Source: an optimization exercise on an open RTL-to-GDS flow (aim: small area and a short achievable clock period). Production flows keep margins and buffers that such runs may drop.
At most, simulation tests tie the RTL to the original design; equivalence was not proved.
Some runs may be left out. An edit can pass the tests and still lose a function that they never use.
The RTL of run 3 was laid out without a check of its function.
Power is estimated from default activity; no workload was simulated.

`run.sh`:
```
#!/bin/bash
# synth_recipe.tcl (not shown) runs the flow's synth.tcl, then flattens the netlist and writes it again
# the make line also repeats each setting of config.mk as NAME=value (left out here)
make -C /OpenROAD-flow-scripts/flow DESIGN_CONFIG=/design/flow/config.mk WORK_HOME=/design/flow/orfs CLKGATE_MAP_FILE= SYNTH_SCRIPT=/design/flow/synth_recipe.tcl finish
```
`config.mk`:
```
export PLATFORM = sky130hd
export DESIGN_NAME = pipeline
export DESIGN_NICKNAME = pipeline
export VERILOG_FILES = /design/flow/design.v
export SDC_FILE = /design/flow/constraint.sdc
export NUM_CORES = 4
export LEC_CHECK = 0
export CAP_MARGIN = 20
export CELL_PAD_IN_SITES_DETAIL_PLACEMENT = 2
export CELL_PAD_IN_SITES_GLOBAL_PLACEMENT = 2
export CORE_MARGIN = 2
export CORE_UTILIZATION = 30
export PLACE_DENSITY = 0.35
export SLEW_MARGIN = 20
```
`constraint.sdc`:
```
create_clock -name core_clock -period 12.0 [get_ports {clk}]
set_input_delay 2.4000 -clock core_clock [delete_from_list [all_inputs] [get_ports {clk}]]
set_output_delay 2.4000 -clock core_clock [all_outputs]
set_load 0.01 [all_outputs]
```
`design.v`:
```
module func_unit(
  input [3:0]  FS,
  input [4:0]  SH,
  input [31:0] A,
  input [31:0] B,
  output reg V,
  output reg C,
  output reg N,
  output reg Z,
  output reg [31:0] F
);
  parameter T_A    = 4'b0000,
            A_A1   = 4'b0001,
            A_AB   = 4'b0010,
            A_AB1  = 4'b0011,
            A_ANB  = 4'b0100,
            A_ANB1 = 4'b0101,
            S_A1   = 4'b0110,
            T_A2   = 4'b0111,
            LAND   = 4'b1000,
            LOR    = 4'b1001,
            LXOR   = 4'b1010,
            T_NA   = 4'b1011,
            T_B    = 4'b1100,
            LSR    = 4'b1101,
            LSL    = 4'b1110,
            ONE    = 32'h0000_0001,
            NONE   = 32'hFFFF_FFFF;
  reg [31:0] NA;
  reg [31:0] NB;
  function overflow;
    input M_A, M_B, M_F;
    begin
      overflow = (M_A != M_B) | (M_A == M_F) ? 1'b0 : 1'b1; 
    end
  endfunction
  always @(*) begin
    V = 0;
    C = 0;
    F = 0;
    NA = ~A;  
    NB = ~B;
    case(FS)
      T_A    : begin
                 F = A;
               end
      A_A1   : begin
                 {C, F} = A + ONE; 
                 V = overflow(A[31], 1'b0, F[31]);
               end
      A_AB   : begin 
                 {C, F} = A + B;
                 V = overflow(A[31], B[31], F[31]);
               end
      A_AB1  : begin
                 {C, F} = A + B + ONE;
                 V = overflow(A[31], (B + ONE) >> 31, F[31]);
               end
      A_ANB  : begin
                 {C, F} = A + NB;
                 V = overflow(A[31], NB[31], F[31]);
               end
      A_ANB1 : begin
                 {C, F} = A + NB + 1;
                 V = overflow(A[31], (NB + ONE) >> 31, F[31]);
               end
      S_A1   : begin
                 {C, F} = A + NONE;
                 V = overflow(A[31], 1'b1, F[31]);
               end
      T_A2   : begin 
                 F = A;
               end
      LAND   : begin
                 F = A & B;
               end
      LOR    : begin
                 F = A | B;
               end
      LXOR   : begin
                 F = A ^ B;
               end
      T_NA   : begin
                 F = NA;
               end
      T_B    : begin
                 F = B;
               end
      LSR    : begin
                 F = B >> SH;
               end
      LSL    : begin
                 F = B << SH;
               end
    endcase
    Z = F ? 0 : 1;
    N = F[31];
  end
endmodule
module instruction_decoder (
    input  wire flush,
    input  wire [31:0] IR,
    output reg  [4:0]  DA,
    output reg  [4:0]  AA,
    output reg  [4:0]  BA,
    output reg         RW,
    output reg  [1:0]  MD,
    output reg  [1:0]  BS,
    output reg         PS,
    output reg         MW,
    output reg  [3:0]  FS,
    output reg         MB,
    output reg         MA,
    output reg         CS
    );
reg [6:0] opcode;
parameter NOP  = 7'b000_0000,
          MOVA = 7'b100_0000,
          ADD  = 7'b000_0010,
          SUB  = 7'b000_0101,
          AND  = 7'b000_1000,
          OR   = 7'b000_1001,
          XOR  = 7'b000_1010,
          NOT  = 7'b000_1011,
          ADI  = 7'b010_0010,
          SBI  = 7'b010_0101,
          ANI  = 7'b010_1000,
          ORI  = 7'b010_1001,
          XRI  = 7'b010_1010,
          AIU  = 7'b100_0010,
          SIU  = 7'b100_0101,
          MOVB = 7'b000_1100,
          LSR  = 7'b000_1101,
          LSL  = 7'b000_1110,
          LD   = 7'b001_0000,
          ST   = 7'b010_0000,
          JMR  = 7'b111_0000,
          SLT  = 7'b110_0101,
          BZ   = 7'b110_0000,
          BNZ  = 7'b100_1000,
          JMP  = 7'b110_1000,
          JML  = 7'b011_0000;
  always @(*) begin
    RW = 0;
    MD = 0;
    BS = 0;
    PS = 0;
    MW = 0;
    MB = 0;
    MA = 0;
    CS = 0;
    FS = 0;
    DA = 0;
    AA = 0;
    BA = 0;
    opcode = 0;
    if(!flush) begin
      DA = IR[24:20];
      AA = IR[19:15];
      BA = IR[14:10];
      opcode = IR[31:25];
      FS = IR[28:25];
      case(opcode)
        MOVA,
        MOVB,
        ADD ,
        SUB ,
        AND , 
        OR  ,
        XOR ,
        LSR ,
        LSL ,
        NOT  : RW = 1'b1;
        ADI ,
        SBI  : {RW, MB, CS} = 3'b1_1_1;
        ANI ,
        ORI ,
        XRI ,
        AIU ,
        SIU  : {RW, MB}             = 2'b1_1;
        LD   : {RW, MD}             = 3'b1_01;
        ST   : MW                   = 1'b1;
        JMR  : BS                   = 2'b10;
        SLT  : {RW, MD}             = 3'b1_10;
        BZ   : {BS, MB, CS}         = 4'b01_1_1;
        BNZ  : {BS, PS, FS, MB, CS} = 9'b01_1_0000_1_1;
        JMP  : {BS, MB, CS}         = 4'b11_1_1;
        JML  : {RW, BS, MB, MA, CS} = 6'b1_11_1_1_1;
      endcase
    end
  end
endmodule
module register_file (
  input clk,
  input rst_n,
  input RW,
  input  [4:0]  DA,
  input  [4:0]  AA,
  input  [4:0]  BA,
  input  [31:0] BUS_D,
  output reg [31:0] REG_A,
  output reg [31:0] REG_B
);
  reg [31:0] R00, R01, R02, R03, R04, R05, R06, R07, R08, R09, R10, R11, R12, R13, R14, R15,
             R16, R17, R18, R19, R20, R21, R22, R23, R24, R25, R26, R27, R28, R29, R30, R31;
  always @(posedge clk) begin
    if(!rst_n) begin
      R00 <= 0;
      R01 <= 0;
      R02 <= 0;
      R03 <= 0;
      R04 <= 0;
      R05 <= 0;
      R06 <= 0;
      R07 <= 0;
      R08 <= 0;
      R09 <= 0;
      R10 <= 0;
      R11 <= 0;
      R12 <= 0;
      R13 <= 0;
      R14 <= 0;
      R15 <= 0;
      R16 <= 0;
      R17 <= 0;
      R18 <= 0;
      R19 <= 0;
      R20 <= 0;
      R21 <= 0;
      R22 <= 0;
      R23 <= 0;
      R24 <= 0;
      R25 <= 0;
      R26 <= 0;
      R27 <= 0;
      R28 <= 0;
      R29 <= 0;
      R30 <= 0;
      R31 <= 0;
    end else begin
      if(RW) begin
        case(DA)
          5'd01 : R01 <= BUS_D;
          5'd02 : R02 <= BUS_D;
          5'd03 : R03 <= BUS_D;
          5'd04 : R04 <= BUS_D;
          5'd05 : R05 <= BUS_D;
          5'd06 : R06 <= BUS_D;
          5'd07 : R07 <= BUS_D;
          5'd08 : R08 <= BUS_D;
          5'd09 : R09 <= BUS_D;
          5'd10 : R10 <= BUS_D;
          5'd11 : R11 <= BUS_D;
          5'd12 : R12 <= BUS_D;
          5'd13 : R13 <= BUS_D;
          5'd14 : R14 <= BUS_D;
          5'd15 : R15 <= BUS_D;
          5'd16 : R16 <= BUS_D;
          5'd17 : R17 <= BUS_D;
          5'd18 : R18 <= BUS_D;
          5'd19 : R19 <= BUS_D;
          5'd20 : R20 <= BUS_D;
          5'd21 : R21 <= BUS_D;
          5'd22 : R22 <= BUS_D;
          5'd23 : R23 <= BUS_D;
          5'd24 : R24 <= BUS_D;
          5'd25 : R25 <= BUS_D;
          5'd26 : R26 <= BUS_D;
          5'd27 : R27 <= BUS_D;
          5'd28 : R28 <= BUS_D;
          5'd29 : R29 <= BUS_D;
          5'd30 : R30 <= BUS_D;
          5'd31 : R31 <= BUS_D;
        endcase
      end
    end
  end
  always @(*) begin
    case(AA)
      5'd01 : REG_A = R01;
      5'd02 : REG_A = R02;
      5'd03 : REG_A = R03;
      5'd04 : REG_A = R04;
      5'd05 : REG_A = R05;
      5'd06 : REG_A = R06;
      5'd07 : REG_A = R07;
      5'd08 : REG_A = R08;
      5'd09 : REG_A = R09;
      5'd10 : REG_A = R10;
      5'd11 : REG_A = R11;
      5'd12 : REG_A = R12;
      5'd13 : REG_A = R13;
      5'd14 : REG_A = R14;
      5'd15 : REG_A = R15;
      5'd16 : REG_A = R16;
      5'd17 : REG_A = R17;
      5'd18 : REG_A = R18;
      5'd19 : REG_A = R19;
      5'd20 : REG_A = R20;
      5'd21 : REG_A = R21;
      5'd22 : REG_A = R22;
      5'd23 : REG_A = R23;
      5'd24 : REG_A = R24;
      5'd25 : REG_A = R25;
      5'd26 : REG_A = R26;
      5'd27 : REG_A = R27;
      5'd28 : REG_A = R28;
      5'd29 : REG_A = R29;
      5'd30 : REG_A = R30;
      5'd31 : REG_A = R31;
      default:REG_A = 0;
    endcase
    case(BA)
      5'd01 : REG_B = R01;
      5'd02 : REG_B = R02;
      5'd03 : REG_B = R03;
      5'd04 : REG_B = R04;
      5'd05 : REG_B = R05;
      5'd06 : REG_B = R06;
      5'd07 : REG_B = R07;
      5'd08 : REG_B = R08;
      5'd09 : REG_B = R09;
      5'd10 : REG_B = R10;
      5'd11 : REG_B = R11;
      5'd12 : REG_B = R12;
      5'd13 : REG_B = R13;
      5'd14 : REG_B = R14;
      5'd15 : REG_B = R15;
      5'd16 : REG_B = R16;
      5'd17 : REG_B = R17;
      5'd18 : REG_B = R18;
      5'd19 : REG_B = R19;
      5'd20 : REG_B = R20;
      5'd21 : REG_B = R21;
      5'd22 : REG_B = R22;
      5'd23 : REG_B = R23;
      5'd24 : REG_B = R24;
      5'd25 : REG_B = R25;
      5'd26 : REG_B = R26;
      5'd27 : REG_B = R27;
      5'd28 : REG_B = R28;
      5'd29 : REG_B = R29;
      5'd30 : REG_B = R30;
      5'd31 : REG_B = R31;
      default:REG_B = 0;
    endcase
  end
endmodule
module pipeline(
  input  clk, rst_n,
  input  [31:0] IR ,   
  input  [31:0] D_IN,   
  output reg [31:0] D_OUT,  
  output reg [10:0] I_ADDR,
  output reg [10:0] D_ADDR, 
  output reg im_oen,
  output reg dm_oen,
  output reg dm_wen,
  output reg halt
);
reg  [31:0] BrA, RAA;
reg  [31:0] MUX_C, PC_NEXT;
reg  [31:0] PC, PC_1, PC_2;       
reg  [1:0]  C_SELECT;
reg  [1:0]  C_SELECT_NEXT;
reg  HA, HB;                      
wire MA, MB;                      
wire CS;                          
wire ID_RW, ID_PS, ID_MW;         
wire [1:0]  ID_MD, ID_BS;         
wire [3:0]  ID_FS;                
wire [4:0]  ID_DA, ID_AA, ID_BA;  
wire [31:0] RA, RB;               
reg  [31:0] BUS_A, BUS_B;         
reg  [31:0] FWD;                  
reg  [31:0] IM;                   
reg  [4:0]  ID_SH;                
reg  flush_ID;                    
wire V, C, N, Z;                  
wire [31:0]   F;                  
reg  [31:0] EX_BUSA, EX_BUSB;     
reg  EX_RW, EX_PS, EX_MW;         
reg  [1:0]  EX_MD, EX_BS;         
reg  [4:0]  EX_DA, EX_AA, EX_BA;  
reg  [3:0]  EX_FS;                
reg  [4:0]  EX_SH;                
reg WB_RW;                        
reg [1:0]  WB_MD;                 
reg [4:0]  WB_DA;                 
reg [31:0] WB_F, WB_SLT, WB_DIN;  
reg [31:0] BUS_D;          
reg WHA, WHB;
reg dm_onext, dm_wnext;
reg halt_next;
reg [31:0] instrc, instrc_next;
  always @(posedge clk) begin
    if(!rst_n) begin
      PC     <= 0;
      PC_1   <= 0;
      PC_2   <= 0;
      I_ADDR <= 0;
      im_oen <= 1'b1;
      halt   <= 1'b0;
      WB_RW  <= 0;
      WB_MD  <= 0;
      WB_DA  <= 0;
      WB_F   <= 0;
      WB_SLT <= 0;
      WB_DIN <= 0;
      EX_FS    <= 0;
      EX_RW    <= 0;
      EX_DA    <= 0;
      EX_MD    <= 0;
      EX_BS    <= 0;
      EX_PS    <= 0;
      flush_ID <= 0;
  end else begin
      im_oen <= 1'b0;
      PC_2   <= PC_1;
      PC_1   <= PC;
      PC     <= PC_NEXT;
      I_ADDR <= PC_NEXT[10:0];  
      WB_RW   <= EX_RW;
      WB_MD   <= EX_MD;
      WB_DA   <= EX_DA;
      WB_F    <= F;
      WB_SLT  <= {31'b0, N ^ V};
      WB_DIN  <= D_IN;
      EX_RW    <= ID_RW;
      EX_DA    <= ID_DA;
      EX_MD    <= ID_MD;
      EX_BS    <= ID_BS;
      EX_PS    <= ID_PS;
      EX_MW    <= ID_MW;
      EX_FS    <= ID_FS;
      EX_BUSA  <= BUS_A;
      EX_BUSB  <= BUS_B;
      EX_SH    <= ID_SH;
      flush_ID <= C_SELECT;        
      D_OUT    <= BUS_B;
      halt     <= halt_next;
    end
  end
  always @(posedge clk) begin
    if(!rst_n) begin
      instrc <= 0;
    end else begin
      instrc <= instrc_next;
    end
  end
  always @(*) begin
    instrc_next = ((C_SELECT != 2'b00) | flush_ID | !rst_n) ? 32'b0 : IR;
    halt_next = 0;
    if(&instrc_next | halt) begin 
      halt_next = 1'b1;
    end
  end
register_file       REGF (.clk(clk), .rst_n(rst_n), .RW(WB_RW),
                          .DA(WB_DA), .AA(ID_AA)   , .BA(ID_BA), .BUS_D(BUS_D),
                          .REG_A(RA), .REG_B(RB));
instruction_decoder INSDE(.flush(|C_SELECT),
                          .IR(instrc), .DA(ID_DA), .AA(ID_AA), .BA(ID_BA),
                          .RW(ID_RW) , .MD(ID_MD), .BS(ID_BS), .PS(ID_PS), 
                          .MW(ID_MW) , .FS(ID_FS), .MB(MB)   , .MA(MA)   , .CS(CS));
  always @(*) begin
    IM      = {17'h0_0000 ,instrc[14:0]};
    ID_SH   = instrc[4:0];
    if(CS & instrc[14]) begin
      IM = {17'h1_ffff, instrc[14:0]};
    end
  end
  always @(*) begin
    case({WHA, HA, MA})
      3'b000 : BUS_A = RA;
      3'b001 : BUS_A = PC_1;  
      3'b010,
      3'b110 : BUS_A = FWD;
      3'b100 : BUS_A = BUS_D;
      default: BUS_A = 0;
    endcase
  end
  always @(*) begin
    case({WHB, HB, MB})
      3'b000 : BUS_B = RB;
      3'b001 : BUS_B = IM;  
      3'b010 : BUS_B = FWD;
      3'b100 : BUS_B = BUS_D;
      default: BUS_B = 0;
    endcase
  end
  always @(posedge clk) begin
    if(!rst_n) begin
      dm_oen <= 1'b1;
      dm_wen <= 1'b1;
    end else begin
      dm_oen <= dm_onext;
      dm_wen <= dm_wnext;
    end
  end
  always @(*) begin
    dm_onext = 1'b1;
    dm_wnext = 1'b1;
    if(ID_MW)
      dm_wnext = 1'b0;
    if(ID_MD[0])
      dm_onext = 1'b0;
    if(dm_wen) begin
      D_ADDR = BUS_A;
    end else begin
      D_ADDR = EX_BUSA;
    end
  end
func_unit FUNCUNIT(.FS(EX_FS), .SH(EX_SH), .A(EX_BUSA), .B(EX_BUSB), 
                    .V(V), .C(C), .N(N), .Z(Z), .F(F));
  always @(*) begin
    HA = (EX_RW) & (|EX_DA) & ~(MA) & (EX_DA == ID_AA);
    HB = (EX_RW) & (|EX_DA) & ~(MB) & (EX_DA == ID_BA);
    WHA= (WB_RW) & (|WB_DA) & ~(MA) & (WB_DA == ID_AA);
    WHB= (WB_RW) & (|WB_DA) & ~(MB) & (WB_DA == ID_BA);
  end
  always @(*) begin
    FWD = 0;
    case(EX_MD)
      2'b00 : FWD = F;
      2'b01 : FWD = D_IN;
      2'b10 : FWD = {31'b0, N ^ V};
    endcase
  end
  always @(*) begin
    BrA = PC_2 + EX_BUSB;
    RAA = EX_BUSA;
  end
  always @(*) begin
    case(WB_MD)
      2'b00 : BUS_D = WB_F;
      2'b01 : BUS_D = WB_DIN;
      2'b10 : BUS_D = WB_SLT;
      default:BUS_D = 0;
    endcase
  end
  always @(*) begin
      PC_NEXT = PC + 1;
    case(C_SELECT)
      2'b01 : PC_NEXT = BrA;
      2'b10 : PC_NEXT = RAA;
      2'b11 : PC_NEXT = BrA;
    endcase
  end
  always @(*) begin
    if(!flush_ID)
      C_SELECT = {EX_BS[1], (((EX_PS ^ Z) | EX_BS[1]) & EX_BS[0])};
    else
      C_SELECT = 0;
  end
endmodule
```
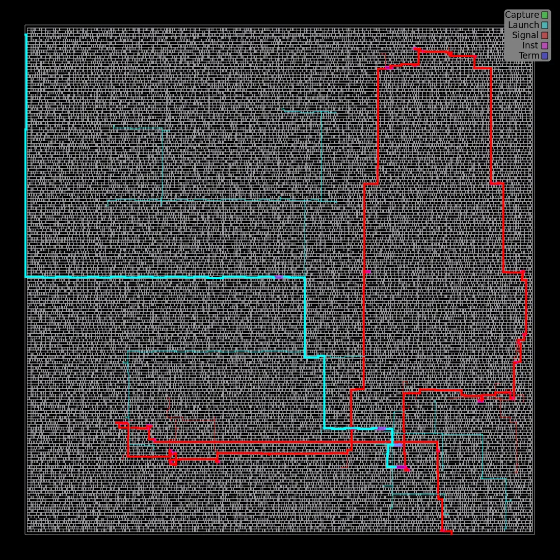
Fig. 1. Worst path highlighted (run 1).
fin cells: 13,400
Final Util: 0.358
Setup WS post-layout: 0.104 ns
Final min period: 11.90 ns

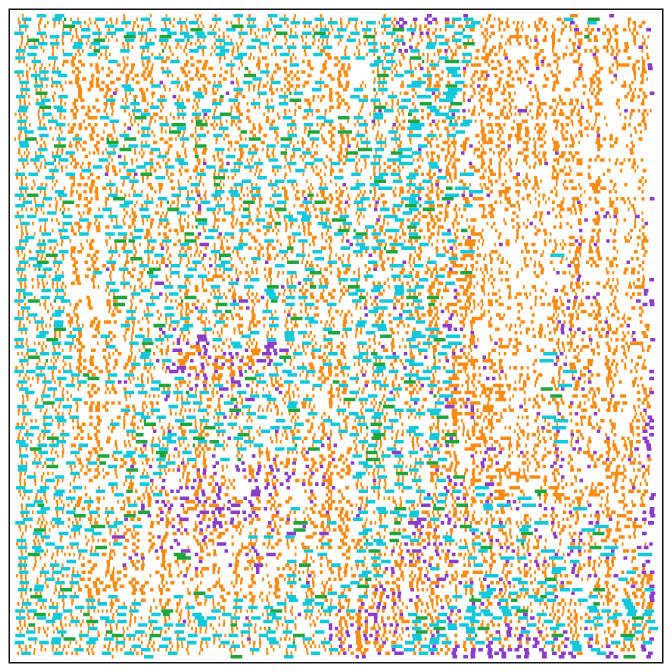
Fig. 2. Placement by cell class (run 1).
color	class	cells	share of their area
purple	other buffers and delay cells	790	8.1%
green	clock drivers and dummy loads	284	6.4%
cyan	flops	1,282	31%
orange	combinational and other logic	7,639	54%
Seq area share: 0.296
design area: 89,000 um2
Rows: 183
Core Area: 248,000 um2

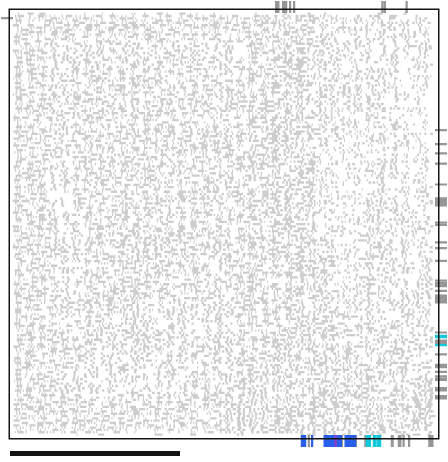
Fig. 3. Pin placement (run 1).
Scale bar: 200 um. Pins as bars across the die edge, other pins in gray.
color	port	pins	direction	edge
blue	IR	32	input	bottom
cyan	D_ADDR	11	output	8 bottom, 3 right
purple	halt	1	output	bottom
all pins by edge	62 bottom, 49 right, 12 top, 1 left
PortBufs: 123
die height: 503 um
Die Wd: 503 um

[run 1: through the flow]
| step | std cells | power (mW) | utilization |
|---|---|---|---|
| after CTS | 13300 | 11.1 | 0.357 |
| after floorplan | 9837 | 5.24 | - |
| after detailed placement | 13000 | 6.05 | 0.334 |
| final | 13400 | 11.2 | 0.358 |
| after global placement | 13000 | 6.04 | 0.333 |
| after global routing | 13300 | 11.4 | 0.358 |
[run 1: cells by family (layout without fill, tap and decap cells)]
kind of cell | Yosys count | in the layout | synth area share
other cells | 0 | 32 | 0
simple gates | 3933 | 3933 | 0.235
xor+xnor | 180 | 180 | 0.0212
compound gates | 2994 | 2994 | 0.269
flops | 1282 | 1282 | 0.352
buf+inv | 1060 | 1218 | 0.0566
mux | 252 | 252 | 0.0431
fa+ha+maj | 136 | 136 | 0.0230
[run 1: power groups by stage]
stage / Clock (mW) / Sequential (mW) / Combinational (mW)
floorplan: 0 / 4.45 / 0.783
global placement: 0 / 4.49 / 1.55
detailed placement: 0 / 4.49 / 1.56
CTS: 5.13 / 4.40 / 1.58
global route: 5.32 / 4.40 / 1.68
finish: 5.12 / 4.40 / 1.66
[run 1: critical path: cells and delay by family, from the launching register on]
family,cells,cell delay [ns]
and+or+nand+nor,10,3.15
DFF,1,0.32
buffers and inverters,10,2.40
adders and majority gates,1,0.49
AOI/OAI and AO/OA,8,1.97
xor gates and xnor gates,1,0.23
[run 1: worst max path at each step]
stage,startpoint,end,cells after the start
floorplan,EX_BUSB[1],D_ADDR[6],26
global placement,EX_BUSA[6],D_ADDR[4],27
detailed placement,EX_BUSA[6],D_ADDR[6],23
CTS,EX_BUSB[2],D_ADDR[10],30
global route,EX_BUSB[0],D_ADDR[10],30
finish,EX_BUSB[2],D_ADDR[5],30
[run 1: area by class of cell]
type / count / share of cell area
antenna: 32 / 0.000900
clock buffer: 236 / 0.0533
clock inverter: 48 / 0.00738
inverter: 144 / 0.00617
multi-input combinational: 7495 / 0.512
sequential: 1282 / 0.296
tap: 3330 / 0.0468
timing repair buffer: 790 / 0.0768
[run 1: routing by layer]
metal / GRT usage / routed length [um] / up-vias
li1: - / - / 35700
met2: 0.709 / 262000 / 6207
met4: 0.395 / 62100 / 24
met3: 0.124 / 61100 / 2358
met5: 0 / 148 / -
met1: 0.547 / 226000 / 46600
==> impl_metrics.yaml, run 1 <==
min_path:
  holdPathEnd: "PC_2[16]"
  hold_path_depth: 1
route:
  drc: 0
  viasPerCell: 6.80
  routed_wl_um: 612000
  wire_per_inst_um: 45.8
  drt_first_iter_violations: 12800
timing:
  finalCritPeriodShare: 0.991
  worstMarginPinSlew_ns: 1.32
  setup_violations: 0
final_layout:
  drive_above_1_share: 0.135
  final_cell_mix: "nand2_1 (2,218), dfxtp_1 (1,202), a21oi_1 (1,202), buf_4 (621), nor2_1 (456)"
  multi_input_area_um2: 45600
  area_growth_pct: 18.9
synth:
  yosysTopAreaCellShare: 0.324
  syn_avg_cell_area_um2: 7.61
  synth_async_sr_flop_share: 0
  synthFlopType: "dfxtp_1"
grt:
  grt_usage: 0.467
  grt_pass1_wl_um: 811000
  grt_pass1_vias: 89400
  grt_max_degree: 188
clock_tree:
  cts_max_path_buffers: 3
  cts_tree: "done"
  clk_pin_slew_ns: 0.06
  clock-root-buffer: "clkbuf_16"
  cts.sinks: 1282
  post_cts_buffers: 10
placement:
  placed_cell_area_um2: 82900
pwr:
  p_sw_mw: 3.47
  seq_power_share: 0.393
  p_per_area_nw_per_um2: 126
outcome:
  outcome: "timing/DRC/antenna clean"
setup_path:
  timing.rr.start: "EX_BUSB[2]"
  worstSetupPathType: "flop to primary output"
job:
  cap_violations: 0
Fig. 4: run 1, routed metal per tile
Scale bar: 200 um. 25 x 25 tiles, from dark blue (low) to red (high), scaled to the fullest tile. Values are wire area over tile area, all layers added.
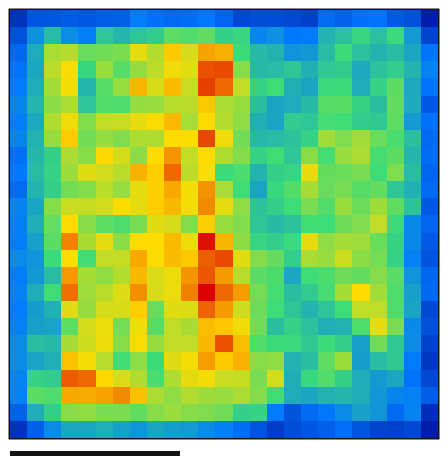

## Run 2: files that changed since run 1, shown whole
==> design.v <==
module func_unit(
  input  [3:0]  FS,
  input         SLT,
  input  [4:0]  SH,
  input  [31:0] A,
  input  [31:0] B,
  output [31:0] F
);
  wire [31:0] bx  = ({32{FS[1]}} & B) | ({32{FS[0]}} & ~B);
  wire [31:0] sum = A + bx + {31'b0, FS[0]};
  wire nb1 = ~B[31] ^ ~(|B[30:0]);
  wire v   = (A[31] == nb1) & (A[31] != sum[31]);
  wire lt  = sum[31] ^ v;
  reg [3:0] tt;
  always @(*) begin
    case (FS[2:0])
      3'b000:  tt = 4'b1000;  
      3'b001:  tt = 4'b1110;  
      3'b010:  tt = 4'b0110;  
      3'b011:  tt = 4'b0011;  
      default: tt = 4'b1010;  
    endcase
  end
  wire [31:0] lu = ({32{tt[3]}} &  A &  B) | ({32{tt[2]}} &  A & ~B) |
                   ({32{tt[1]}} & ~A &  B) | ({32{tt[0]}} & ~A & ~B);
  wire lsl = FS[1];
  reg  [31:0] brev, srev;
  wire [31:0] sin = lsl ? brev : B;
  wire [31:0] sr  = sin >> SH;
  integer k;
  always @(*)
    for (k = 0; k < 32; k = k + 1) begin
      brev[k] = B[31-k];
      srev[k] = sr[31-k];
    end
  wire [31:0] sh = lsl ? srev : sr;
  wire shift = FS[3] & FS[2] & (FS[1] ^ FS[0]);
  assign F = SLT      ? {31'b0, lt} :
             ~FS[3]   ? sum :
             shift    ? sh  : lu;
endmodule
module instruction_decoder (
  input  [31:0] IR,
  output        RW,     
  output        LD,     
  output        SLT,    
  output        ST,     
  output        MA,     
  output        MB,     
  output        CS,     
  output        BR,     
  output        BZ,
  output        BNZ,
  output        JMP,    
  output        JMR
);
  wire [6:0] op = IR[31:25];
  localparam NOP  = 7'b000_0000,
             MOVA = 7'b100_0000,
             ADD  = 7'b000_0010,
             SUB  = 7'b000_0101,
             AND  = 7'b000_1000,
             OR   = 7'b000_1001,
             XOR  = 7'b000_1010,
             NOT  = 7'b000_1011,
             ADI  = 7'b010_0010,
             SBI  = 7'b010_0101,
             ANI  = 7'b010_1000,
             ORI  = 7'b010_1001,
             XRI  = 7'b010_1010,
             AIU  = 7'b100_0010,
             SIU  = 7'b100_0101,
             MOVB = 7'b000_1100,
             LSR  = 7'b000_1101,
             LSL  = 7'b000_1110,
             LDO  = 7'b001_0000,
             STO  = 7'b010_0000,
             JMRO = 7'b111_0000,
             SLTO = 7'b110_0101,
             BZO  = 7'b110_0000,
             BNZO = 7'b100_1000,
             JMPO = 7'b110_1000,
             JML  = 7'b011_0000;
  assign LD  = op == LDO;
  assign SLT = op == SLTO;
  assign ST  = op == STO;
  assign MA  = op == JML;
  assign BZ  = op == BZO;
  assign BNZ = op == BNZO;
  assign JMP = op == JMPO || op == JML;
  assign JMR = op == JMRO;
  assign BR  = BZ | BNZ | JMP;
  assign CS  = op == ADI || op == SBI || BR;
  assign MB  = CS || op == ANI || op == ORI || op == XRI || op == AIU || op == SIU;
  assign RW  = op == MOVA || op == MOVB || op == ADD || op == SUB || op == AND ||
               op == OR   || op == XOR  || op == LSR || op == LSL || op == NOT ||
               op == ADI  || op == SBI  || op == ANI || op == ORI || op == XRI ||
               op == AIU  || op == SIU  || LD || SLT || MA;
endmodule
module register_file (
  input         clk,
  input         rst_n,
  input         we,       
  input  [4:0]  wa,
  input  [31:0] wd,
  input  [4:0]  AA,
  input  [4:0]  BA,
  output [31:0] REG_A,
  output [31:0] REG_B
);
  reg  [31:1] valid;
  wire [31:0] rdata [0:31];
  assign rdata[0] = 32'b0;
  genvar i;
  generate
    for (i = 1; i < 32; i = i + 1) begin : r
      reg [31:0] q;
      always @(posedge clk)
        if (we && wa == i) q <= wd;
      always @(posedge clk)
        if (!rst_n)              valid[i] <= 1'b0;
        else if (we && wa == i)  valid[i] <= 1'b1;
      assign rdata[i] = q;
    end
  endgenerate
  wire [31:0] asel, bsel;
  assign asel[0] = 1'b0;
  assign bsel[0] = 1'b0;
  generate
    for (i = 1; i < 32; i = i + 1) begin : s
      assign asel[i] = valid[i] & (AA == i);
      assign bsel[i] = valid[i] & (BA == i);
    end
  endgenerate
  reg [31:0] ra, rb;
  integer k;
  always @(*) begin
    ra = 32'b0;
    rb = 32'b0;
    for (k = 1; k < 32; k = k + 1) begin
      ra = ra | ({32{asel[k]}} & rdata[k]);
      rb = rb | ({32{bsel[k]}} & rdata[k]);
    end
  end
  assign REG_A = ra;
  assign REG_B = rb;
endmodule
module pipeline(
  input  clk, rst_n,
  input  [31:0] IR ,   
  input  [31:0] D_IN,   
  output [31:0] D_OUT,  
  output [10:0] I_ADDR,
  output [10:0] D_ADDR, 
  output reg im_oen,
  output reg dm_oen,
  output reg dm_wen,
  output reg halt
);
  reg  [31:0] PC, PC_1;
  reg  [31:0] ins;                  
  reg         iv;                   
  reg         flush_ID;             
  reg  [31:0] EX_BUSA, EX_BUSB;
  reg  [4:0]  EX_DA;
  reg  [4:0]  EX_SH;
  reg  [3:0]  EX_FS;
  reg         EX_RW;                
  reg         EX_LD, EX_SLT;
  reg         EX_BZ, EX_BNZ, EX_JMP, EX_JMR;
  reg  [4:0]  WB_DA;                
  reg         WB_RW;
  wire [31:0] F;
  func_unit FUNCUNIT(.FS(EX_FS), .SLT(EX_SLT), .SH(EX_SH), .A(EX_BUSA),
                     .B(EX_BUSB), .F(F));
  wire [31:0] WD = EX_LD ? D_IN : F;
  wire Z        = ~|EX_BUSA;        
  wire take_bra = EX_JMP | (EX_BZ & Z) | (EX_BNZ & ~Z);
  wire take_raa = EX_JMR;
  wire take     = take_bra | take_raa;
  wire [31:0] PC_NEXT = take_raa ? EX_BUSA :
                        take_bra ? EX_BUSB : PC + 32'd1;
  wire ID_RW, ID_LD, ID_SLT, ID_ST, MA, MB, CS, ID_BR, ID_BZ, ID_BNZ,
       ID_JMP, ID_JMR;
  instruction_decoder INSDE(.IR(ins), .RW(ID_RW), .LD(ID_LD), .SLT(ID_SLT),
                            .ST(ID_ST), .MA(MA), .MB(MB), .CS(CS), .BR(ID_BR),
                            .BZ(ID_BZ), .BNZ(ID_BNZ), .JMP(ID_JMP),
                            .JMR(ID_JMR));
  wire [4:0] ID_DA = ins[24:20];
  wire [4:0] ID_AA = ins[19:15];
  wire [4:0] ID_BA = ins[14:10];
  wire       id_v  = iv & ~take;
  wire [31:0] RA, RB;
  register_file REGF (.clk(clk), .rst_n(rst_n), .we(EX_RW), .wa(EX_DA),
                      .wd(WD), .AA(ID_AA), .BA(ID_BA), .REG_A(RA), .REG_B(RB));
  wire [31:0] IM  = {{17{CS & ins[14]}}, ins[14:0]};
  wire [31:0] BRA = PC_1 + IM;
  wire HA = EX_RW & (EX_DA == ID_AA);
  wire HB = EX_RW & (EX_DA == ID_BA);
  wire [31:0] BUS_A = MA ? PC_1 : HA ? WD : RA;
  wire WHB = WB_RW & (WB_DA == ID_BA);
  wire [31:0] BUS_B = MB ? (ID_BR ? BRA : IM) :
                      HB ? (WHB ? 32'b0 : WD) : RB;
  wire sel_din = dm_wen & HA & EX_LD;
  assign D_ADDR = sel_din ? D_IN[10:0] :
                  ~dm_wen ? EX_BUSA[10:0] :
                  HA      ? F[10:0] : RA[10:0];
  assign D_OUT  = EX_BUSB;
  assign I_ADDR = PC[10:0];
  wire squash_if = take | flush_ID;
  always @(posedge clk) begin
    ins      <= IR;
    EX_BUSA  <= BUS_A;
    EX_BUSB  <= BUS_B;
    EX_DA    <= ID_DA;
    EX_SH    <= ins[4:0];
    EX_FS    <= ins[28:25];
    EX_LD    <= ID_LD;
    EX_SLT   <= ID_SLT;
    WB_DA    <= EX_DA;
  end
  always @(posedge clk) begin
    if (!rst_n) begin
      PC       <= 0;
      PC_1     <= 0;
      im_oen   <= 1'b1;
      halt     <= 1'b0;
      iv       <= 1'b0;
      flush_ID <= 1'b0;
      dm_oen   <= 1'b1;
      dm_wen   <= 1'b1;
      EX_RW    <= 1'b0;
      WB_RW    <= 1'b0;
      EX_BZ    <= 1'b0;
      EX_BNZ   <= 1'b0;
      EX_JMP   <= 1'b0;
      EX_JMR   <= 1'b0;
    end else begin
      PC       <= PC_NEXT;
      PC_1     <= PC;
      im_oen   <= 1'b0;
      halt     <= halt | (~squash_if & (&IR));
      iv       <= ~squash_if;
      flush_ID <= take_bra;
      dm_oen   <= ~(id_v & ID_LD);
      dm_wen   <= ~(id_v & ID_ST);
      EX_RW    <= id_v & ID_RW & (|ID_DA);
      WB_RW    <= EX_RW;
      EX_BZ    <= id_v & ID_BZ;
      EX_BNZ   <= id_v & ID_BNZ;
      EX_JMP   <= id_v & ID_JMP;
      EX_JMR   <= id_v & ID_JMR;
    end
  end
endmodule
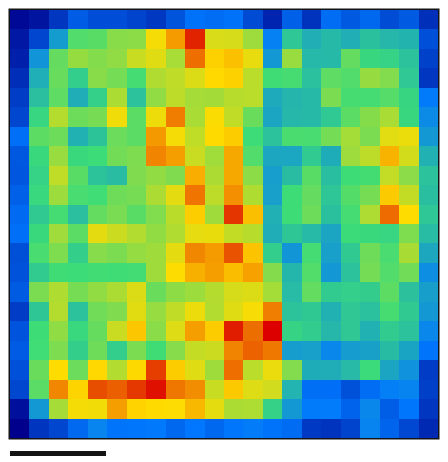
Fig. 5. Routed metal per tile (run 2).
Scale bar: 100 um. 22 x 22 tiles, from dark blue (low) to red (high), scaled to the fullest tile. Values are wire area over tile area, all layers added.
nearly empty tiles	0.40%
fullest tile	0.65
tiles over half the peak	56%
emptiest ninth of the die	lower right
wire per inst: 51.2 um
Total GRT Usage: 0.383
Detailed Route WL: 388,000 um
via count: 52,200

==> run 2 against run 1 <==
Net effect:
- die area is 22% lower
- clock power is 8.2% lower
- largest power group is now registers
- still clean
- clock skew up 0.011 ns
- register-to-register slack better by 3.4 ns
- highest routed layer unchanged
- worst hold slack worse by 0.11 ns
- critical path depth is 16 lower
==> impl_metrics.yaml, run 2 <==
grt:
  grt_pass1_wl_um: 508000
  grt.met1_usage: 0.487
  grt_pass1_vias: 51700
  use_met3: 0.0826
  grt-busiest-layer: "met2"
  grt_max_degree: 62
  grt_util_met2: 0.606
setup_path:
  startpoint: "EX_FS[0]"
  endpoint: "D_ADDR[0]"
  timing.rr.start: "EX_BUSB[0]"
timing:
  setup_violations: 0
  min_period_ns: 8.90
  worstMarginPinSlew_ns: 1.34
  finalCritPeriodShare: 0.741
  postLayoutSetupSlackWorst_ns: 3.10
final_layout:
  drive_above_1_share: 0.142
  final_cell_mix: "edfxtp_1 (992), a22oi_1 (418), nor2_1 (291), a221oi_1 (258), a22o_1 (256)"
  area_growth_pct: 17.1
  instances_no_fill: 7586
  finish.utilization: 0.352
route:
  drt_first_iter_violations: 7328
  drc: 0
  viasPerCell: 6.88
  drtPass1Iterations: 13
placement:
  io_buffers: 123
  numPlacedInstances: 7298
synth:
  synth-simple-area-share: 0.0998
  synthFlopType: "edfxtp_1"
  synth_xor_area_frac: 0.0130
  synth_async_sr_flop_share: 0
  synth.area.mux_share: 0.0385
  synth_top_family_by_area: "compound AO/OA/AOI/OAI gates"
  synth-compound-area-share: 0.213
  yosysTopAreaCellShare: 0.510
  syn_avg_cell_area_um2: 12.1
  synthTopCellsByCount: "edfxtp_1 (992), a22oi_1 (418), clkbuf_1 (372), nor2_1 (324), a221oi_1 (258)"
  synthAdderAreaFrac: 0.0152
die:
  die_w_um: 445
  core_area_um2: 194000
  die_y_um: 445
  row_count: 162
clock_tree:
  cts.sinks: 1216
  cts_max_path_buffers: 3
  clock-root-buffer: "clkbuf_16"
  clk_pin_slew_ns: 0.06
  post_cts_buffers: 0
outcome:
  outcome: "timing/DRC/antenna clean"
job:
  cap_violations: 0
pwr:
  p_per_area_nw_per_um2: 148
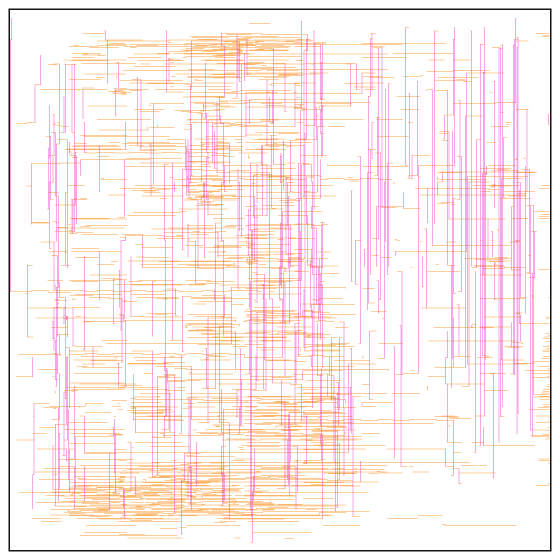
Fig. 6. Routed metal, one color a layer (run 2).
Two of the layers only.
color	layer	wire length
orange	metal 3	33.9 mm
magenta	metal 4	25.2 mm

run 2: changes by cell type after synthesis, moves of 71 or more:
cell / change
a21oi_1: -1045
and2_1: -133
buf_2: -71
clkbuf_1: -389
dfxtp_1: -989
edfxtp_1: +923
inv_1: -83
mux2i_1: -93
nand2_1: -2046
nor2_1: -200
nor3_1: -112
xnor2_1: -74
run 2: cells by family (layout without fill, tap and decap cells):
family,Yosys count,count (layout)
buf+inv,504,703
mux,135,135
flops,1216,1216
other cells,0,10
compound gates,1649,1649
simple gates,1175,1175
xor+xnor,87,87
fa+ha+maj,69,69
run 2: per-layer routing:
| metal | routed length [um] | vias to the layer above |
|---|---|---|
| met5 | 105 | - |
| met4 | 25200 | 16 |
| met3 | 33900 | 942 |
| met2 | 176000 | 3281 |
| met1 | 153000 | 28100 |
| li1 | - | 19800 |
run 2: stage by stage:
stage,power (mW),instance area (um2)
finish,10.1,68400
global route,10.3,68400
CTS,10.1,68400
detailed placement,5.48,63400
global placement,5.47,63400
floorplan,5.12,58500
run 2: how the worst min path moves through the flow:
stage / start / end / slack (ns) / cells past startpoint
5_1_grt: ins[22] / EX_DA[2] / 0.37 / 0
4_1_cts: ins[22] / EX_DA[2] / 0.35 / 0
3_3_place_gp: ins[22] / EX_DA[2] / 0.34 / 0
3_5_place_dp: ins[23] / EX_DA[3] / 0.34 / 0
2_1_floorplan: ins[24] / EX_DA[4] / 0.32 / 0
6_report: ins[22] / EX_DA[2] / 0.35 / 0
run 2: worst max-delay path, cell delays in order (launching register included):
cell	delay (ns)
dfxtp_1	0.35
inv_1	0.25
buf_4	0.39
o21ai_0	0.17
ha_1	0.43
nand3_1	0.25
nor4_1	0.65
o211ai_1	0.39
o211ai_1	0.36
a31oi_1	0.34
mux2i_1	0.24
o311ai_0	0.75
a31oi_1	0.34
a21o_1	0.24
clkdlybuf4s50_1	0.48
run 2: cell type report:
class	instances	area, um2
fill	20100	126000
sequential	1216	34300
multi-input combinational	3115	22600
clock buffer	184	4010
tap	2542	3180
timing repair buffer	372	3160
clock inverter	93	930
inverter	54	203
antenna	10	25.0
run 2: report_power, final:
part	leakage, nW	switching, mW	internal [mW]
clock	2.39	2.05	2.65
sequential	10.8	0.0490	4.68
combinational	9.76	0.487	0.187
total	23.0	2.58	7.52
Fig. 7: run 2, worst path highlighted
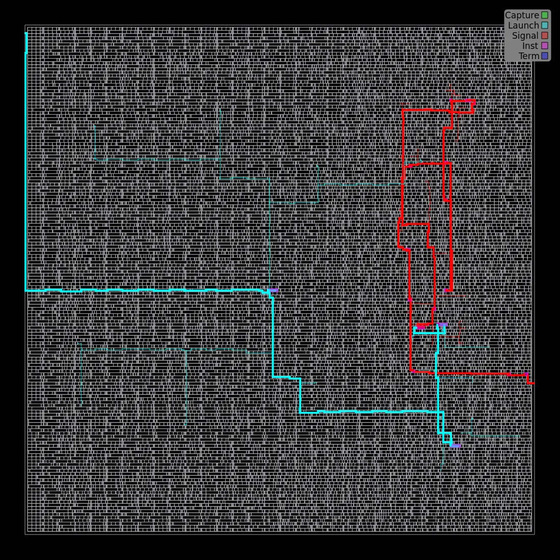

--- run 3 (changed files replaced; the others as in run 2) ---
removed: run.sh
==> design.v <==
module func_unit(
  input  [3:0]  FS,
  input         SLT,
  input  [4:0]  SH,
  input  [31:0] A,
  input  [31:0] B,
  output [31:0] F
);
  wire [31:0] bx  = ({32{FS[1]}} & B) | ({32{FS[0]}} & ~B);
  wire        cin = FS[0];
  wire [32:0] sum1 = {A, 1'b1} + {bx, cin};
  wire [31:0] sum = sum1[32:1];
  wire nb1 = ~B[31] ^ ~(|B[30:0]);
  wire v   = (A[31] == nb1) & (A[31] != sum[31]);
  wire lt  = sum[31] ^ v;
  reg [3:0] tt;
  always @(*) begin
    case (FS[2:0])
      3'b000:  tt = 4'b1000;  
      3'b001:  tt = 4'b1110;  
      3'b010:  tt = 4'b0110;  
      3'b011:  tt = 4'b0011;  
      default: tt = 4'b1010;  
    endcase
  end
  wire [31:0] lu = ({32{tt[3]}} &  A &  B) | ({32{tt[2]}} &  A & ~B) |
                   ({32{tt[1]}} & ~A &  B) | ({32{tt[0]}} & ~A & ~B);
  wire lsl = FS[1];
  wire [4:0] amt = lsl ? (5'd0 - SH) : SH;
  wire [63:0] bb = {B, B};
  wire [31:0] rot = bb >> amt;
  reg  [31:0] mask;
  integer k;
  always @(*)
    for (k = 0; k < 32; k = k + 1)
      mask[k] = lsl ? (k >= SH) : (k <= 31 - SH);
  wire [31:0] sh = rot & mask;
  wire shift = FS[3] & FS[2] & (FS[1] ^ FS[0]);
  assign F = SLT      ? {31'b0, lt} :
             ~FS[3]   ? sum :
             shift    ? sh  : lu;
endmodule
module instruction_decoder (
  input  [31:0] IR,
  output        RW,     
  output        LD,     
  output        SLT,    
  output        ST,     
  output        MA,     
  output        MB,     
  output        CS,     
  output        BR,     
  output        BZ,
  output        BNZ,
  output        JMP,    
  output        JMR
);
  wire [6:0] op = IR[31:25];
  localparam NOP  = 7'b000_0000,
             MOVA = 7'b100_0000,
             ADD  = 7'b000_0010,
             SUB  = 7'b000_0101,
             AND  = 7'b000_1000,
             OR   = 7'b000_1001,
             XOR  = 7'b000_1010,
             NOT  = 7'b000_1011,
             ADI  = 7'b010_0010,
             SBI  = 7'b010_0101,
             ANI  = 7'b010_1000,
             ORI  = 7'b010_1001,
             XRI  = 7'b010_1010,
             AIU  = 7'b100_0010,
             SIU  = 7'b100_0101,
             MOVB = 7'b000_1100,
             LSR  = 7'b000_1101,
             LSL  = 7'b000_1110,
             LDO  = 7'b001_0000,
             STO  = 7'b010_0000,
             JMRO = 7'b111_0000,
             SLTO = 7'b110_0101,
             BZO  = 7'b110_0000,
             BNZO = 7'b100_1000,
             JMPO = 7'b110_1000,
             JML  = 7'b011_0000;
  assign LD  = op == LDO;
  assign SLT = op == SLTO;
  assign ST  = op == STO;
  assign MA  = op == JML;
  assign BZ  = op == BZO;
  assign BNZ = op == BNZO;
  assign JMP = op == JMPO || op == JML;
  assign JMR = op == JMRO;
  assign BR  = BZ | BNZ | JMP;
  assign CS  = op == ADI || op == SBI || BR;
  assign MB  = CS || op == ANI || op == ORI || op == XRI || op == AIU || op == SIU;
  assign RW  = op == MOVA || op == MOVB || op == ADD || op == SUB || op == AND ||
               op == OR   || op == XOR  || op == LSR || op == LSL || op == NOT ||
               op == ADI  || op == SBI  || op == ANI || op == ORI || op == XRI ||
               op == AIU  || op == SIU  || LD || SLT || MA;
endmodule
module daddr_mux (
  input         sel,
  input  [10:0] din,
  input  [10:0] other,
  output [10:0] q
);
  assign q = sel ? din : other;
endmodule
module reg_next (
  input  l,
  input  h,
  input  d,
  input  q,
  output o
);
  assign o = (l & d) | (h & q);
endmodule
module rd3 (
  input  [2:0] s,
  input  [2:0] d,
  output       n
);
  assign n = ~|(s & d);
endmodule
module pipeline(
  input  clk, rst_n,
  input  [31:0] IR ,   
  input  [31:0] D_IN,   
  output [31:0] D_OUT,  
  output [10:0] I_ADDR,
  output [10:0] D_ADDR, 
  output reg im_oen,
  output reg dm_oen,
  output reg dm_wen,
  output reg halt
);
  reg  [31:0] PC, PC_1;
  reg  [31:0] ins;                  
  reg         iv;                   
  reg         flush_ID;             
  reg  [31:1] asel, bsel;           
  reg         HA, HB;               
  reg         WHB;                  
  reg  [31:0] EX_R;                 
  reg  [31:0] EX_T;                 
  reg  [4:0]  EX_DA;
  reg         EX_RW;                
  reg         EX_LD;                
  reg         EX_TAKE;              
  reg         EX_FL;                
  wire [31:0] RES     = EX_LD ? D_IN : EX_R;    
  wire [31:0] PC_NEXT = EX_TAKE ? EX_T : PC + 32'd1;
  reg  [31:0] rf [1:31];
  wire [31:0] rf_nxt [1:31];
  integer k;
  genvar gi, gb;
  generate
    for (gi = 1; gi < 32; gi = gi + 1) begin : w
      wire we = EX_RW && EX_DA == gi;
      wire l = rst_n & we, h = rst_n & ~we;
      for (gb = 0; gb < 32; gb = gb + 1) begin : b
        reg_next RN(.l(l), .h(h), .d(RES[gb]), .q(rf[gi][gb]),
                    .o(rf_nxt[gi][gb]));
      end
    end
  endgenerate
  always @(posedge clk)
    for (k = 1; k < 32; k = k + 1)
      rf[k] <= rf_nxt[k];
  wire ID_RW, ID_LD, ID_SLT, ID_ST, MA, MB, CS, ID_BR, ID_BZ, ID_BNZ,
       ID_JMP, ID_JMR;
  instruction_decoder INSDE(.IR(ins), .RW(ID_RW), .LD(ID_LD), .SLT(ID_SLT),
                            .ST(ID_ST), .MA(MA), .MB(MB), .CS(CS), .BR(ID_BR),
                            .BZ(ID_BZ), .BNZ(ID_BNZ), .JMP(ID_JMP),
                            .JMR(ID_JMR));
  wire [4:0] ID_DA = ins[24:20];
  wire       id_v  = iv & ~EX_TAKE;
  wire       rw_next = id_v & ID_RW & (|ID_DA);   
  wire [31:0] RA, RB;
  generate
    for (gb = 0; gb < 32; gb = gb + 1) begin : rd
      wire [10:0] ga, gbb;
      for (gi = 0; gi < 10; gi = gi + 1) begin : g
        rd3 RDA(.s(asel[3*gi+3:3*gi+1]),
                .d({rf[3*gi+3][gb], rf[3*gi+2][gb], rf[3*gi+1][gb]}),
                .n(ga[gi]));
        rd3 RDB(.s(bsel[3*gi+3:3*gi+1]),
                .d({rf[3*gi+3][gb], rf[3*gi+2][gb], rf[3*gi+1][gb]}),
                .n(gbb[gi]));
      end
      assign ga[10]  = ~(asel[31] & rf[31][gb]);
      assign gbb[10] = ~(bsel[31] & rf[31][gb]);
      assign RA[gb] = ~&ga;
      assign RB[gb] = ~&gbb;
    end
  endgenerate
  wire [31:0] IM  = {{17{CS & ins[14]}}, ins[14:0]};
  wire [31:0] BRA = PC_1 + IM;
  wire [31:0] BUS_A = MA ? PC_1 : HA ? RES : RA;
  wire [31:0] BUS_B = MB ? IM : HB ? (WHB ? 32'b0 : RES) : RB;
  wire [31:0] F;
  func_unit FUNCUNIT(.FS(ID_ST ? 4'b1100 : ins[28:25]), .SLT(ID_SLT),
                     .SH(ins[4:0]), .A(BUS_A), .B(BUS_B), .F(F));
  wire Z    = ~|BUS_A;
  wire take = ID_JMP | ID_JMR | (ID_BZ & Z) | (ID_BNZ & ~Z);
  daddr_mux DMUX(.sel(dm_wen & HA & EX_LD), .din(D_IN[10:0]),
                 .other(~dm_wen ? EX_T[10:0] : HA ? EX_R[10:0] : RA[10:0]),
                 .q(D_ADDR));
  assign D_OUT  = EX_R;
  assign I_ADDR = PC[10:0];
  wire squash_if = EX_TAKE | flush_ID;
  always @(posedge clk) begin
    ins      <= IR;
    for (k = 1; k < 32; k = k + 1) begin
      asel[k] <= IR[19:15] == k;
      bsel[k] <= IR[14:10] == k;
    end
    EX_R     <= F;
    EX_T     <= ID_BR ? BRA : BUS_A;
    EX_DA    <= ID_DA;
    EX_LD    <= ID_LD;
  end
  always @(posedge clk) begin
    if (!rst_n) begin
      PC       <= 0;
      PC_1     <= 0;
      im_oen   <= 1'b1;
      halt     <= 1'b0;
      iv       <= 1'b0;
      flush_ID <= 1'b0;
      dm_oen   <= 1'b1;
      dm_wen   <= 1'b1;
      EX_RW    <= 1'b0;
      EX_TAKE  <= 1'b0;
      EX_FL    <= 1'b0;
      HA       <= 1'b0;
      HB       <= 1'b0;
      WHB      <= 1'b0;
    end else begin
      PC       <= PC_NEXT;
      PC_1     <= PC;
      im_oen   <= 1'b0;
      halt     <= halt | (~squash_if & (&IR));
      iv       <= ~squash_if;
      flush_ID <= EX_FL;
      dm_oen   <= ~(id_v & ID_LD);
      dm_wen   <= ~(id_v & ID_ST);
      EX_RW    <= rw_next;
      EX_TAKE  <= id_v & take;
      EX_FL    <= id_v & take & ~ID_JMR;
      HA       <= rw_next & (IR[19:15] == ID_DA);
      HB       <= rw_next & (IR[14:10] == ID_DA);
      WHB      <= EX_RW & (IR[14:10] == EX_DA);
    end
  end
endmodule
==> flow/run.sh <==
#!/bin/bash
set -euo pipefail
bash standard.sh \
  SETUP_SLACK_MARGIN=6.6 \
  "BUFFER_PORTS_ARGS=-buffer_cell sky130_fd_sc_hd__buf_4" \
  "CTS_ARGS=-sink_clustering_enable -repair_clock_nets -sink_clustering_size 30 -sink_clustering_max_diameter 60 -dont_use_dummy_load" \
  finish > standard_flow.log 2>&1
==> standard.sh <==
#!/bin/bash
# synth_recipe.tcl (not shown) runs the flow's synth.tcl, then flattens the netlist and writes it again
# the make line also repeats each setting of config.mk as NAME=value (left out here)
make -C /OpenROAD-flow-scripts/flow DESIGN_CONFIG=/design/flow/config.mk WORK_HOME=/design/flow/orfs CLKGATE_MAP_FILE= SYNTH_SCRIPT=/design/flow/synth_recipe.tcl "${@:-finish}"
==> config.mk <==
export PLATFORM = sky130hd
export DESIGN_NAME = pipeline
export DESIGN_NICKNAME = pipeline
export VERILOG_FILES = /design/flow/design.v
export SDC_FILE = /design/flow/constraint.sdc
export NUM_CORES = 4
export LEC_CHECK = 0
export CAP_MARGIN = 20
export CORE_MARGIN = 2
export CORE_UTILIZATION = 35
export CTS_CLUSTER_DIAMETER = 60
export CTS_CLUSTER_SIZE = 30
export GPL_ROUTABILITY_DRIVEN = 1
export PLACE_DENSITY = 0.45
export SETUP_SLACK_MARGIN = 5
export SLEW_MARGIN = 20
export SYNTH_HIERARCHICAL = 1
export SYNTH_MINIMUM_KEEP_SIZE = 1
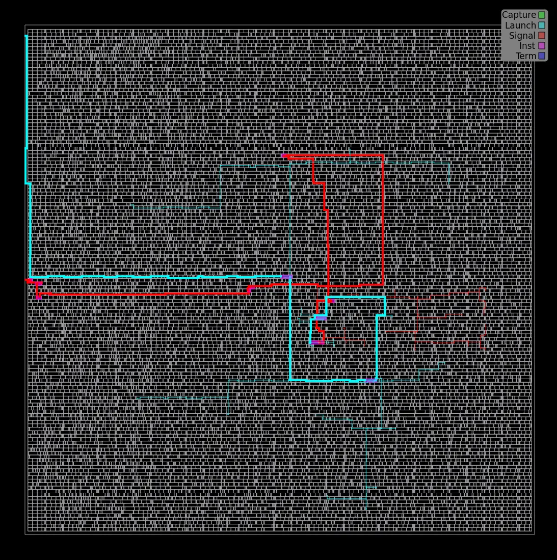
Fig. 8. Worst path highlighted (run 3).
Setup WS post-layout: 5.14 ns
fin cells: 7,705
Final min period: 6.86 ns
Final Util: 0.427
TNS Setup: 0 ns

==> run 3 against run 2 <==
Net effect:
- fmax up 30%
- routed wire length down 15%
- register-to-register slack better by 0.52 ns
- global-route usage up 0.39 points
- critical path depth down 5
- area after synthesis down 5.8%
- first-iteration DRC count up 70%
- synthesized cell count up 7.1%
- largest power group unchanged
==> impl_metrics.yaml, run 3 <==
outcome:
  outcome: "timing/DRC/antenna clean"
timing:
  finClkSkew_ns: 0.107
  relSlewSlack: 0.0821
  finalCritPeriodShare: 0.572
  worstMarginPinSlew_ns: 1.38
  setup_violations: 0
synth:
  syn_avg_cell_area_um2: 10.6
  synth_area_um2: 55000
pwr:
  p_clk_frac: 0.395
  seq_power_share: 0.492
  p_comb_frac: 0.113
  p_per_area_nw_per_um2: 126
final_layout:
  drive_above_1_share: 0.188
  final_cell_mix: "dfxtp_1 (1,197), a22o_1 (993), a222oi_1 (640), buf_4 (435), nor2_1 (253)"
  area_growth_pct: 21.2
setup_path:
  critPathTopFamily: "compound AO/OA/AOI/OAI gates"
  cpMostUsedCell: "buf_4"
  required_ns: 9.60
  critPathMaxStageDelay_ns: 0.86
  crit_buf_inv: 3
  worstSetupPathType: "flop to primary output"
  crit_path_top_delay_cell: "a222oi_1"
grt:
  use_met3: 0.106
  grt_pass1_vias: 50900
  grt_util_met2: 0.586
  grt_usage: 0.386
  grt_pass1_wl_um: 440000
  grt_max_degree: 66
  grt.met1_usage: 0.477
clock_tree:
  clk_pin_slew_ns: 0.08
  clock-root-buffer: "clkbuf_16"
  cts_max_path_buffers: 3
  cts_tree: "done"
  cts.sinks: 1227
route:
  viasPerCell: 7.26
  drt_first_iter_violations: 12500
  drc: 0
die:
  die_w_um: 401
  die_y_um: 401
  core_area_um2: 156000
  row_count: 145
job:
  cap_violations: 0
placement:
  io_buffers: 123
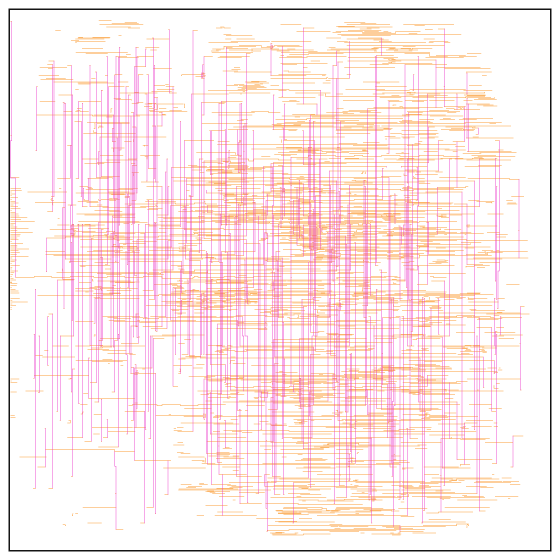
Fig. 9. Routed metal, one color a layer (run 3).
Two of the layers only.
color	layer	wire length
magenta	metal 4	27.8 mm
orange	metal 3	38.2 mm
via count: 55,900
wire per inst: 42.7 um

## run 3: power by group through the flow
stage	clock, mW	combinational [mW]	sequential, mW
global route	3.47	0.962	4.14
floorplan	0	0.400	4.23
detailed placement	0	0.860	4.23
finish	3.32	0.955	4.14
global placement	0	0.867	4.23
CTS	3.34	0.901	4.14
## run 3: worst paths after layout
path,slack (ns),to,cells past startpoint,from
hold / removal,0.43,EX_DA[0],0,ins[20]
setup reg to reg,6.38,EX_R[0],16,asel[7]
hold reg to reg,0.43,EX_DA[0],0,ins[20]
setup / recovery,5.14,D_ADDR[5],9,asel[8]
## run 3: stage by stage
step | hold slack, ns | area, um2 | power, mW | cells | worst slack, ns
2_1_floorplan | 0.380 | 55000 | 4.63 | 5177 | 6.61
3_3_place_gp | 0.414 | 60200 | 5.10 | 7418 | 5.44
3_5_place_dp | 0.413 | 60200 | 5.09 | 7421 | 5.44
4_1_cts | 0.437 | 65700 | 8.38 | 7649 | 5.65
5_1_grt | 0.459 | 66700 | 8.57 | 7698 | 5.33
6_report | 0.431 | 66700 | 8.42 | 7705 | 5.14
## run 3: routing by layer
metal	routed length (um)	vias up
li1	-	23000
met1	122000	27900
met2	141000	4229
met3	38200	843
met4	27800	6
met5	201	-
## run 3: cell type report
type	instances	area, um2
antenna	11	27.5
inverter	77	298
tap	2058	2570
sequential	1227	24600
fill	14900	89500
multi-input combinational	3687	31300
clock buffer	117	2930
timing repair buffer	528	4950
## run 3: repair_timing
action / 4_1_cts / 5_1_grt
resized for setup: 274 / 128
cloned: 17 / 2
setup endpoints to repair: 50 / 39
buffers inserted: 94 / 39
pin swaps: 146 / 145
Fig. 10: run 3, pin placement
Scale bar: 100 um. Pins as bars across the die edge, other pins in gray.
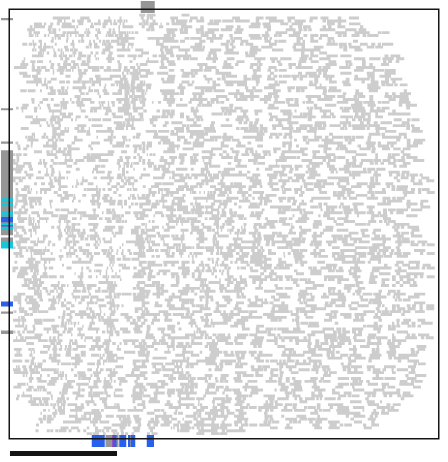

## Run 4: what changed since run 3
--- a/design.v
+++ b/design.v
@@ -122,6 +122,24 @@
 );
   assign n = ~|(s & d);
 endmodule
+module rd_nand4 (
+  input  [3:0] a,
+  output       y
+);
+  assign y = ~&a;
+endmodule
+module rd_nand3 (
+  input  [2:0] a,
+  output       y
+);
+  assign y = ~&a;
+endmodule
+module rd_nor3 (
+  input  [2:0] a,
+  output       y
+);
+  assign y = ~|a;
+endmodule
 module pipeline(
   input  clk, rst_n,
   input  [31:0] IR ,   
@@ -176,10 +194,12 @@
   wire [4:0] ID_DA = ins[24:20];
   wire       id_v  = iv & ~EX_TAKE;
   wire       rw_next = id_v & ID_RW & (|ID_DA);   
-  wire [31:0] RA, RB;
+  wire [31:0] RAn, RBn;
+  wire [31:0] RA = ~RAn, RB = ~RBn;
   generate
     for (gb = 0; gb < 32; gb = gb + 1) begin : rd
       wire [10:0] ga, gbb;
+      wire [2:0]  ha, hb;
       for (gi = 0; gi < 10; gi = gi + 1) begin : g
         rd3 RDA(.s(asel[3*gi+3:3*gi+1]),
                 .d({rf[3*gi+3][gb], rf[3*gi+2][gb], rf[3*gi+1][gb]}),
@@ -190,8 +210,14 @@
       end
       assign ga[10]  = ~(asel[31] & rf[31][gb]);
       assign gbb[10] = ~(bsel[31] & rf[31][gb]);
-      assign RA[gb] = ~&ga;
-      assign RB[gb] = ~&gbb;
+      rd_nand4 A0(.a(ga[3:0]),  .y(ha[0]));
+      rd_nand4 A1(.a(ga[7:4]),  .y(ha[1]));
+      rd_nand3 A2(.a(ga[10:8]), .y(ha[2]));
+      rd_nand4 B0(.a(gbb[3:0]),  .y(hb[0]));
+      rd_nand4 B1(.a(gbb[7:4]),  .y(hb[1]));
+      rd_nand3 B2(.a(gbb[10:8]), .y(hb[2]));
+      rd_nor3 AN(.a(ha), .y(RAn[gb]));
+      rd_nor3 BN(.a(hb), .y(RBn[gb]));
     end
   endgenerate
   wire [31:0] IM  = {{17{CS & ins[14]}}, ins[14:0]};
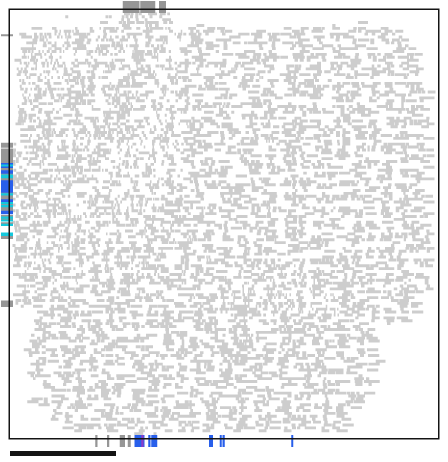
Fig. 11. Pin placement (run 4).
Scale bar: 100 um. Pins as bars across the die edge, other pins in gray.
color	port	pins	direction	edge
purple	halt	1	output	bottom
blue	IR	32	input	16 left, 16 bottom
cyan	D_ADDR	11	output	left
all pins by edge	63 left, 35 top, 26 bottom
Die Wd: 402 um
die height: 402 um

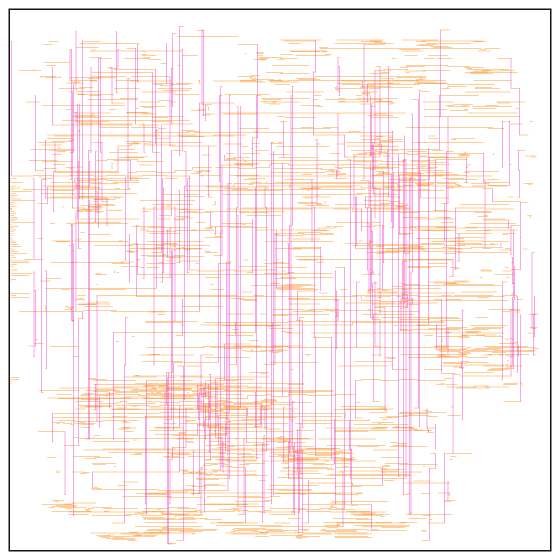
Fig. 12. Routed metal, one color a layer (run 4).
Two of the layers only.
color	layer	wire length
magenta	metal 4	19,300 um
orange	metal 3	32.4 mm
Detailed Route WL: 300,000 um
Total GRT Usage: 0.349

==> run 4 against run 3 <==
Net effect:
- worst setup slack gained 0.74 ns
- clock power shrank 3%
- die area grew 0.77%
- worst hold slack lost 0.011 ns
- clock skew is essentially flat
- synthesized cell count grew 3.0%
- flip-flop and latch count is the same
- routed wire length shrank 8.7%
- final cell count shrank 0.38%
- via count shrank 1.3%
- first-iteration DRC count shrank 6.6%
- still clean
- area after synthesis grew 0.78%
==> impl_metrics.yaml, run 4 <==
die:
  row_count: 146
  core_area_um2: 158000
synth:
  syn_avg_cell_area_um2: 10.4
  synth_area_um2: 55500
setup_path:
  critPathMaxStageDelay_ns: 0.78
  required_ns: 9.60
  worstSetupPathType: "flop to primary output"
  r2r_setup_slack_ns: 6.52
  cp_num_cells: 9
  startpoint: "asel[24]"
  reg2reg_to: "EX_R[0]"
  crit_path_top_delay_cell: "nand4_1"
  crit_chain: "a222oi_1 > nand4_1 > nor3_4 > buf_6 > nor2_1 > a21oi_2 > a21oi_2 > mux2_4 > buf_6"
  crit_buf_inv: 2
timing:
  setup_violations: 0
  setup_tns_ns: 0
  hold_slack_ns: 0.420
  worstMarginPinSlew_ns: 1.21
  relSlewSlack: 0.193
grt:
  grt_pass1_wl_um: 407000
  grt_max_degree: 63
pwr:
  p_sw_frac: 0.279
  p_comb_frac: 0.107
  p_per_area_nw_per_um2: 129
  p_sw_mw: 2.31
  seq_power_share: 0.503
clock_tree:
  cts_max_path_buffers: 3
  clock-root-buffer: "clkbuf_16"
  cts_tree: "done"
  cts.sinks: 1227
route:
  drc: 0
  dr_wl_met2_um: 128000
  drt_first_iter_violations: 11700
  viasPerCell: 7.19
  wire_per_inst_um: 39.1
final_layout:
  final_cell_mix: "dfxtp_1 (1,157), a22o_1 (995), a222oi_1 (640), buf_4 (294), nor2_1 (263)"
  area_growth_pct: 15.9
  postLayoutCellArea_um2: 64300
  drive_above_1_share: 0.152
placement:
  placed_cell_area_um2: 60100
  numPlacedInstances: 7508
job:
  cap_violations: 0
outcome:
  outcome: "timing/DRC/antenna clean"
[run 4: metal layers]
metal,vias to the layer above,track usage
met5,-,0
li1,23000,-
met2,3844,0.520
met4,6,0.193
met1,27600,0.460
met3,734,0.0877
[run 4: layout make-up]
cell class,instances,area (um2)
Sequential cell,1227,24700
Fill cell,15400,93500
Timing Repair Buffer,354,3250
Inverter,69,269
Clock buffer,113,2830
Tap cell,2072,2590
Multi-Input combinational cell,3830,30600
Antenna cell,11,27.5
[run 4: worst min-delay path: stages, from the launching register on]
cell and delay, ns:
dfxtp_1 0.30, nor2_1 0.09, a211oi_1 0.06
[run 4: what timing repair did]
item,in CTS,in global routing
cloned,2,7
hold endpoints to repair,0,0
setup endpoints to repair,24,33
gates resized for setup,73,113
setup buffers,10,22
pin swaps,43,75
[run 4: worst min path at each step]
stage / end / start / depth (start not counted)
final: PC[26] / EX_T[26] / 2
after detailed placement: EX_DA[1] / ins[21] / 0
after global placement: EX_DA[1] / ins[21] / 0
after CTS: PC[26] / EX_T[26] / 2
after global routing: PC[26] / EX_T[26] / 2
after floorplan: EX_DA[1] / ins[21] / 0
[run 4: power by group through the flow]
stage | Sequential, mW | Clock (mW) | Combinational, mW
after floorplan | 4.24 | 0 | 0.418
after global placement | 4.25 | 0 | 0.841
after detailed placement | 4.25 | 0 | 0.837
after CTS | 4.16 | 3.26 | 0.846
after global routing | 4.16 | 3.39 | 0.910
final | 4.16 | 3.23 | 0.887
[run 4: metrics by stage]
stage               utilization  worst slack, ns  total power [mW]
global placement          0.381             5.56              5.09
global route              0.407             5.87              8.46
CTS                       0.402             5.95              8.26
floorplan                     -             6.63              4.66
finish                    0.407             5.88              8.27
detailed placement        0.381             5.55              5.09
Fig. 13: run 4, worst path highlighted
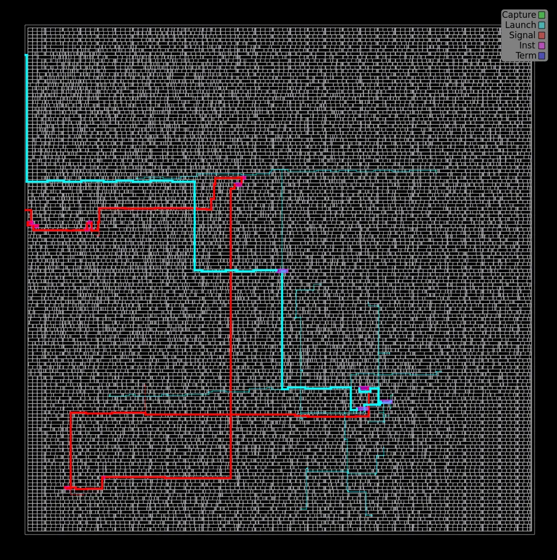

## Run 5: what changed since run 4
--- a/design.v
+++ b/design.v
@@ -98,13 +98,11 @@
                op == ADI  || op == SBI  || op == ANI || op == ORI || op == XRI ||
                op == AIU  || op == SIU  || LD || SLT || MA;
 endmodule
-module daddr_mux (
-  input         sel,
-  input  [10:0] din,
-  input  [10:0] other,
-  output [10:0] q
-);
-  assign q = sel ? din : other;
+module ao221 (
+  input  a1, a2, b1, b2, c,
+  output x
+);
+  assign x = (a1 & a2) | (b1 & b2) | c;
 endmodule
 module reg_next (
   input  l,
@@ -115,30 +113,24 @@
 );
   assign o = (l & d) | (h & q);
 endmodule
-module rd3 (
-  input  [2:0] s,
-  input  [2:0] d,
-  output       n
-);
-  assign n = ~|(s & d);
-endmodule
-module rd_nand4 (
+module rd4 (
+  input  [3:0] s,
+  input  [3:0] d,
+  output       y
+);
+  assign y = |(s & d);
+endmodule
+module rd_nor4 (
   input  [3:0] a,
   output       y
 );
+  assign y = ~|a;
+endmodule
+module rd_nand2 (
+  input  [1:0] a,
+  output       y
+);
   assign y = ~&a;
-endmodule
-module rd_nand3 (
-  input  [2:0] a,
-  output       y
-);
-  assign y = ~&a;
-endmodule
-module rd_nor3 (
-  input  [2:0] a,
-  output       y
-);
-  assign y = ~|a;
 endmodule
 module pipeline(
   input  clk, rst_n,
@@ -194,44 +186,56 @@
   wire [4:0] ID_DA = ins[24:20];
   wire       id_v  = iv & ~EX_TAKE;
   wire       rw_next = id_v & ID_RW & (|ID_DA);   
-  wire [31:0] RAn, RBn;
-  wire [31:0] RA = ~RAn, RB = ~RBn;
+  wire [31:0] RA, RB;
+  wire [31:0] sa = {asel, 1'b0};
+  wire [31:0] sb = {bsel, 1'b0};
   generate
     for (gb = 0; gb < 32; gb = gb + 1) begin : rd
-      wire [10:0] ga, gbb;
-      wire [2:0]  ha, hb;
-      for (gi = 0; gi < 10; gi = gi + 1) begin : g
-        rd3 RDA(.s(asel[3*gi+3:3*gi+1]),
-                .d({rf[3*gi+3][gb], rf[3*gi+2][gb], rf[3*gi+1][gb]}),
-                .n(ga[gi]));
-        rd3 RDB(.s(bsel[3*gi+3:3*gi+1]),
-                .d({rf[3*gi+3][gb], rf[3*gi+2][gb], rf[3*gi+1][gb]}),
-                .n(gbb[gi]));
+      wire [31:0] d;
+      assign d[0] = 1'b0;
+      for (gi = 1; gi < 32; gi = gi + 1) begin : c
+        assign d[gi] = rf[gi][gb];
       end
-      assign ga[10]  = ~(asel[31] & rf[31][gb]);
-      assign gbb[10] = ~(bsel[31] & rf[31][gb]);
-      rd_nand4 A0(.a(ga[3:0]),  .y(ha[0]));
-      rd_nand4 A1(.a(ga[7:4]),  .y(ha[1]));
-      rd_nand3 A2(.a(ga[10:8]), .y(ha[2]));
-      rd_nand4 B0(.a(gbb[3:0]),  .y(hb[0]));
-      rd_nand4 B1(.a(gbb[7:4]),  .y(hb[1]));
-      rd_nand3 B2(.a(gbb[10:8]), .y(hb[2]));
-      rd_nor3 AN(.a(ha), .y(RAn[gb]));
-      rd_nor3 BN(.a(hb), .y(RBn[gb]));
+      wire [7:0] ga, gbb;
+      wire [1:0] ha, hb;
+      for (gi = 0; gi < 8; gi = gi + 1) begin : g
+        rd4 RDA(.s(sa[4*gi+3:4*gi]), .d(d[4*gi+3:4*gi]), .y(ga[gi]));
+        rd4 RDB(.s(sb[4*gi+3:4*gi]), .d(d[4*gi+3:4*gi]), .y(gbb[gi]));
+      end
+      rd_nor4 A0(.a(ga[3:0]), .y(ha[0]));
+      rd_nor4 A1(.a(ga[7:4]), .y(ha[1]));
+      rd_nor4 B0(.a(gbb[3:0]), .y(hb[0]));
+      rd_nor4 B1(.a(gbb[7:4]), .y(hb[1]));
+      rd_nand2 AN(.a(ha), .y(RA[gb]));
+      rd_nand2 BN(.a(hb), .y(RB[gb]));
     end
   endgenerate
   wire [31:0] IM  = {{17{CS & ins[14]}}, ins[14:0]};
   wire [31:0] BRA = PC_1 + IM;
-  wire [31:0] BUS_A = MA ? PC_1 : HA ? RES : RA;
-  wire [31:0] BUS_B = MB ? IM : HB ? (WHB ? 32'b0 : RES) : RB;
+  wire aPC = MA,  aR = ~MA & HA & ~EX_LD, aD = ~MA & HA & EX_LD, aF = ~MA & ~HA;
+  wire bIM = MB,  bR = ~MB & HB & ~WHB & ~EX_LD, bD = ~MB & HB & ~WHB & EX_LD,
+       bF = ~MB & ~HB;
+  wire [31:0] BUS_A, BUS_B;
+  generate
+    for (gb = 0; gb < 32; gb = gb + 1) begin : opm
+      ao221 MXA(.a1(aF), .a2(RA[gb]), .b1(aD), .b2(D_IN[gb]),
+                .c((aPC & PC_1[gb]) | (aR & EX_R[gb])), .x(BUS_A[gb]));
+      ao221 MXB(.a1(bF), .a2(RB[gb]), .b1(bD), .b2(D_IN[gb]),
+                .c((bIM & IM[gb]) | (bR & EX_R[gb])), .x(BUS_B[gb]));
+    end
+  endgenerate
   wire [31:0] F;
   func_unit FUNCUNIT(.FS(ID_ST ? 4'b1100 : ins[28:25]), .SLT(ID_SLT),
                      .SH(ins[4:0]), .A(BUS_A), .B(BUS_B), .F(F));
   wire Z    = ~|BUS_A;
   wire take = ID_JMP | ID_JMR | (ID_BZ & Z) | (ID_BNZ & ~Z);
-  daddr_mux DMUX(.sel(dm_wen & HA & EX_LD), .din(D_IN[10:0]),
-                 .other(~dm_wen ? EX_T[10:0] : HA ? EX_R[10:0] : RA[10:0]),
-                 .q(D_ADDR));
+  wire dD = dm_wen & HA & EX_LD, dR = dm_wen & HA & ~EX_LD, dF = dm_wen & ~HA;
+  generate
+    for (gb = 0; gb < 11; gb = gb + 1) begin : dam
+      ao221 MXD(.a1(dF), .a2(RA[gb]), .b1(dD), .b2(D_IN[gb]),
+                .c((~dm_wen & EX_T[gb]) | (dR & EX_R[gb])), .x(D_ADDR[gb]));
+    end
+  endgenerate
   assign D_OUT  = EX_R;
   assign I_ADDR = PC[10:0];
   wire squash_if = EX_TAKE | flush_ID;
==> flow/run.sh (replaced) <==
#!/bin/bash
set -euo pipefail
bash standard.sh \
  SETUP_SLACK_MARGIN=6.8 \
  "BUFFER_PORTS_ARGS=-buffer_cell sky130_fd_sc_hd__buf_4" \
  "CTS_ARGS=-sink_clustering_enable -repair_clock_nets -sink_clustering_size 30 -sink_clustering_max_diameter 75 -dont_use_dummy_load" \
  finish > standard_flow.log 2>&1
--- a/config.mk
+++ b/config.mk
@@ -8,7 +8,7 @@
 export CAP_MARGIN = 20
 export CORE_MARGIN = 2
 export CORE_UTILIZATION = 35
-export CTS_CLUSTER_DIAMETER = 60
+export CTS_CLUSTER_DIAMETER = 75
 export CTS_CLUSTER_SIZE = 30
 export GPL_ROUTABILITY_DRIVEN = 1
 export PLACE_DENSITY = 0.45
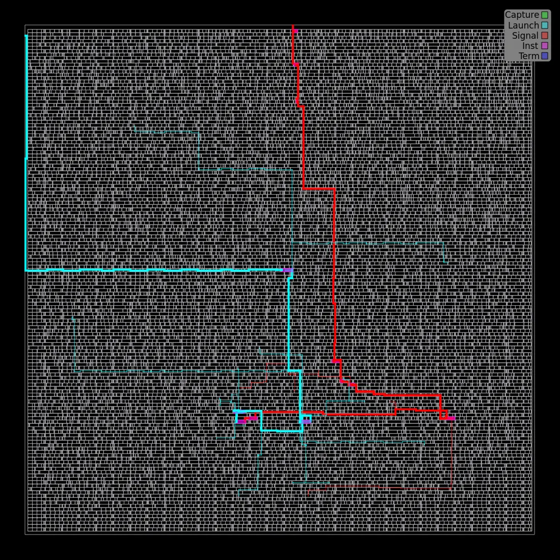
Fig. 14. Worst path highlighted (run 5).
Final Util: 0.417
Final min period: 5.44 ns
fin cells: 8,585
Setup WS post-layout: 6.56 ns

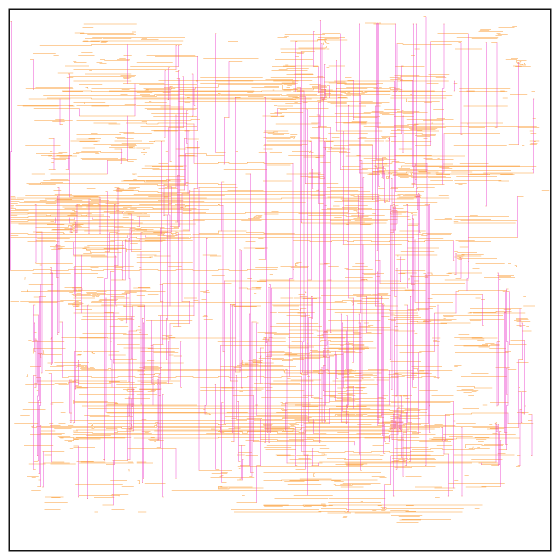
Fig. 15. Routed metal, one color a layer (run 5).
Two of the layers only.
color	layer	wire length
magenta	metal 4	20.9 mm
orange	metal 3	35.2 mm
wire per inst: 37.9 um
Detailed Route WL: 325,000 um
via count: 58,000
Total GRT Usage: 0.363

==> run 5 against run 4 <==
Net effect:
- still clean on timing, DRC and antenna
- clock skew increased by 0.0052 ns
- sequential share of layout area shrank 2.6 points
- die area grew 4.7%
- routed wire length increased by 8.3%
- combinational power rose by 54%
- sequential power is 1% higher
- non-clock buffer count grew 47
- clock-buffer cell count shrank 17
- design area increased by 7.0%
- worst hold slack improved by 0.011 ns
- via count increased by 5.1%
- global-route usage increased by 1.4 points
- highest routed layer unchanged
==> impl_metrics.yaml, run 5 <==
timing:
  worstMarginPinSlew_ns: 1.26
  finClkSkew_ns: 0.112
  relSlewSlack: 0.159
  setup_violations: 0
route:
  viasPerCell: 6.76
  drc: 0
  drtPass1Iterations: 6
  drt_first_iter_violations: 8600
synth:
  syn_avg_cell_area_um2: 9.78
  synth_area_um2: 58100
placement:
  placed_cell_area_um2: 63300
  io_buffers: 123
  pre_cts_ws_ns: 5.19
setup_path:
  crit_path_top_delay_cell: "nor4_4"
  required_ns: 9.60
  cpMostUsedCell: "buf_12"
  critPathMaxStageDelay_ns: 0.62
  worstSetupPathType: "flop to primary output"
  crit_chain: "buf_12 > buf_12 > a22oi_2 > nand2_2 > nor4_4 > nand2_1 > a221o_1 > buf_6"
final_layout:
  drive_above_1_share: 0.155
  n_fill_cell: 16100
  area_growth_pct: 18.4
  final_cell_mix: "dfxtp_1 (1,200), a22o_1 (1,040), a22oi_1 (977), nand2_1 (753), buf_4 (304)"
  regArea_um2: 24600
  multi_input_area_um2: 34700
clock_tree:
  cts.sinks: 1227
  cts_tree: "done"
  clk_pin_slew_ns: 0.11
  cts_max_path_buffers: 3
die:
  die_y_um: 412
  core_area_um2: 165000
  die_w_um: 412
job:
  cap_violations: 0
outcome:
  outcome: "timing/DRC/antenna clean"
grt:
  grt_pass1_wl_um: 435000
  grt_max_degree: 61
run 5: changes by cell type in the layout (fill, tap and decap cells not counted), sizes merged, moves of 38 or more:
cell	before	now
a22o	995	1040
a222oi	640	0
conb	0	128
nand3	117	46
nand4	157	24
nand2	244	789
a22oi	5	1027
a21oi	161	104
a221o	1	76
nor4	28	160
nor3	143	64
o22ai	50	12
run 5: power breakdown:
| part | internal, mW | switching [mW] | leakage [nW] |
|---|---|---|---|
| registers | 4.11 | 0.101 | 9.93 |
| logic | 0.357 | 1.01 | 16.1 |
| clock network | 1.41 | 1.56 | 1.18 |
run 5: per-layer routing:
metal / track usage / share of wire / up-vias
met5: 0 / 0.00039 / -
met4: 0.196 / 0.064 / 20
met3: 0.100 / 0.11 / 748
met2: 0.535 / 0.42 / 3690
met1: 0.478 / 0.40 / 29000
li1: - / - / 24600
run 5: path summary, 6_finish.rpt:
path	from	end	slack (ns)	cells past startpoint
worst max-delay path	asel[20]	D_ADDR[9]	6.56	8
worst min-delay path	EX_T[17]	PC[17]	0.43	2
worst min register to register	EX_T[17]	PC[17]	0.43	2
worst max register to register	asel[2]	EX_R[0]	6.63	16
run 5: area by class of cell:
cell class / instances / share of cell area
Tap cell: 2189 / 0.0398
Multi-Input combinational cell: 4631 / 0.504
Sequential cell: 1227 / 0.358
Timing Repair Buffer: 401 / 0.0605
Inverter: 36 / 0.00204
Antenna cell: 5 / 0.000182
Clock buffer: 96 / 0.0349
run 5: critical path: cells and delay by family, from the launching register on:
family          cells  cell delay [ns]
compound gates      2             0.58
buf+inv             3             0.44
flops               1             0.33
simple gates        3             0.92
run 5: stage by stage:
step | power (mW) | cells | hold slack (ns) | util
global placement | 5.58 | 8384 | 0.414 | 0.384
global route | 8.74 | 8580 | 0.441 | 0.417
CTS | 8.50 | 8541 | 0.422 | 0.410
detailed placement | 5.56 | 8385 | 0.416 | 0.384
floorplan | 4.89 | 6072 | 0.380 | -
finish | 8.54 | 8585 | 0.431 | 0.417
run 5: repair_timing:
| action | CTS | global route |
|---|---|---|
| setup buffers | 45 | 30 |
| endpoints found under the setup margin | 43 | 32 |
| gates resized for setup | 249 | 152 |
| pin swaps | 60 | 71 |
| cloned | 15 | 9 |
Fig. 16: run 5, pin placement
Scale bar: 100 um. Pins as bars across the die edge, other pins in gray.
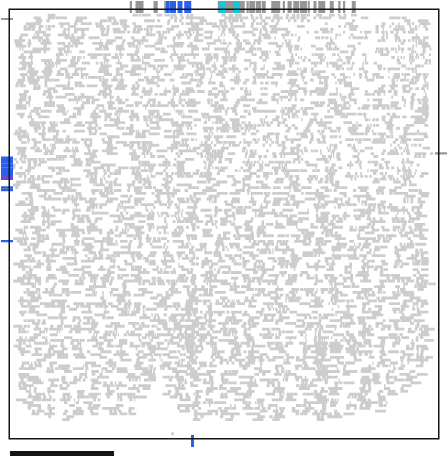

## Run 6: what changed since run 5
--- a/design.v
+++ b/design.v
@@ -187,18 +187,19 @@
   wire       id_v  = iv & ~EX_TAKE;
   wire       rw_next = id_v & ID_RW & (|ID_DA);   
   wire [31:0] RA, RB;
-  wire [31:0] sa = {asel, 1'b0};
-  wire [31:0] sb = {bsel, 1'b0};
+  wire [31:1] sa = asel;
+  wire [31:1] sb = bsel;
   generate
     for (gb = 0; gb < 32; gb = gb + 1) begin : rd
-      wire [31:0] d;
-      assign d[0] = 1'b0;
+      wire [31:1] d;
       for (gi = 1; gi < 32; gi = gi + 1) begin : c
         assign d[gi] = rf[gi][gb];
       end
       wire [7:0] ga, gbb;
       wire [1:0] ha, hb;
-      for (gi = 0; gi < 8; gi = gi + 1) begin : g
+      rd4 RDA0(.s({sa[3:1], sa[1]}), .d({d[3:1], d[1]}), .y(ga[0]));
+      rd4 RDB0(.s({sb[3:1], sb[1]}), .d({d[3:1], d[1]}), .y(gbb[0]));
+      for (gi = 1; gi < 8; gi = gi + 1) begin : g
         rd4 RDA(.s(sa[4*gi+3:4*gi]), .d(d[4*gi+3:4*gi]), .y(ga[gi]));
         rd4 RDB(.s(sb[4*gi+3:4*gi]), .d(d[4*gi+3:4*gi]), .y(gbb[gi]));
       end
==> flow/run.sh (replaced) <==
#!/bin/bash
set -euo pipefail
bash standard.sh \
  SETUP_SLACK_MARGIN=6.6 \
  "BUFFER_PORTS_ARGS=-buffer_cell sky130_fd_sc_hd__buf_4" \
  "CTS_ARGS=-sink_clustering_enable -repair_clock_nets -sink_clustering_size 30 -sink_clustering_max_diameter 75 -dont_use_dummy_load" \
  finish > standard_flow.log 2>&1
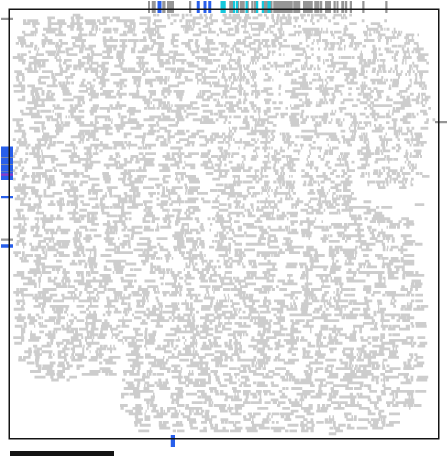
Fig. 17. Pin placement (run 6).
Scale bar: 100 um. Pins as bars across the die edge, other pins in gray.
color	port	pins	direction	edge
blue	IR	32	input	22 left, 8 top, 2 bottom
cyan	D_ADDR	11	output	top
purple	halt	1	output	left
all pins by edge	93 top, 28 left, 2 bottom, 1 right
Die Wd: 412 um
die height: 412 um

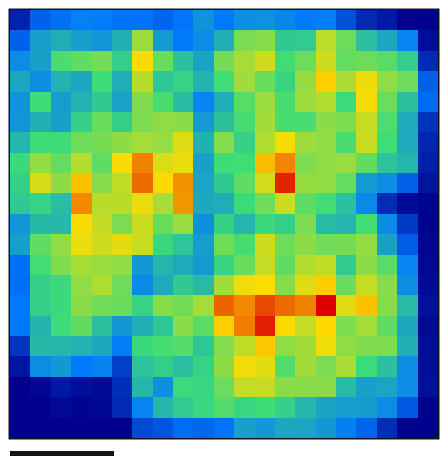
Fig. 18. Routed metal per tile (run 6).
Scale bar: 100 um. 21 x 21 tiles, from dark blue (low) to red (high), scaled to the fullest tile. Values are wire area over tile area, all layers added.
fullest tile	0.73
nearly empty tiles	5.2%
tiles over half the peak	47%
emptiest ninth of the die	lower left
mean over tiles	0.33
wire per inst: 38.4 um
Total GRT Usage: 0.363

==> run 6 against run 5 <==
Net effect:
- still clean on timing, DRC and antenna
- utilization fell by 0.58 points
- combinational power shrank 41%
- design area down 1.4%
- critical path depth shrank 1
- global-route usage is essentially flat
- worst hold slack better by 0.0051 ns
- final cell count decreased by 1.5%
==> impl_metrics.yaml, run 6 <==
grt:
  grt_max_degree: 60
  grt_pass1_wl_um: 436000
clock_tree:
  clock-root-buffer: "clkbuf_16"
  cts_max_path_buffers: 3
  clk_pin_slew_ns: 0.10
  cts.sinks: 1227
setup_path:
  critPathMaxStageDelay_ns: 0.76
  timing.rr.start: "bsel[1]"
  r2r_setup_slack_ns: 6.59
  crit_chain: "buf_12 > a22oi_2 > nand2_2 > nor4_4 > nand2_1 > a221o_1 > buf_6"
  reg2regPathDepth: 14
  required_ns: 9.60
final_layout:
  drive_above_1_share: 0.150
  regArea_um2: 24600
  final_cell_mix: "dfxtp_1 (1,199), a22o_1 (1,040), a22oi_1 (996), nand2_1 (765), buf_4 (313)"
  area_growth_pct: 16.7
  multi_input_area_um2: 33900
  n_fill_cell: 16000
route:
  routed_wl_um: 325000
  viasPerCell: 6.84
  vias: 57800
  drtPass1Iterations: 6
  drc: 0
pwr:
  finalPower_mw: 7.99
  irDropWorstVdd_mv: 0.123
  p_per_area_nw_per_um2: 118
min_path:
  hold_path_depth: 2
  min-delay-start: "EX_T[5]"
outcome:
  outcome: "timing/DRC/antenna clean"
timing:
  min_period_ns: 5.45
  setup_violations: 0
  hold_slack_ns: 0.436
  relSlewSlack: 0.142
  worstMarginPinSlew_ns: 1.28
  setup_tns_ns: 0
  finalCritPeriodShare: 0.454
die:
  core_area_um2: 165000
  row_count: 149
synth:
  syn_avg_cell_area_um2: 9.78
placement:
  io_buffers: 123
  placed_cell_area_um2: 62800
==> run 6: worst max-delay path, delay by kind of cell (launching register included) <==
family          cells  cell delay (ns)
flops               1             0.35
compound gates      2             0.61
simple gates        3             1.06
buf+inv             2             0.29
==> run 6: what timing repair did <==
item	4_1_cts	5_1_grt
resized for setup	161	142
endpoints found under the hold margin	0	0
hold buffers	0	0
gates cloned	12	11
endpoints found under the setup margin	42	29
pin swaps	33	53
setup buffers	32	32
==> run 6: stage by stage <==
stage | instances | setup slack (ns)
2_1_floorplan | 5944 | 6.63
3_3_place_gp | 8259 | 5.35
3_5_place_dp | 8259 | 5.36
4_1_cts | 8403 | 6.56
5_1_grt | 8448 | 6.52
6_report | 8456 | 6.55
==> run 6: layout make-up <==
class / instances / area share
multi-input cells: 4503 / 0.499
flip-flops and latches: 1227 / 0.363
repair buffers: 393 / 0.0580
well taps: 2189 / 0.0404
clock buffers: 100 / 0.0369
inverters: 36 / 0.00207
diodes: 8 / 0.000295
==> run 6: per-layer routing <==
metal,wire length [um],part of all wire,global-route usage
met4,21300,0.066,0.203
met1,135000,0.41,0.490
met2,136000,0.42,0.525
met5,7,0.000022,0
met3,33500,0.10,0.0933
==> run 6: worst max-delay path by stage <==
stage                        start   endpoint  slack (ns)  cells after the start
after floorplan            ins[31]   EX_R[23]        6.63                     19
after global placement     ins[31]   EX_R[23]        5.35                     20
after detailed placement   ins[31]   EX_R[23]        5.36                     20
after CTS                  ins[31]   EX_R[23]        6.56                     20
after global routing       bsel[1]   EX_R[28]        6.52                     18
final                     asel[26]  D_ADDR[8]        6.55                      7
==> run 6: where the power goes <==
group          leakage (nW)  internal (mW)  switching [mW]
Clock                  1.23           1.46            1.57
Combinational          15.7          0.190           0.611
Sequential             9.92           4.09          0.0613
Fig. 19: run 6, sequential cells grouped by signal name
Other sequential cells in the stronger gray, the rest of the logic in the fainter gray.
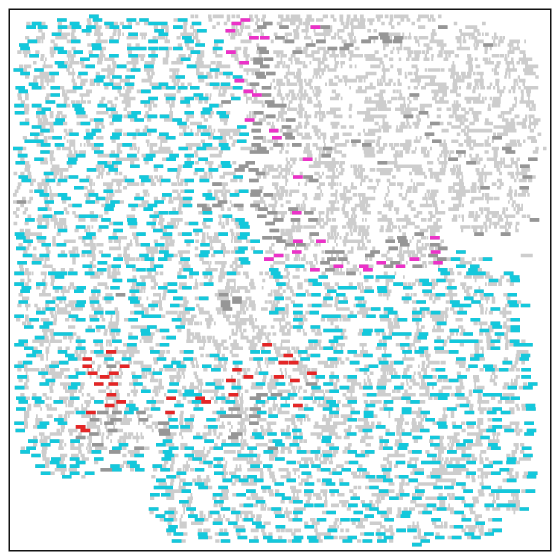

## Run 7: what changed since run 6
--- a/design.v
+++ b/design.v
@@ -144,6 +144,7 @@
   output reg dm_wen,
   output reg halt
 );
+  integer k;
   reg  [31:0] PC, PC_1;
   reg  [31:0] ins;                  
   reg         iv;                   
@@ -159,10 +160,21 @@
   reg         EX_TAKE;              
   reg         EX_FL;                
   wire [31:0] RES     = EX_LD ? D_IN : EX_R;    
-  wire [31:0] PC_NEXT = EX_TAKE ? EX_T : PC + 32'd1;
+  reg  [31:0] PC_INC, ia;
+  integer d;
+  always @(*) begin
+    ia = PC;
+    for (d = 1; d < 32; d = d * 2)
+      for (k = 2*d - 1; k < 32; k = k + 2*d)
+        ia[k] = ia[k] & ia[k-d];
+    for (d = 8; d >= 1; d = d / 2)
+      for (k = 3*d - 1; k < 32; k = k + 2*d)
+        ia[k] = ia[k] & ia[k-d];
+    PC_INC = PC ^ {ia[30:0], 1'b1};
+  end
+  wire [31:0] PC_NEXT = EX_TAKE ? EX_T : PC_INC;
   reg  [31:0] rf [1:31];
   wire [31:0] rf_nxt [1:31];
-  integer k;
   genvar gi, gb;
   generate
     for (gi = 1; gi < 32; gi = gi + 1) begin : w
@@ -212,7 +224,24 @@
     end
   endgenerate
   wire [31:0] IM  = {{17{CS & ins[14]}}, ins[14:0]};
-  wire [31:0] BRA = PC_1 + IM;
+  reg  [31:0] BRA, bg, bp, BG, BP;
+  always @(*) begin
+    bg = PC_1 & IM;
+    bp = PC_1 ^ IM;
+    BG = bg;
+    BP = bp;
+    for (d = 1; d < 32; d = d * 2)
+      for (k = 2*d - 1; k < 32; k = k + 2*d) begin
+        BG[k] = BG[k] | (BP[k] & BG[k-d]);
+        BP[k] = BP[k] & BP[k-d];
+      end
+    for (d = 8; d >= 1; d = d / 2)
+      for (k = 3*d - 1; k < 32; k = k + 2*d) begin
+        BG[k] = BG[k] | (BP[k] & BG[k-d]);
+        BP[k] = BP[k] & BP[k-d];
+      end
+    BRA = bp ^ {BG[30:0], 1'b0};
+  end
   wire aPC = MA,  aR = ~MA & HA & ~EX_LD, aD = ~MA & HA & EX_LD, aF = ~MA & ~HA;
   wire bIM = MB,  bR = ~MB & HB & ~WHB & ~EX_LD, bD = ~MB & HB & ~WHB & EX_LD,
        bF = ~MB & ~HB;
==> flow/run.sh (replaced) <==
#!/bin/bash
set -euo pipefail
bash standard.sh \
  SETUP_SLACK_MARGIN=6.6 \
  "BUFFER_PORTS_ARGS=-buffer_cell sky130_fd_sc_hd__buf_4" \
  "CTS_ARGS=-sink_clustering_enable -repair_clock_nets -sink_clustering_size 25 -sink_clustering_max_diameter 90 -dont_use_dummy_load" \
  finish > standard_flow.log 2>&1
--- a/config.mk
+++ b/config.mk
@@ -8,8 +8,8 @@
 export CAP_MARGIN = 20
 export CORE_MARGIN = 2
 export CORE_UTILIZATION = 35
-export CTS_CLUSTER_DIAMETER = 75
-export CTS_CLUSTER_SIZE = 30
+export CTS_CLUSTER_DIAMETER = 90
+export CTS_CLUSTER_SIZE = 25
 export GPL_ROUTABILITY_DRIVEN = 1
 export PLACE_DENSITY = 0.45
 export SETUP_SLACK_MARGIN = 5
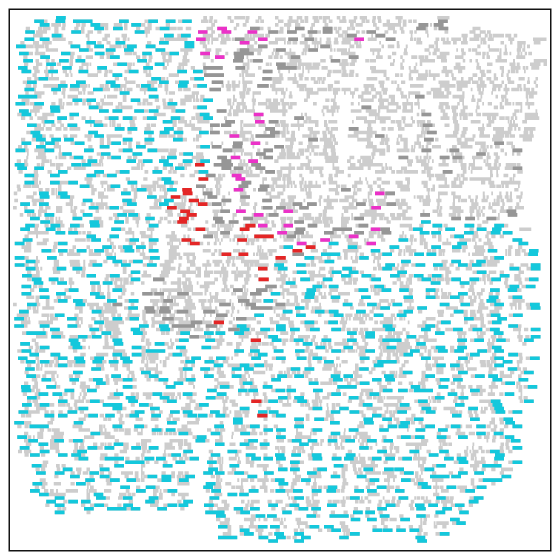
Fig. 20. Sequential cells grouped by signal name (run 7).
Other sequential cells in the stronger gray, the rest of the logic in the fainter gray.
color	netlist name	placed flops
magenta	PC	32
cyan	rf	992
red	bsel	31
Seq area share: 0.370
Sequential Area: 24,700 um2
flip-flop and latch power: 4.16 mW

==> run 7 against run 6 <==
Net effect:
- still clean
- flip-flop and latch count is the same
- clock skew shrank 0.050 ns
- first-iteration DRC count grew 2.0%
- global-route usage shrank 0.65 points
- die area shrank 0.84%
- final cell count shrank 1.8%
- critical path depth grew 6
- critical path type is now flop to flop
==> impl_metrics.yaml, run 7 <==
outcome:
  outcome: "timing/DRC/antenna clean"
final_layout:
  final_cell_mix: "dfxtp_1 (1,188), a22o_1 (1,040), a22oi_1 (997), nand2_1 (732), buf_4 (311)"
  multi_input_area_um2: 33400
  drive_above_1_share: 0.149
  area_growth_pct: 15.8
  postLayoutCellArea_um2: 66700
route:
  drc: 0
  drtPass1Iterations: 8
  viasPerCell: 6.87
  wire_per_inst_um: 38.3
  drt_first_iter_violations: 8700
pwr:
  p_sw_mw: 2.16
  p_sw_frac: 0.287
  irDropWorstVdd_mv: 0.108
  intPower_mw: 5.36
clock_tree:
  cts_max_path_buffers: 3
  cts.sinks: 1227
  clk_pin_slew_ns: 0.10
  clock-root-buffer: "clkbuf_16"
setup_path:
  worstSetupPathType: "flop to flop"
  crit_path_top_delay_cell: "a2111oi_0"
  critPathMaxStageDelay_ns: 0.83
  critPathTopFamily: "compound AO/OA/AOI/OAI gates"
  crit_chain: "buf_4 > a22oi_1 > nand2_1 > nor4_2 > nand2_1 > a221o_1 > mux4_1 > mux2i_1 > mux2i_1 > mux2i_1 > nor3_1 > a2111oi_0 > a21oi_1"
timing:
  finalCritPeriodShare: 0.462
placement:
  io_buffers: 123
  placed_cell_area_um2: 62500
synth:
  syn_avg_cell_area_um2: 9.92
  synth_area_um2: 57600
job:
  cap_violations: 0
die:
  die_w_um: 410
  core_area_um2: 163000
grt:
  grt_max_degree: 65
  grt_pass1_wl_um: 428000
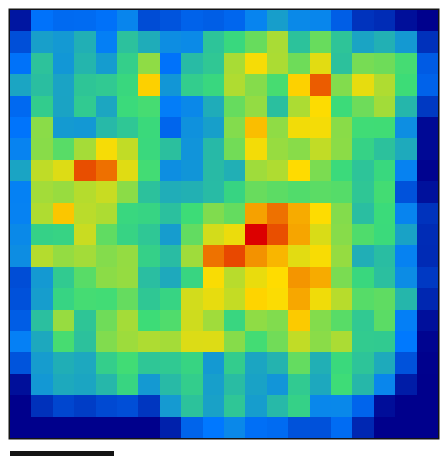
Fig. 21. Routed metal per tile (run 7).
Scale bar: 100 um. 20 x 20 tiles, from dark blue (low) to red (high), scaled to the fullest tile. Values are wire area over tile area, all layers added.
tiles over half the peak	40%
mean over tiles	0.33
fullest tile	0.74
densest ninth of the die	center
nearly empty tiles	5.0%
Detailed Route WL: 318,000 um
via count: 57,000
Total GRT Usage: 0.357

run 7: changes by cell type in the layout (fill, tap and decap cells not counted), moves of 8 or more:
cell | before | now
inv_1 | 32 | 46
nor2_1 | 231 | 219
xor2_1 | 35 | 17
o21ai_0 | 141 | 132
buf_6 | 24 | 14
ha_1 | 56 | 85
fa_1 | 2 | 17
xnor2_1 | 63 | 53
nor2_2 | 17 | 4
nor3_1 | 61 | 53
nand2_1 | 765 | 732
clkbuf_16 | 110 | 83
dfxtp_1 | 1199 | 1188
nand3_1 | 44 | 28
run 7: per-stage QoR:
step	power (mW)	hold WS, ns	setup slack [ns]	std cells	utilization
6_report	7.52	0.387	6.46	8301	0.409
5_1_grt	7.69	0.405	6.52	8290	0.409
4_1_cts	7.50	0.397	6.57	8246	0.402
3_5_place_dp	4.98	0.402	5.45	8120	0.383
3_3_place_gp	4.98	0.402	5.44	8118	0.383
2_1_floorplan	4.57	0.380	6.63	5809	-
run 7: timing repair:
action | CTS | global route
hold buffers | 0 | 0
setup endpoints to repair | 57 | 28
cloned | 7 | 11
gates resized for setup | 169 | 126
setup buffers | 46 | 30
pin swaps | 37 | 45
run 7: path summary, 6_finish.rpt:
check / start / endpoint / slack, ns / depth (start not counted)
max: bsel[14] / EX_R[0] / 6.46 / 13
min: ins[22] / EX_DA[2] / 0.39 / 0
max reg2reg: bsel[14] / EX_R[0] / 6.46 / 13
min reg2reg: ins[22] / EX_DA[2] / 0.39 / 0
run 7: per-layer routing:
metal / share of wire / vias up / global-route usage / wire length (um)
met4: 0.057 / 16 / 0.184 / 18100
met2: 0.42 / 3749 / 0.513 / 133000
met3: 0.11 / 747 / 0.0911 / 34400
li1: - / 23800 / - / -
met1: 0.42 / 28600 / 0.489 / 133000
met5: 0.00032 / - / 0 / 101
run 7: final cells by class:
type / count / area share
inverter: 51 / 0.00300
timing repair buffer: 390 / 0.0579
multi-input combinational: 4370 / 0.501
antenna: 14 / 0.000525
timing repair inverter: 1 / 0.0000750
clock buffer: 73 / 0.0274
sequential: 1227 / 0.370
tap: 2175 / 0.0408
run 7: power by group through the flow:
stage | registers, mW | clock network (mW) | logic, mW
after floorplan | 4.23 | 0 | 0.338
after global placement | 4.25 | 0 | 0.727
after detailed placement | 4.25 | 0 | 0.723
after CTS | 4.16 | 2.60 | 0.742
after global routing | 4.16 | 2.74 | 0.789
final | 4.16 | 2.59 | 0.779
Fig. 22: run 7, worst path highlighted
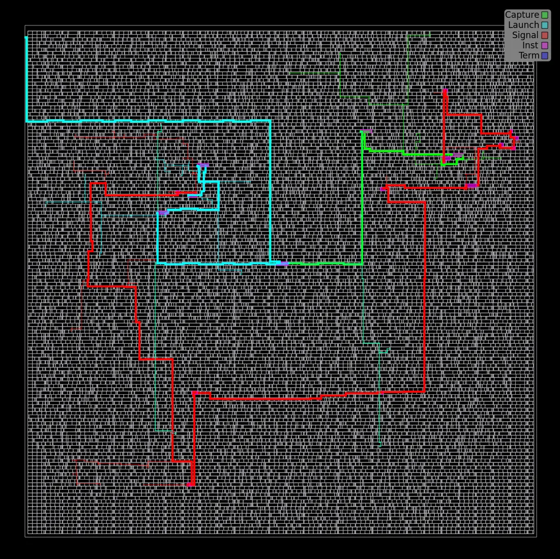

## Run 8: what changed since run 7
--- a/config.mk
+++ b/config.mk
@@ -7,11 +7,11 @@
 export LEC_CHECK = 0
 export CAP_MARGIN = 20
 export CORE_MARGIN = 2
-export CORE_UTILIZATION = 35
+export CORE_UTILIZATION = 42
 export CTS_CLUSTER_DIAMETER = 90
 export CTS_CLUSTER_SIZE = 25
 export GPL_ROUTABILITY_DRIVEN = 1
-export PLACE_DENSITY = 0.45
+export PLACE_DENSITY = 0.52
 export SETUP_SLACK_MARGIN = 5
 export SLEW_MARGIN = 20
 export SYNTH_HIERARCHICAL = 1
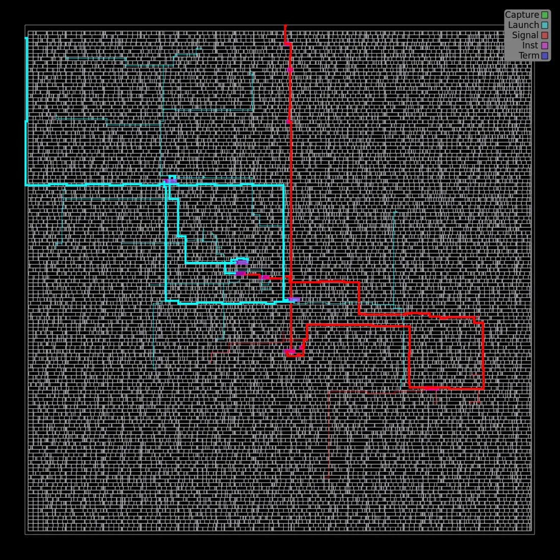
Fig. 23. Worst path highlighted (run 8).
Final min period: 5.49 ns
Final Util: 0.486

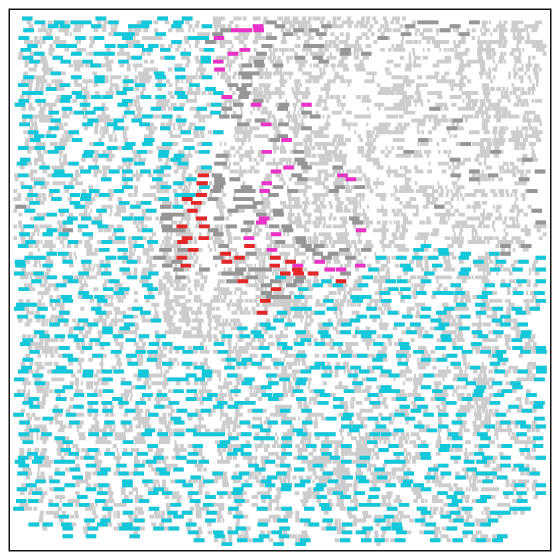
Fig. 24. Sequential cells grouped by signal name (run 8).
Other sequential cells in the stronger gray, the rest of the logic in the fainter gray.
color	netlist name	placed flops
magenta	PC	32
red	bsel	31
cyan	rf	992
Seq area share: 0.373
Sequential Area: 24,600 um2

==> run 8 against run 7 <==
Net effect:
- global-route usage increased by 5.7 points
- clock skew increased by 0.070 ns
- clock-buffer cell count decreased by 13
- routed wire length decreased by 4.2%
- register-to-register slack improved by 0.26 ns
- fmax increased by 1.0%
- worst setup slack improved by 0.055 ns
- highest routed layer unchanged
==> impl_metrics.yaml, run 8 <==
outcome:
  outcome: "timing/DRC/antenna clean"
setup_path:
  crit_path_top_delay_cell: "nor4_4"
  crit_chain: "buf_12 > buf_16 > a22oi_1 > nand2_1 > nor4_4 > nand2_2 > a221o_1 > buf_6"
  worstSetupPathType: "flop to primary output"
  crit_buf_inv: 3
  reg2regPathDepth: 13
  critPathTopFamily: "simple AND/OR/NAND/NOR gates"
  r2r_setup_slack_ns: 6.72
  cp_num_cells: 8
  critPathMaxStageDelay_ns: 0.57
  reg2reg_to: "EX_R[0]"
placement:
  numPlacedInstances: 7741
  pre_cts_ws_ns: 5.22
  io_buffers: 123
route:
  drt_first_iter_violations: 9335
  wire_per_inst_um: 38.7
  dr_wl_met2_um: 126000
  drc: 0
  routedLengthMet1_um: 119000
  routed_wl_um: 305000
  viasPerCell: 7.21
  vias: 56800
  drtPass1Iterations: 10
die:
  core_area_um2: 136000
  die_y_um: 374
  die_w_um: 374
clock_tree:
  cts_max_path_buffers: 3
  cts_hold_repair.buffers: 0
  clock-root-buffer: "clkbuf_16"
  cts.sinks: 1227
  clk_pin_slew_ns: 0.11
synth:
  syn_avg_cell_area_um2: 9.92
  synth_area_um2: 57600
timing:
  setup_tns_ns: 0
  relSlewSlack: 0.222
  worstMarginPinSlew_ns: 1.16
  postLayoutSetupSlackWorst_ns: 6.51
  finClkSkew_ns: 0.168
grt:
  grt_pass1_wl_um: 416000
  grt_usage: 0.414
  grt_max_degree: 66
  grt_pass1_vias: 52200
pwr:
  p_per_area_nw_per_um2: 110
  irDropWorstVdd_mv: 0.120
job:
  cap_violations: 0
final_layout:
  drive_above_1_share: 0.147
  instances_no_fill: 7886
  final_cell_mix: "dfxtp_1 (1,197), a22o_1 (1,040), a22oi_1 (999), nand2_1 (728), buf_4 (310)"
min_path:
  min-delay-start: "EX_T[15]"
  holdPathEnd: "PC[15]"
[run 8: what timing repair did]
item,in CTS,in global routing
gates resized for setup,189,133
pin swaps,40,51
buffers inserted,45,9
gates cloned,17,6
setup endpoints to repair,52,29
[run 8: worst max path at each step]
stage | endpoint | slack [ns] | from
after global routing | EX_R[25] | 6.53 | bsel[1]
after global placement | EX_R[23] | 5.32 | ins[31]
final | D_ADDR[10] | 6.51 | asel[18]
after detailed placement | EX_R[23] | 5.22 | ins[31]
after floorplan | EX_R[23] | 6.63 | ins[31]
after CTS | EX_R[23] | 6.56 | bsel[16]
[run 8: layer usage]
layer,global-route usage,vias to the layer above
met2,0.594,4056
li1,-,23800
met1,0.542,28100
met5,0,-
met4,0.251,14
met3,0.128,877
[run 8: where the power goes]
| part | switching (mW) | leakage, nW | internal (mW) | total [mW] |
|---|---|---|---|---|
| clock | 1.43 | 0.739 | 0.889 | 2.32 |
| combinational | 0.588 | 15.9 | 0.187 | 0.775 |
| sequential | 0.0630 | 9.92 | 4.10 | 4.16 |
| total | 2.08 | 26.6 | 5.17 | 7.25 |
[run 8: layout make-up]
type	count	area [um2]	share of cell area
tap	1781	2230	0.0338
sequential	1227	24600	0.373
inverter	51	200	0.00303
antenna	8	20.0	0.000303
timing repair buffer	388	3940	0.0597
clock buffer	60	1500	0.0227
timing repair inverter	1	5.00	0.0000758
multi-input combinational	4370	33500	0.507
[run 8: worst min-delay path: stages (launching register included)]
cell     delay [ns]
dfxtp_1        0.32
a21oi_1        0.06
nor2_1         0.07
[run 8: per-stage QoR]
| step | area, um2 | utilization |
|---|---|---|
| final | 66000 | 0.486 |
| after global routing | 66000 | 0.486 |
| after CTS | 65200 | 0.480 |
| after detailed placement | 62000 | 0.456 |
| after global placement | 62000 | 0.456 |
| after floorplan | 57600 | - |
Fig. 25: run 8, routed metal, one color a layer
Two of the layers only.
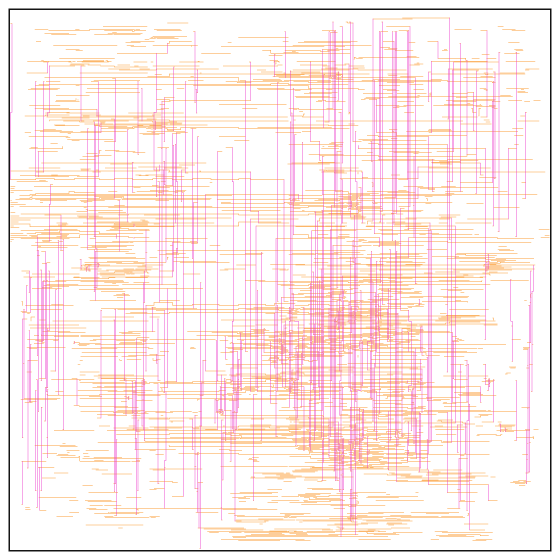

## Run 9: what changed since run 8
--- a/design.v
+++ b/design.v
@@ -11,8 +11,7 @@
   wire [32:0] sum1 = {A, 1'b1} + {bx, cin};
   wire [31:0] sum = sum1[32:1];
   wire nb1 = ~B[31] ^ ~(|B[30:0]);
-  wire v   = (A[31] == nb1) & (A[31] != sum[31]);
-  wire lt  = sum[31] ^ v;
+  wire eq  = A[31] == nb1;
   reg [3:0] tt;
   always @(*) begin
     case (FS[2:0])
@@ -36,9 +35,10 @@
       mask[k] = lsl ? (k >= SH) : (k <= 31 - SH);
   wire [31:0] sh = rot & mask;
   wire shift = FS[3] & FS[2] & (FS[1] ^ FS[0]);
-  assign F = SLT      ? {31'b0, lt} :
-             ~FS[3]   ? sum :
-             shift    ? sh  : lu;
+  wire [31:0] f = ~FS[3] ? sum : shift ? sh : lu;
+  wire f0_s1 = SLT ? (eq ? A[31] : 1'b1) : f[0];    
+  wire f0_s0 = SLT ? (eq ? A[31] : 1'b0) : f[0];    
+  assign F = {f[31:1] & {31{~SLT}}, sum[31] ? f0_s1 : f0_s0};
 endmodule
 module instruction_decoder (
   input  [31:0] IR,
@@ -113,15 +113,21 @@
 );
   assign o = (l & d) | (h & q);
 endmodule
-module rd4 (
-  input  [3:0] s,
-  input  [3:0] d,
+module rd6 (
+  input  [5:0] s,
+  input  [5:0] d,
   output       y
 );
   assign y = |(s & d);
 endmodule
-module rd_nor4 (
-  input  [3:0] a,
+module rd_and2 (
+  input  [1:0] a,
+  output       y
+);
+  assign y = &a;
+endmodule
+module rd_nor3 (
+  input  [2:0] a,
   output       y
 );
   assign y = ~|a;
@@ -199,26 +205,24 @@
   wire       id_v  = iv & ~EX_TAKE;
   wire       rw_next = id_v & ID_RW & (|ID_DA);   
   wire [31:0] RA, RB;
-  wire [31:1] sa = asel;
-  wire [31:1] sb = bsel;
   generate
     for (gb = 0; gb < 32; gb = gb + 1) begin : rd
       wire [31:1] d;
       for (gi = 1; gi < 32; gi = gi + 1) begin : c
         assign d[gi] = rf[gi][gb];
       end
-      wire [7:0] ga, gbb;
+      wire [5:0] ga, gbb;
       wire [1:0] ha, hb;
-      rd4 RDA0(.s({sa[3:1], sa[1]}), .d({d[3:1], d[1]}), .y(ga[0]));
-      rd4 RDB0(.s({sb[3:1], sb[1]}), .d({d[3:1], d[1]}), .y(gbb[0]));
-      for (gi = 1; gi < 8; gi = gi + 1) begin : g
-        rd4 RDA(.s(sa[4*gi+3:4*gi]), .d(d[4*gi+3:4*gi]), .y(ga[gi]));
-        rd4 RDB(.s(sb[4*gi+3:4*gi]), .d(d[4*gi+3:4*gi]), .y(gbb[gi]));
+      for (gi = 0; gi < 5; gi = gi + 1) begin : g
+        rd6 RDA(.s(asel[6*gi+6:6*gi+1]), .d(d[6*gi+6:6*gi+1]), .y(ga[gi]));
+        rd6 RDB(.s(bsel[6*gi+6:6*gi+1]), .d(d[6*gi+6:6*gi+1]), .y(gbb[gi]));
       end
-      rd_nor4 A0(.a(ga[3:0]), .y(ha[0]));
-      rd_nor4 A1(.a(ga[7:4]), .y(ha[1]));
-      rd_nor4 B0(.a(gbb[3:0]), .y(hb[0]));
-      rd_nor4 B1(.a(gbb[7:4]), .y(hb[1]));
+      rd_and2 RDA31(.a({asel[31], d[31]}), .y(ga[5]));
+      rd_and2 RDB31(.a({bsel[31], d[31]}), .y(gbb[5]));
+      rd_nor3 A0(.a(ga[2:0]), .y(ha[0]));
+      rd_nor3 A1(.a(ga[5:3]), .y(ha[1]));
+      rd_nor3 B0(.a(gbb[2:0]), .y(hb[0]));
+      rd_nor3 B1(.a(gbb[5:3]), .y(hb[1]));
       rd_nand2 AN(.a(ha), .y(RA[gb]));
       rd_nand2 BN(.a(hb), .y(RB[gb]));
     end
--- a/config.mk
+++ b/config.mk
@@ -7,11 +7,11 @@
 export LEC_CHECK = 0
 export CAP_MARGIN = 20
 export CORE_MARGIN = 2
-export CORE_UTILIZATION = 42
+export CORE_UTILIZATION = 35
 export CTS_CLUSTER_DIAMETER = 90
 export CTS_CLUSTER_SIZE = 25
 export GPL_ROUTABILITY_DRIVEN = 1
-export PLACE_DENSITY = 0.52
+export PLACE_DENSITY = 0.45
 export SETUP_SLACK_MARGIN = 5
 export SLEW_MARGIN = 20
 export SYNTH_HIERARCHICAL = 1
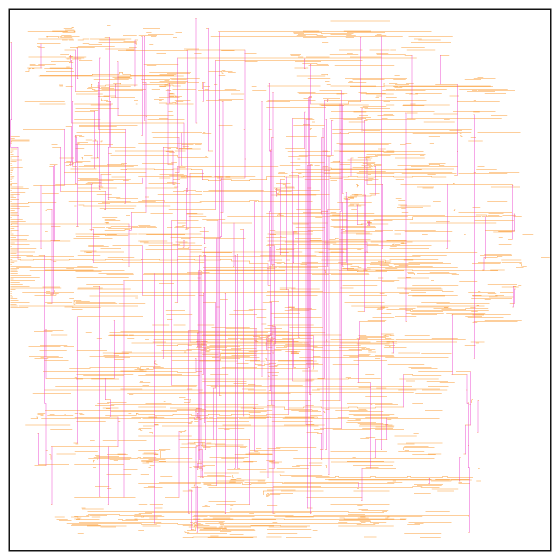
Fig. 26. Routed metal, one color a layer (run 9).
Two of the layers only.
color	layer	wire length
magenta	metal 4	13,600 um
orange	metal 3	32.0 mm
via count: 54,800
wire per inst: 36.9 um
Total GRT Usage: 0.336
Detailed Route WL: 296,000 um

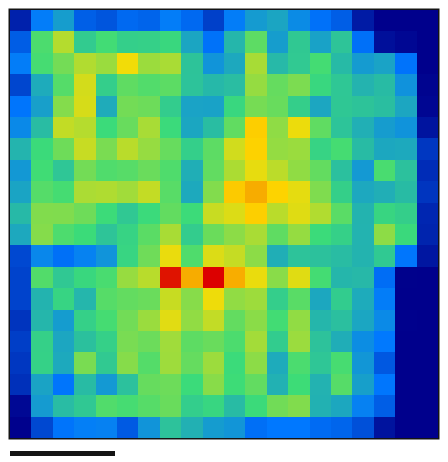
Fig. 27. Routed metal per tile (run 9).
Scale bar: 100 um. 20 x 20 tiles, from dark blue (low) to red (high), scaled to the fullest tile. Values are wire area over tile area, all layers added.
densest ninth of the die	center
emptiest ninth of the die	lower right
fullest tile	0.70

==> run 9 against run 8 <==
Net effect:
- still clean
- die area increased by 18%
- clock power grew about 10%
- worst setup slack improved by 0.022 ns
- synthesized cell count fell by 3.2%
- combinational power is 2.7% lower
- critical path type unchanged
- final cell count up 1.7%
- fmax increased by 0.40%
==> impl_metrics.yaml, run 9 <==
outcome:
  outcome: "timing/DRC/antenna clean"
pwr:
  p_comb_frac: 0.101
  finalPower_mw: 7.46
  p_sw_frac: 0.284
  seq_power_share: 0.556
  irDropWorstVdd_mv: 0.105
  p_clk_frac: 0.343
  p_sw_mw: 2.12
grt:
  grt_pass1_wl_um: 404000
  grt_pass1_vias: 49200
route:
  viasPerCell: 6.83
  routed.top_layer: "met5"
  drt_first_iter_violations: 8052
  routedLengthMet1_um: 131000
placement:
  placed_cell_area_um2: 61700
  numPlacedInstances: 7912
  pre_cts_ws_ns: 5.40
  io_buffers: 123
timing:
  finClkSkew_ns: 0.0776
  setup_violations: 0
  worstMarginPinSlew_ns: 1.26
  hold_slack_ns: 0.416
  relSlewSlack: 0.158
  min_period_ns: 5.47
  setup_tns_ns: 0
synth:
  syn_avg_cell_area_um2: 10.1
  synth_area_um2: 56900
setup_path:
  reg2regPathDepth: 17
  crit_path_top_delay_cell: "nor3_4"
  r2r_setup_slack_ns: 6.64
  timing.rr.start: "bsel[9]"
final_layout:
  final_cell_mix: "dfxtp_1 (1,211), a22o_1 (1,039), a22oi_1 (949), nand3_1 (327), buf_4 (266)"
  drive_above_1_share: 0.137
clock_tree:
  cts_hold_repair.buffers: 0
  clk_pin_slew_ns: 0.11
die:
  core_area_um2: 161000
  row_count: 147
[run 9: changes by cell type in the layout (fill, tap and decap cells not counted), sizes merged, moves of 9 or more]
cell,change
o21ai,-27
clkbuf,+9
nand3,+331
a22oi,-66
and2,+65
bufbuf,-16
nand2,-481
nor3,+124
nor2,-14
buf,-53
nor4,-127
[run 9: how the worst min path moves through the flow]
stage | startpoint | endpoint | cells past startpoint
4_1_cts | EX_T[7] | PC[7] | 2
2_1_floorplan | ins[21] | EX_DA[1] | 0
6_report | EX_T[7] | PC[7] | 2
3_5_place_dp | EX_FL | flush_ID | 1
5_1_grt | EX_T[9] | PC[9] | 2
3_3_place_gp | flush_ID | iv | 1
[run 9: power by group through the flow]
stage	Sequential, mW	Clock (mW)	Combinational [mW]
after CTS	4.14	2.59	0.725
final	4.15	2.56	0.754
after global routing	4.15	2.72	0.770
after floorplan	4.23	0	0.323
after detailed placement	4.24	0	0.718
after global placement	4.24	0	0.720
[run 9: what timing repair did]
action,CTS,global route
endpoints found under the setup margin,50,38
pin swaps,23,37
cloned,1,4
resized for setup,100,70
setup buffers,10,13
[run 9: routing by layer]
layer,vias up,GRT usage
li1,23200,-
met1,27700,0.491
met2,3412,0.466
met3,428,0.0859
met4,6,0.134
met5,-,0
[run 9: worst max-delay path: cells and delay by family, from the launching register on]
kind / cells / cell delay [ns]
AOI/OAI and AO/OA: 2 / 0.72
buffers and inverters: 2 / 0.36
DFF: 1 / 0.33
and+or+nand+nor: 3 / 0.87
[run 9: area by class of cell]
type / count / area (um2)
fillers: 15700 / 96300
multi-input cells: 4187 / 32600
clock buffers: 72 / 1800
inverters: 56 / 213
repair buffers: 316 / 2770
well taps: 2160 / 2700
diodes: 2 / 5.00
flip-flops and latches: 1227 / 24600
Fig. 28: run 9, pin placement
Scale bar: 100 um. Pins as bars across the die edge, other pins in gray.
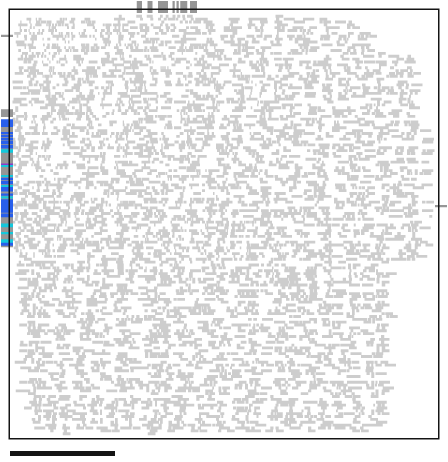

## Run 10: what changed since run 9
--- a/config.mk
+++ b/config.mk
@@ -7,11 +7,11 @@
 export LEC_CHECK = 0
 export CAP_MARGIN = 20
 export CORE_MARGIN = 2
-export CORE_UTILIZATION = 35
+export CORE_UTILIZATION = 48
 export CTS_CLUSTER_DIAMETER = 90
 export CTS_CLUSTER_SIZE = 25
 export GPL_ROUTABILITY_DRIVEN = 1
-export PLACE_DENSITY = 0.45
+export PLACE_DENSITY = 0.6
 export SETUP_SLACK_MARGIN = 5
 export SLEW_MARGIN = 20
 export SYNTH_HIERARCHICAL = 1
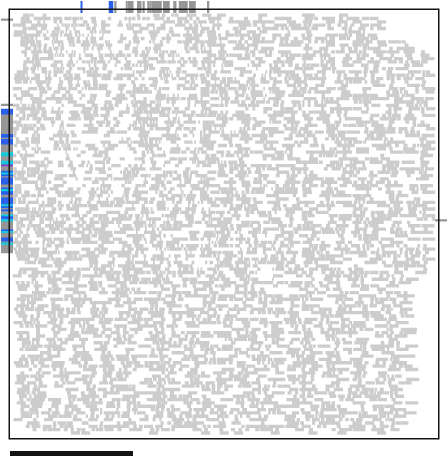
Fig. 29. Pin placement (run 10).
Scale bar: 100 um. Pins as bars across the die edge, other pins in gray.
color	port	pins	direction	edge
blue	IR	32	input	28 left, 4 top
cyan	D_ADDR	11	output	left
purple	halt	1	output	left
all pins by edge	88 left, 35 top, 1 right
die height: 348 um
Die Wd: 348 um

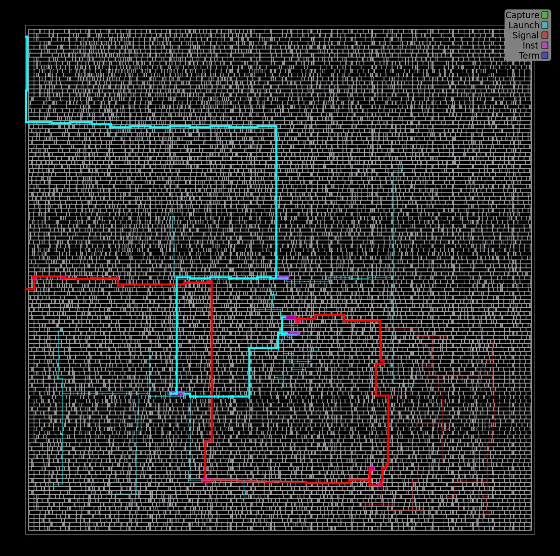
Fig. 30. Worst path highlighted (run 10).
Setup WS post-layout: 6.52 ns
Final min period: 5.48 ns
Final Util: 0.535
fin cells: 7,353

==> run 10 against run 9 <==
Net effect:
- non-clock buffer count down 28
- total power down 4.7%
- first-iteration DRC count up 21%
- worst hold slack worse by 0.0022 ns
- area after synthesis unchanged
- global-route usage up 8.2 points
- die area down 27%
- synthesized cell count unchanged
- still clean on timing, DRC and antenna
- clock skew up 0.013 ns
- design area down 2.6%
- sequential share of layout area up 1.0 points
- critical path type unchanged
==> impl_metrics.yaml, run 10 <==
outcome:
  outcome: "timing/DRC/antenna clean"
route:
  drc: 0
  vias: 55100
  routed_wl_um: 268000
final_layout:
  drive_above_1_share: 0.126
  postLayoutCellArea_um2: 63000
  n_fill_cell: 10600
clock_tree:
  cts.sinks: 1227
  clock-root-buffer: "clkbuf_16"
  clk_pin_slew_ns: 0.10
pwr:
  p_sw_frac: 0.279
  seq_power_share: 0.583
  p_clk_frac: 0.315
  p_sw_mw: 1.98
setup_path:
  endpoint: "D_ADDR[7]"
  critPathMaxStageDelay_ns: 0.43
  startpoint: "asel[13]"
  reg2regPathDepth: 11
  timing.rr.start: "ins[27]"
die:
  core_area_um2: 118000
timing:
  setup_tns_ns: 0
  setup_violations: 0
  relSlewSlack: 0.162
  finClkSkew_ns: 0.0906
placement:
  io_buffers: 123
grt:
  grt_max_degree: 56
## run 10: how the worst min path moves through the flow
stage                     cells past startpoint        to  startpoint  slack (ns)
final                                         1        iv    flush_ID        0.41
after global routing                          0  EX_DA[3]     ins[23]        0.45
after CTS                                     1        iv    flush_ID        0.42
after detailed placement                      1        iv    flush_ID        0.40
after global placement                        1        iv    flush_ID        0.40
after floorplan                               0  EX_DA[1]     ins[21]        0.38
## run 10: area by class of cell
type                    instances  area [um2]  share of cell area
multi-input cells            4185       32400               0.514
flip-flops and latches       1227       24600               0.390
repair buffers                288        2430              0.0385
well taps                    1536        1920              0.0305
clock buffers                  58        1450              0.0230
inverters                      56         213             0.00338
diodes                          3        7.51            0.000119
## run 10: repair_timing
| item | 4_1_cts | 5_1_grt |
|---|---|---|
| setup buffers | 3 | 14 |
| pin swaps | 15 | 29 |
| gates resized for setup | 58 | 58 |
| endpoints found under the setup margin | 41 | 29 |
| hold endpoints to repair | 0 | 0 |
| gates cloned | 2 | 1 |
## run 10: routing by layer
layer,up-vias,share of wire,wire length [um],GRT usage
met5,-,0.00034,90,0.00240
met4,12,0.062,16700,0.220
met3,620,0.15,40400,0.164
met2,4225,0.39,104000,0.563
met1,27200,0.40,106000,0.570
li1,23100,-,-,-
## run 10: metrics by stage
step,utilization,instances,hold slack (ns)
floorplan,-,5622,0.380
global placement,0.515,7264,0.400
detailed placement,0.516,7268,0.404
CTS,0.531,7331,0.416
global route,0.535,7350,0.448
finish,0.535,7353,0.414
## run 10: worst max-delay path, delay by kind of cell (launching register included)
kind	cells	cell delay [ns]
AOI/OAI and AO/OA	2	0.70
and+or+nand+nor	3	0.84
DFF	1	0.31
buffers and inverters	2	0.44
## run 10: power by group through the flow
stage / clock network, mW / logic [mW] / registers [mW]
after floorplan: 0 / 0.323 / 4.23
after global placement: 0 / 0.677 / 4.23
after detailed placement: 0 / 0.681 / 4.23
after CTS: 2.24 / 0.684 / 4.14
after global routing: 2.37 / 0.734 / 4.14
final: 2.24 / 0.728 / 4.14

==> screenshots <==
Routed metal per tile.
shot_01.png
Scale bar: 100 um. 37 x 37 tiles, from dark blue (low) to red (high), scaled to the fullest tile. Values are wire area over tile area, all layers added.
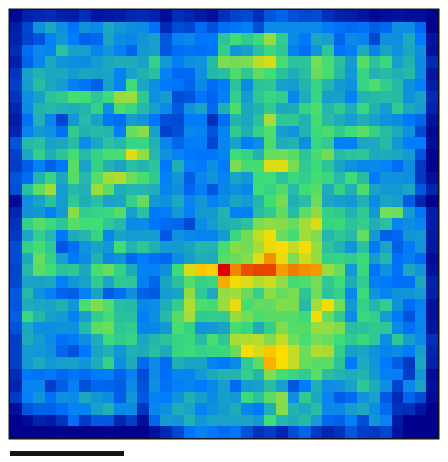
shot_02.png
Scale bar: 100 um. 21 x 21 tiles, from dark blue (low) to red (high), scaled to the fullest tile. Values are wire area over tile area, all layers added.
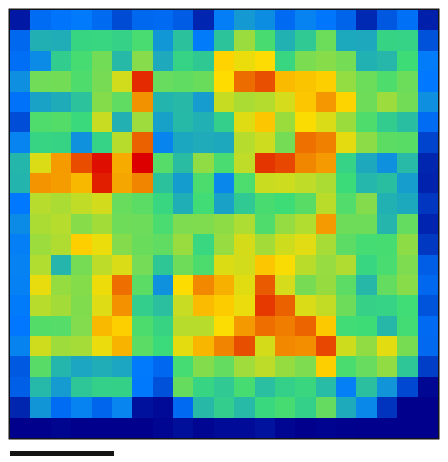
shot_03.png
Scale bar: 100 um. 20 x 20 tiles, from dark blue (low) to red (high), scaled to the fullest tile. Values are wire area over tile area, all layers added.
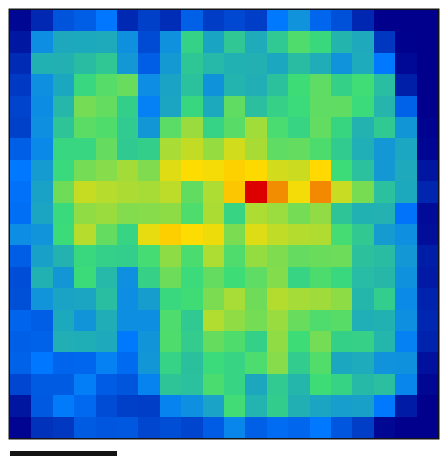
shot_04.png
Scale bar: 100 um. 20 x 20 tiles, from dark blue (low) to red (high), scaled to the fullest tile. Values are wire area over tile area, all layers added.
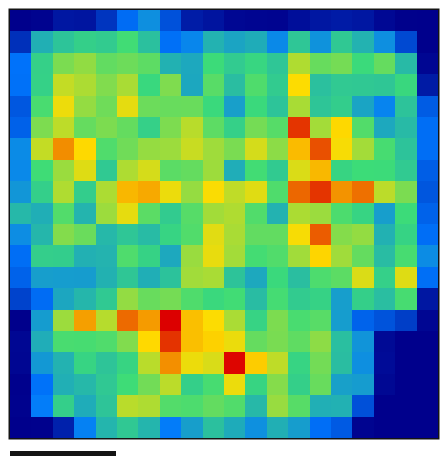
shot_05.png
Scale bar: 100 um. 35 x 35 tiles, from dark blue (low) to red (high), scaled to the fullest tile. Values are wire area over tile area, all layers added.
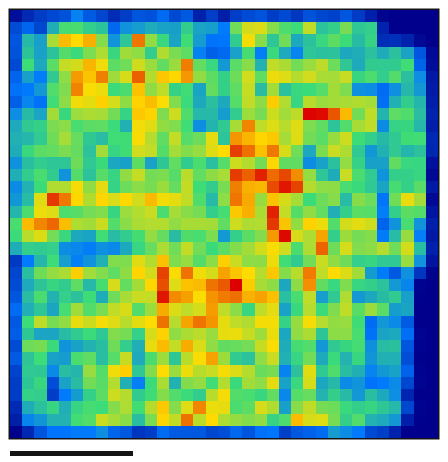
- run 5 = shot_02.png
- run 10 = shot_05.png
- run 4 = shot_04.png
- run 3 = shot_03.png
- run 8 = shot_01.png
- smallest die: shot_05.png


==> layout pictures side by side <==
Pin placement.
Scale bar: 100 um. Pins as bars across the die edge, other pins in gray.
(a)
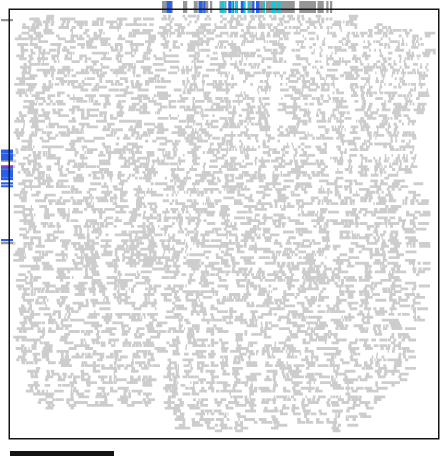
(b)
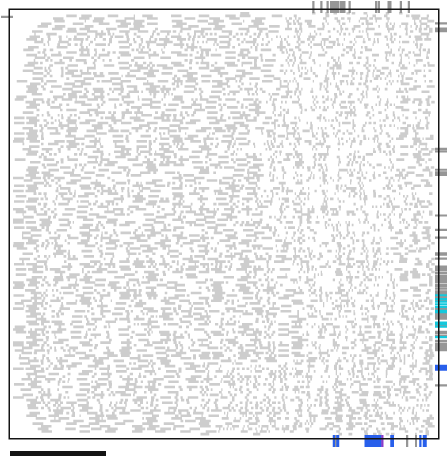
Of these, largest die: (b)
run 2 -> (b)
run 7 -> (a)

==> re-timing with driven ports <==
No port has a modelled driver above. Below, the same layouts with a new extraction and two added sets of constraints.
Step 1 sets driving cells, clkbuf_16 on the clock port and buf_2 on the other inputs (assumed; they add their load-dependent delay and slew).
Step 2 also shifts input and output timing later by t, the mid clock arrival at the registers, as if the neighbouring blocks saw the same clock.
Three values: no drivers, after step 1, after step 2; two values: the first two.
run	t (ns)	setup slack, ns	worst setup path at the end	slew at the worst register clock pin (ns)	worst slew at a driven data input, ns
run 1	0.949	0.104 / 0.004 / 0.953	register to output	0.07 / 0.07	0.23
run 2	0.899	3.104 / 3.017 / 3.916	register to output	0.07 / 0.07	0.10
run 3	0.825	5.141 / 5.055 / 5.819	input to register	0.09 / 0.09	0.08
run 4	0.801	5.880 / 5.798 / 5.908	input to register	0.09 / 0.09	0.10
run 5	0.830	6.559 / 6.478 / 6.277	input to register	0.12 / 0.12	0.15
run 6	0.801	6.549 / 6.469 / 6.290	input to register	0.11 / 0.11	0.08
run 7	0.767	6.457 / 6.457 / 6.366	input to register	0.11 / 0.11	0.16
run 8	0.800	6.512 / 6.430 / 6.313	input to register	0.11 / 0.11	0.18
run 9	0.790	6.533 / 6.445 / 6.043	input to register	0.11 / 0.11	0.14
run 10	0.791	6.516 / 6.435 / 6.197	input to register	0.11 / 0.11	0.10
After both steps setup and hold are still met in every run listed. For run 9, which loses most, drivers alone change the setup slack by -0.088 ns; drivers and shift together by -0.490 ns.
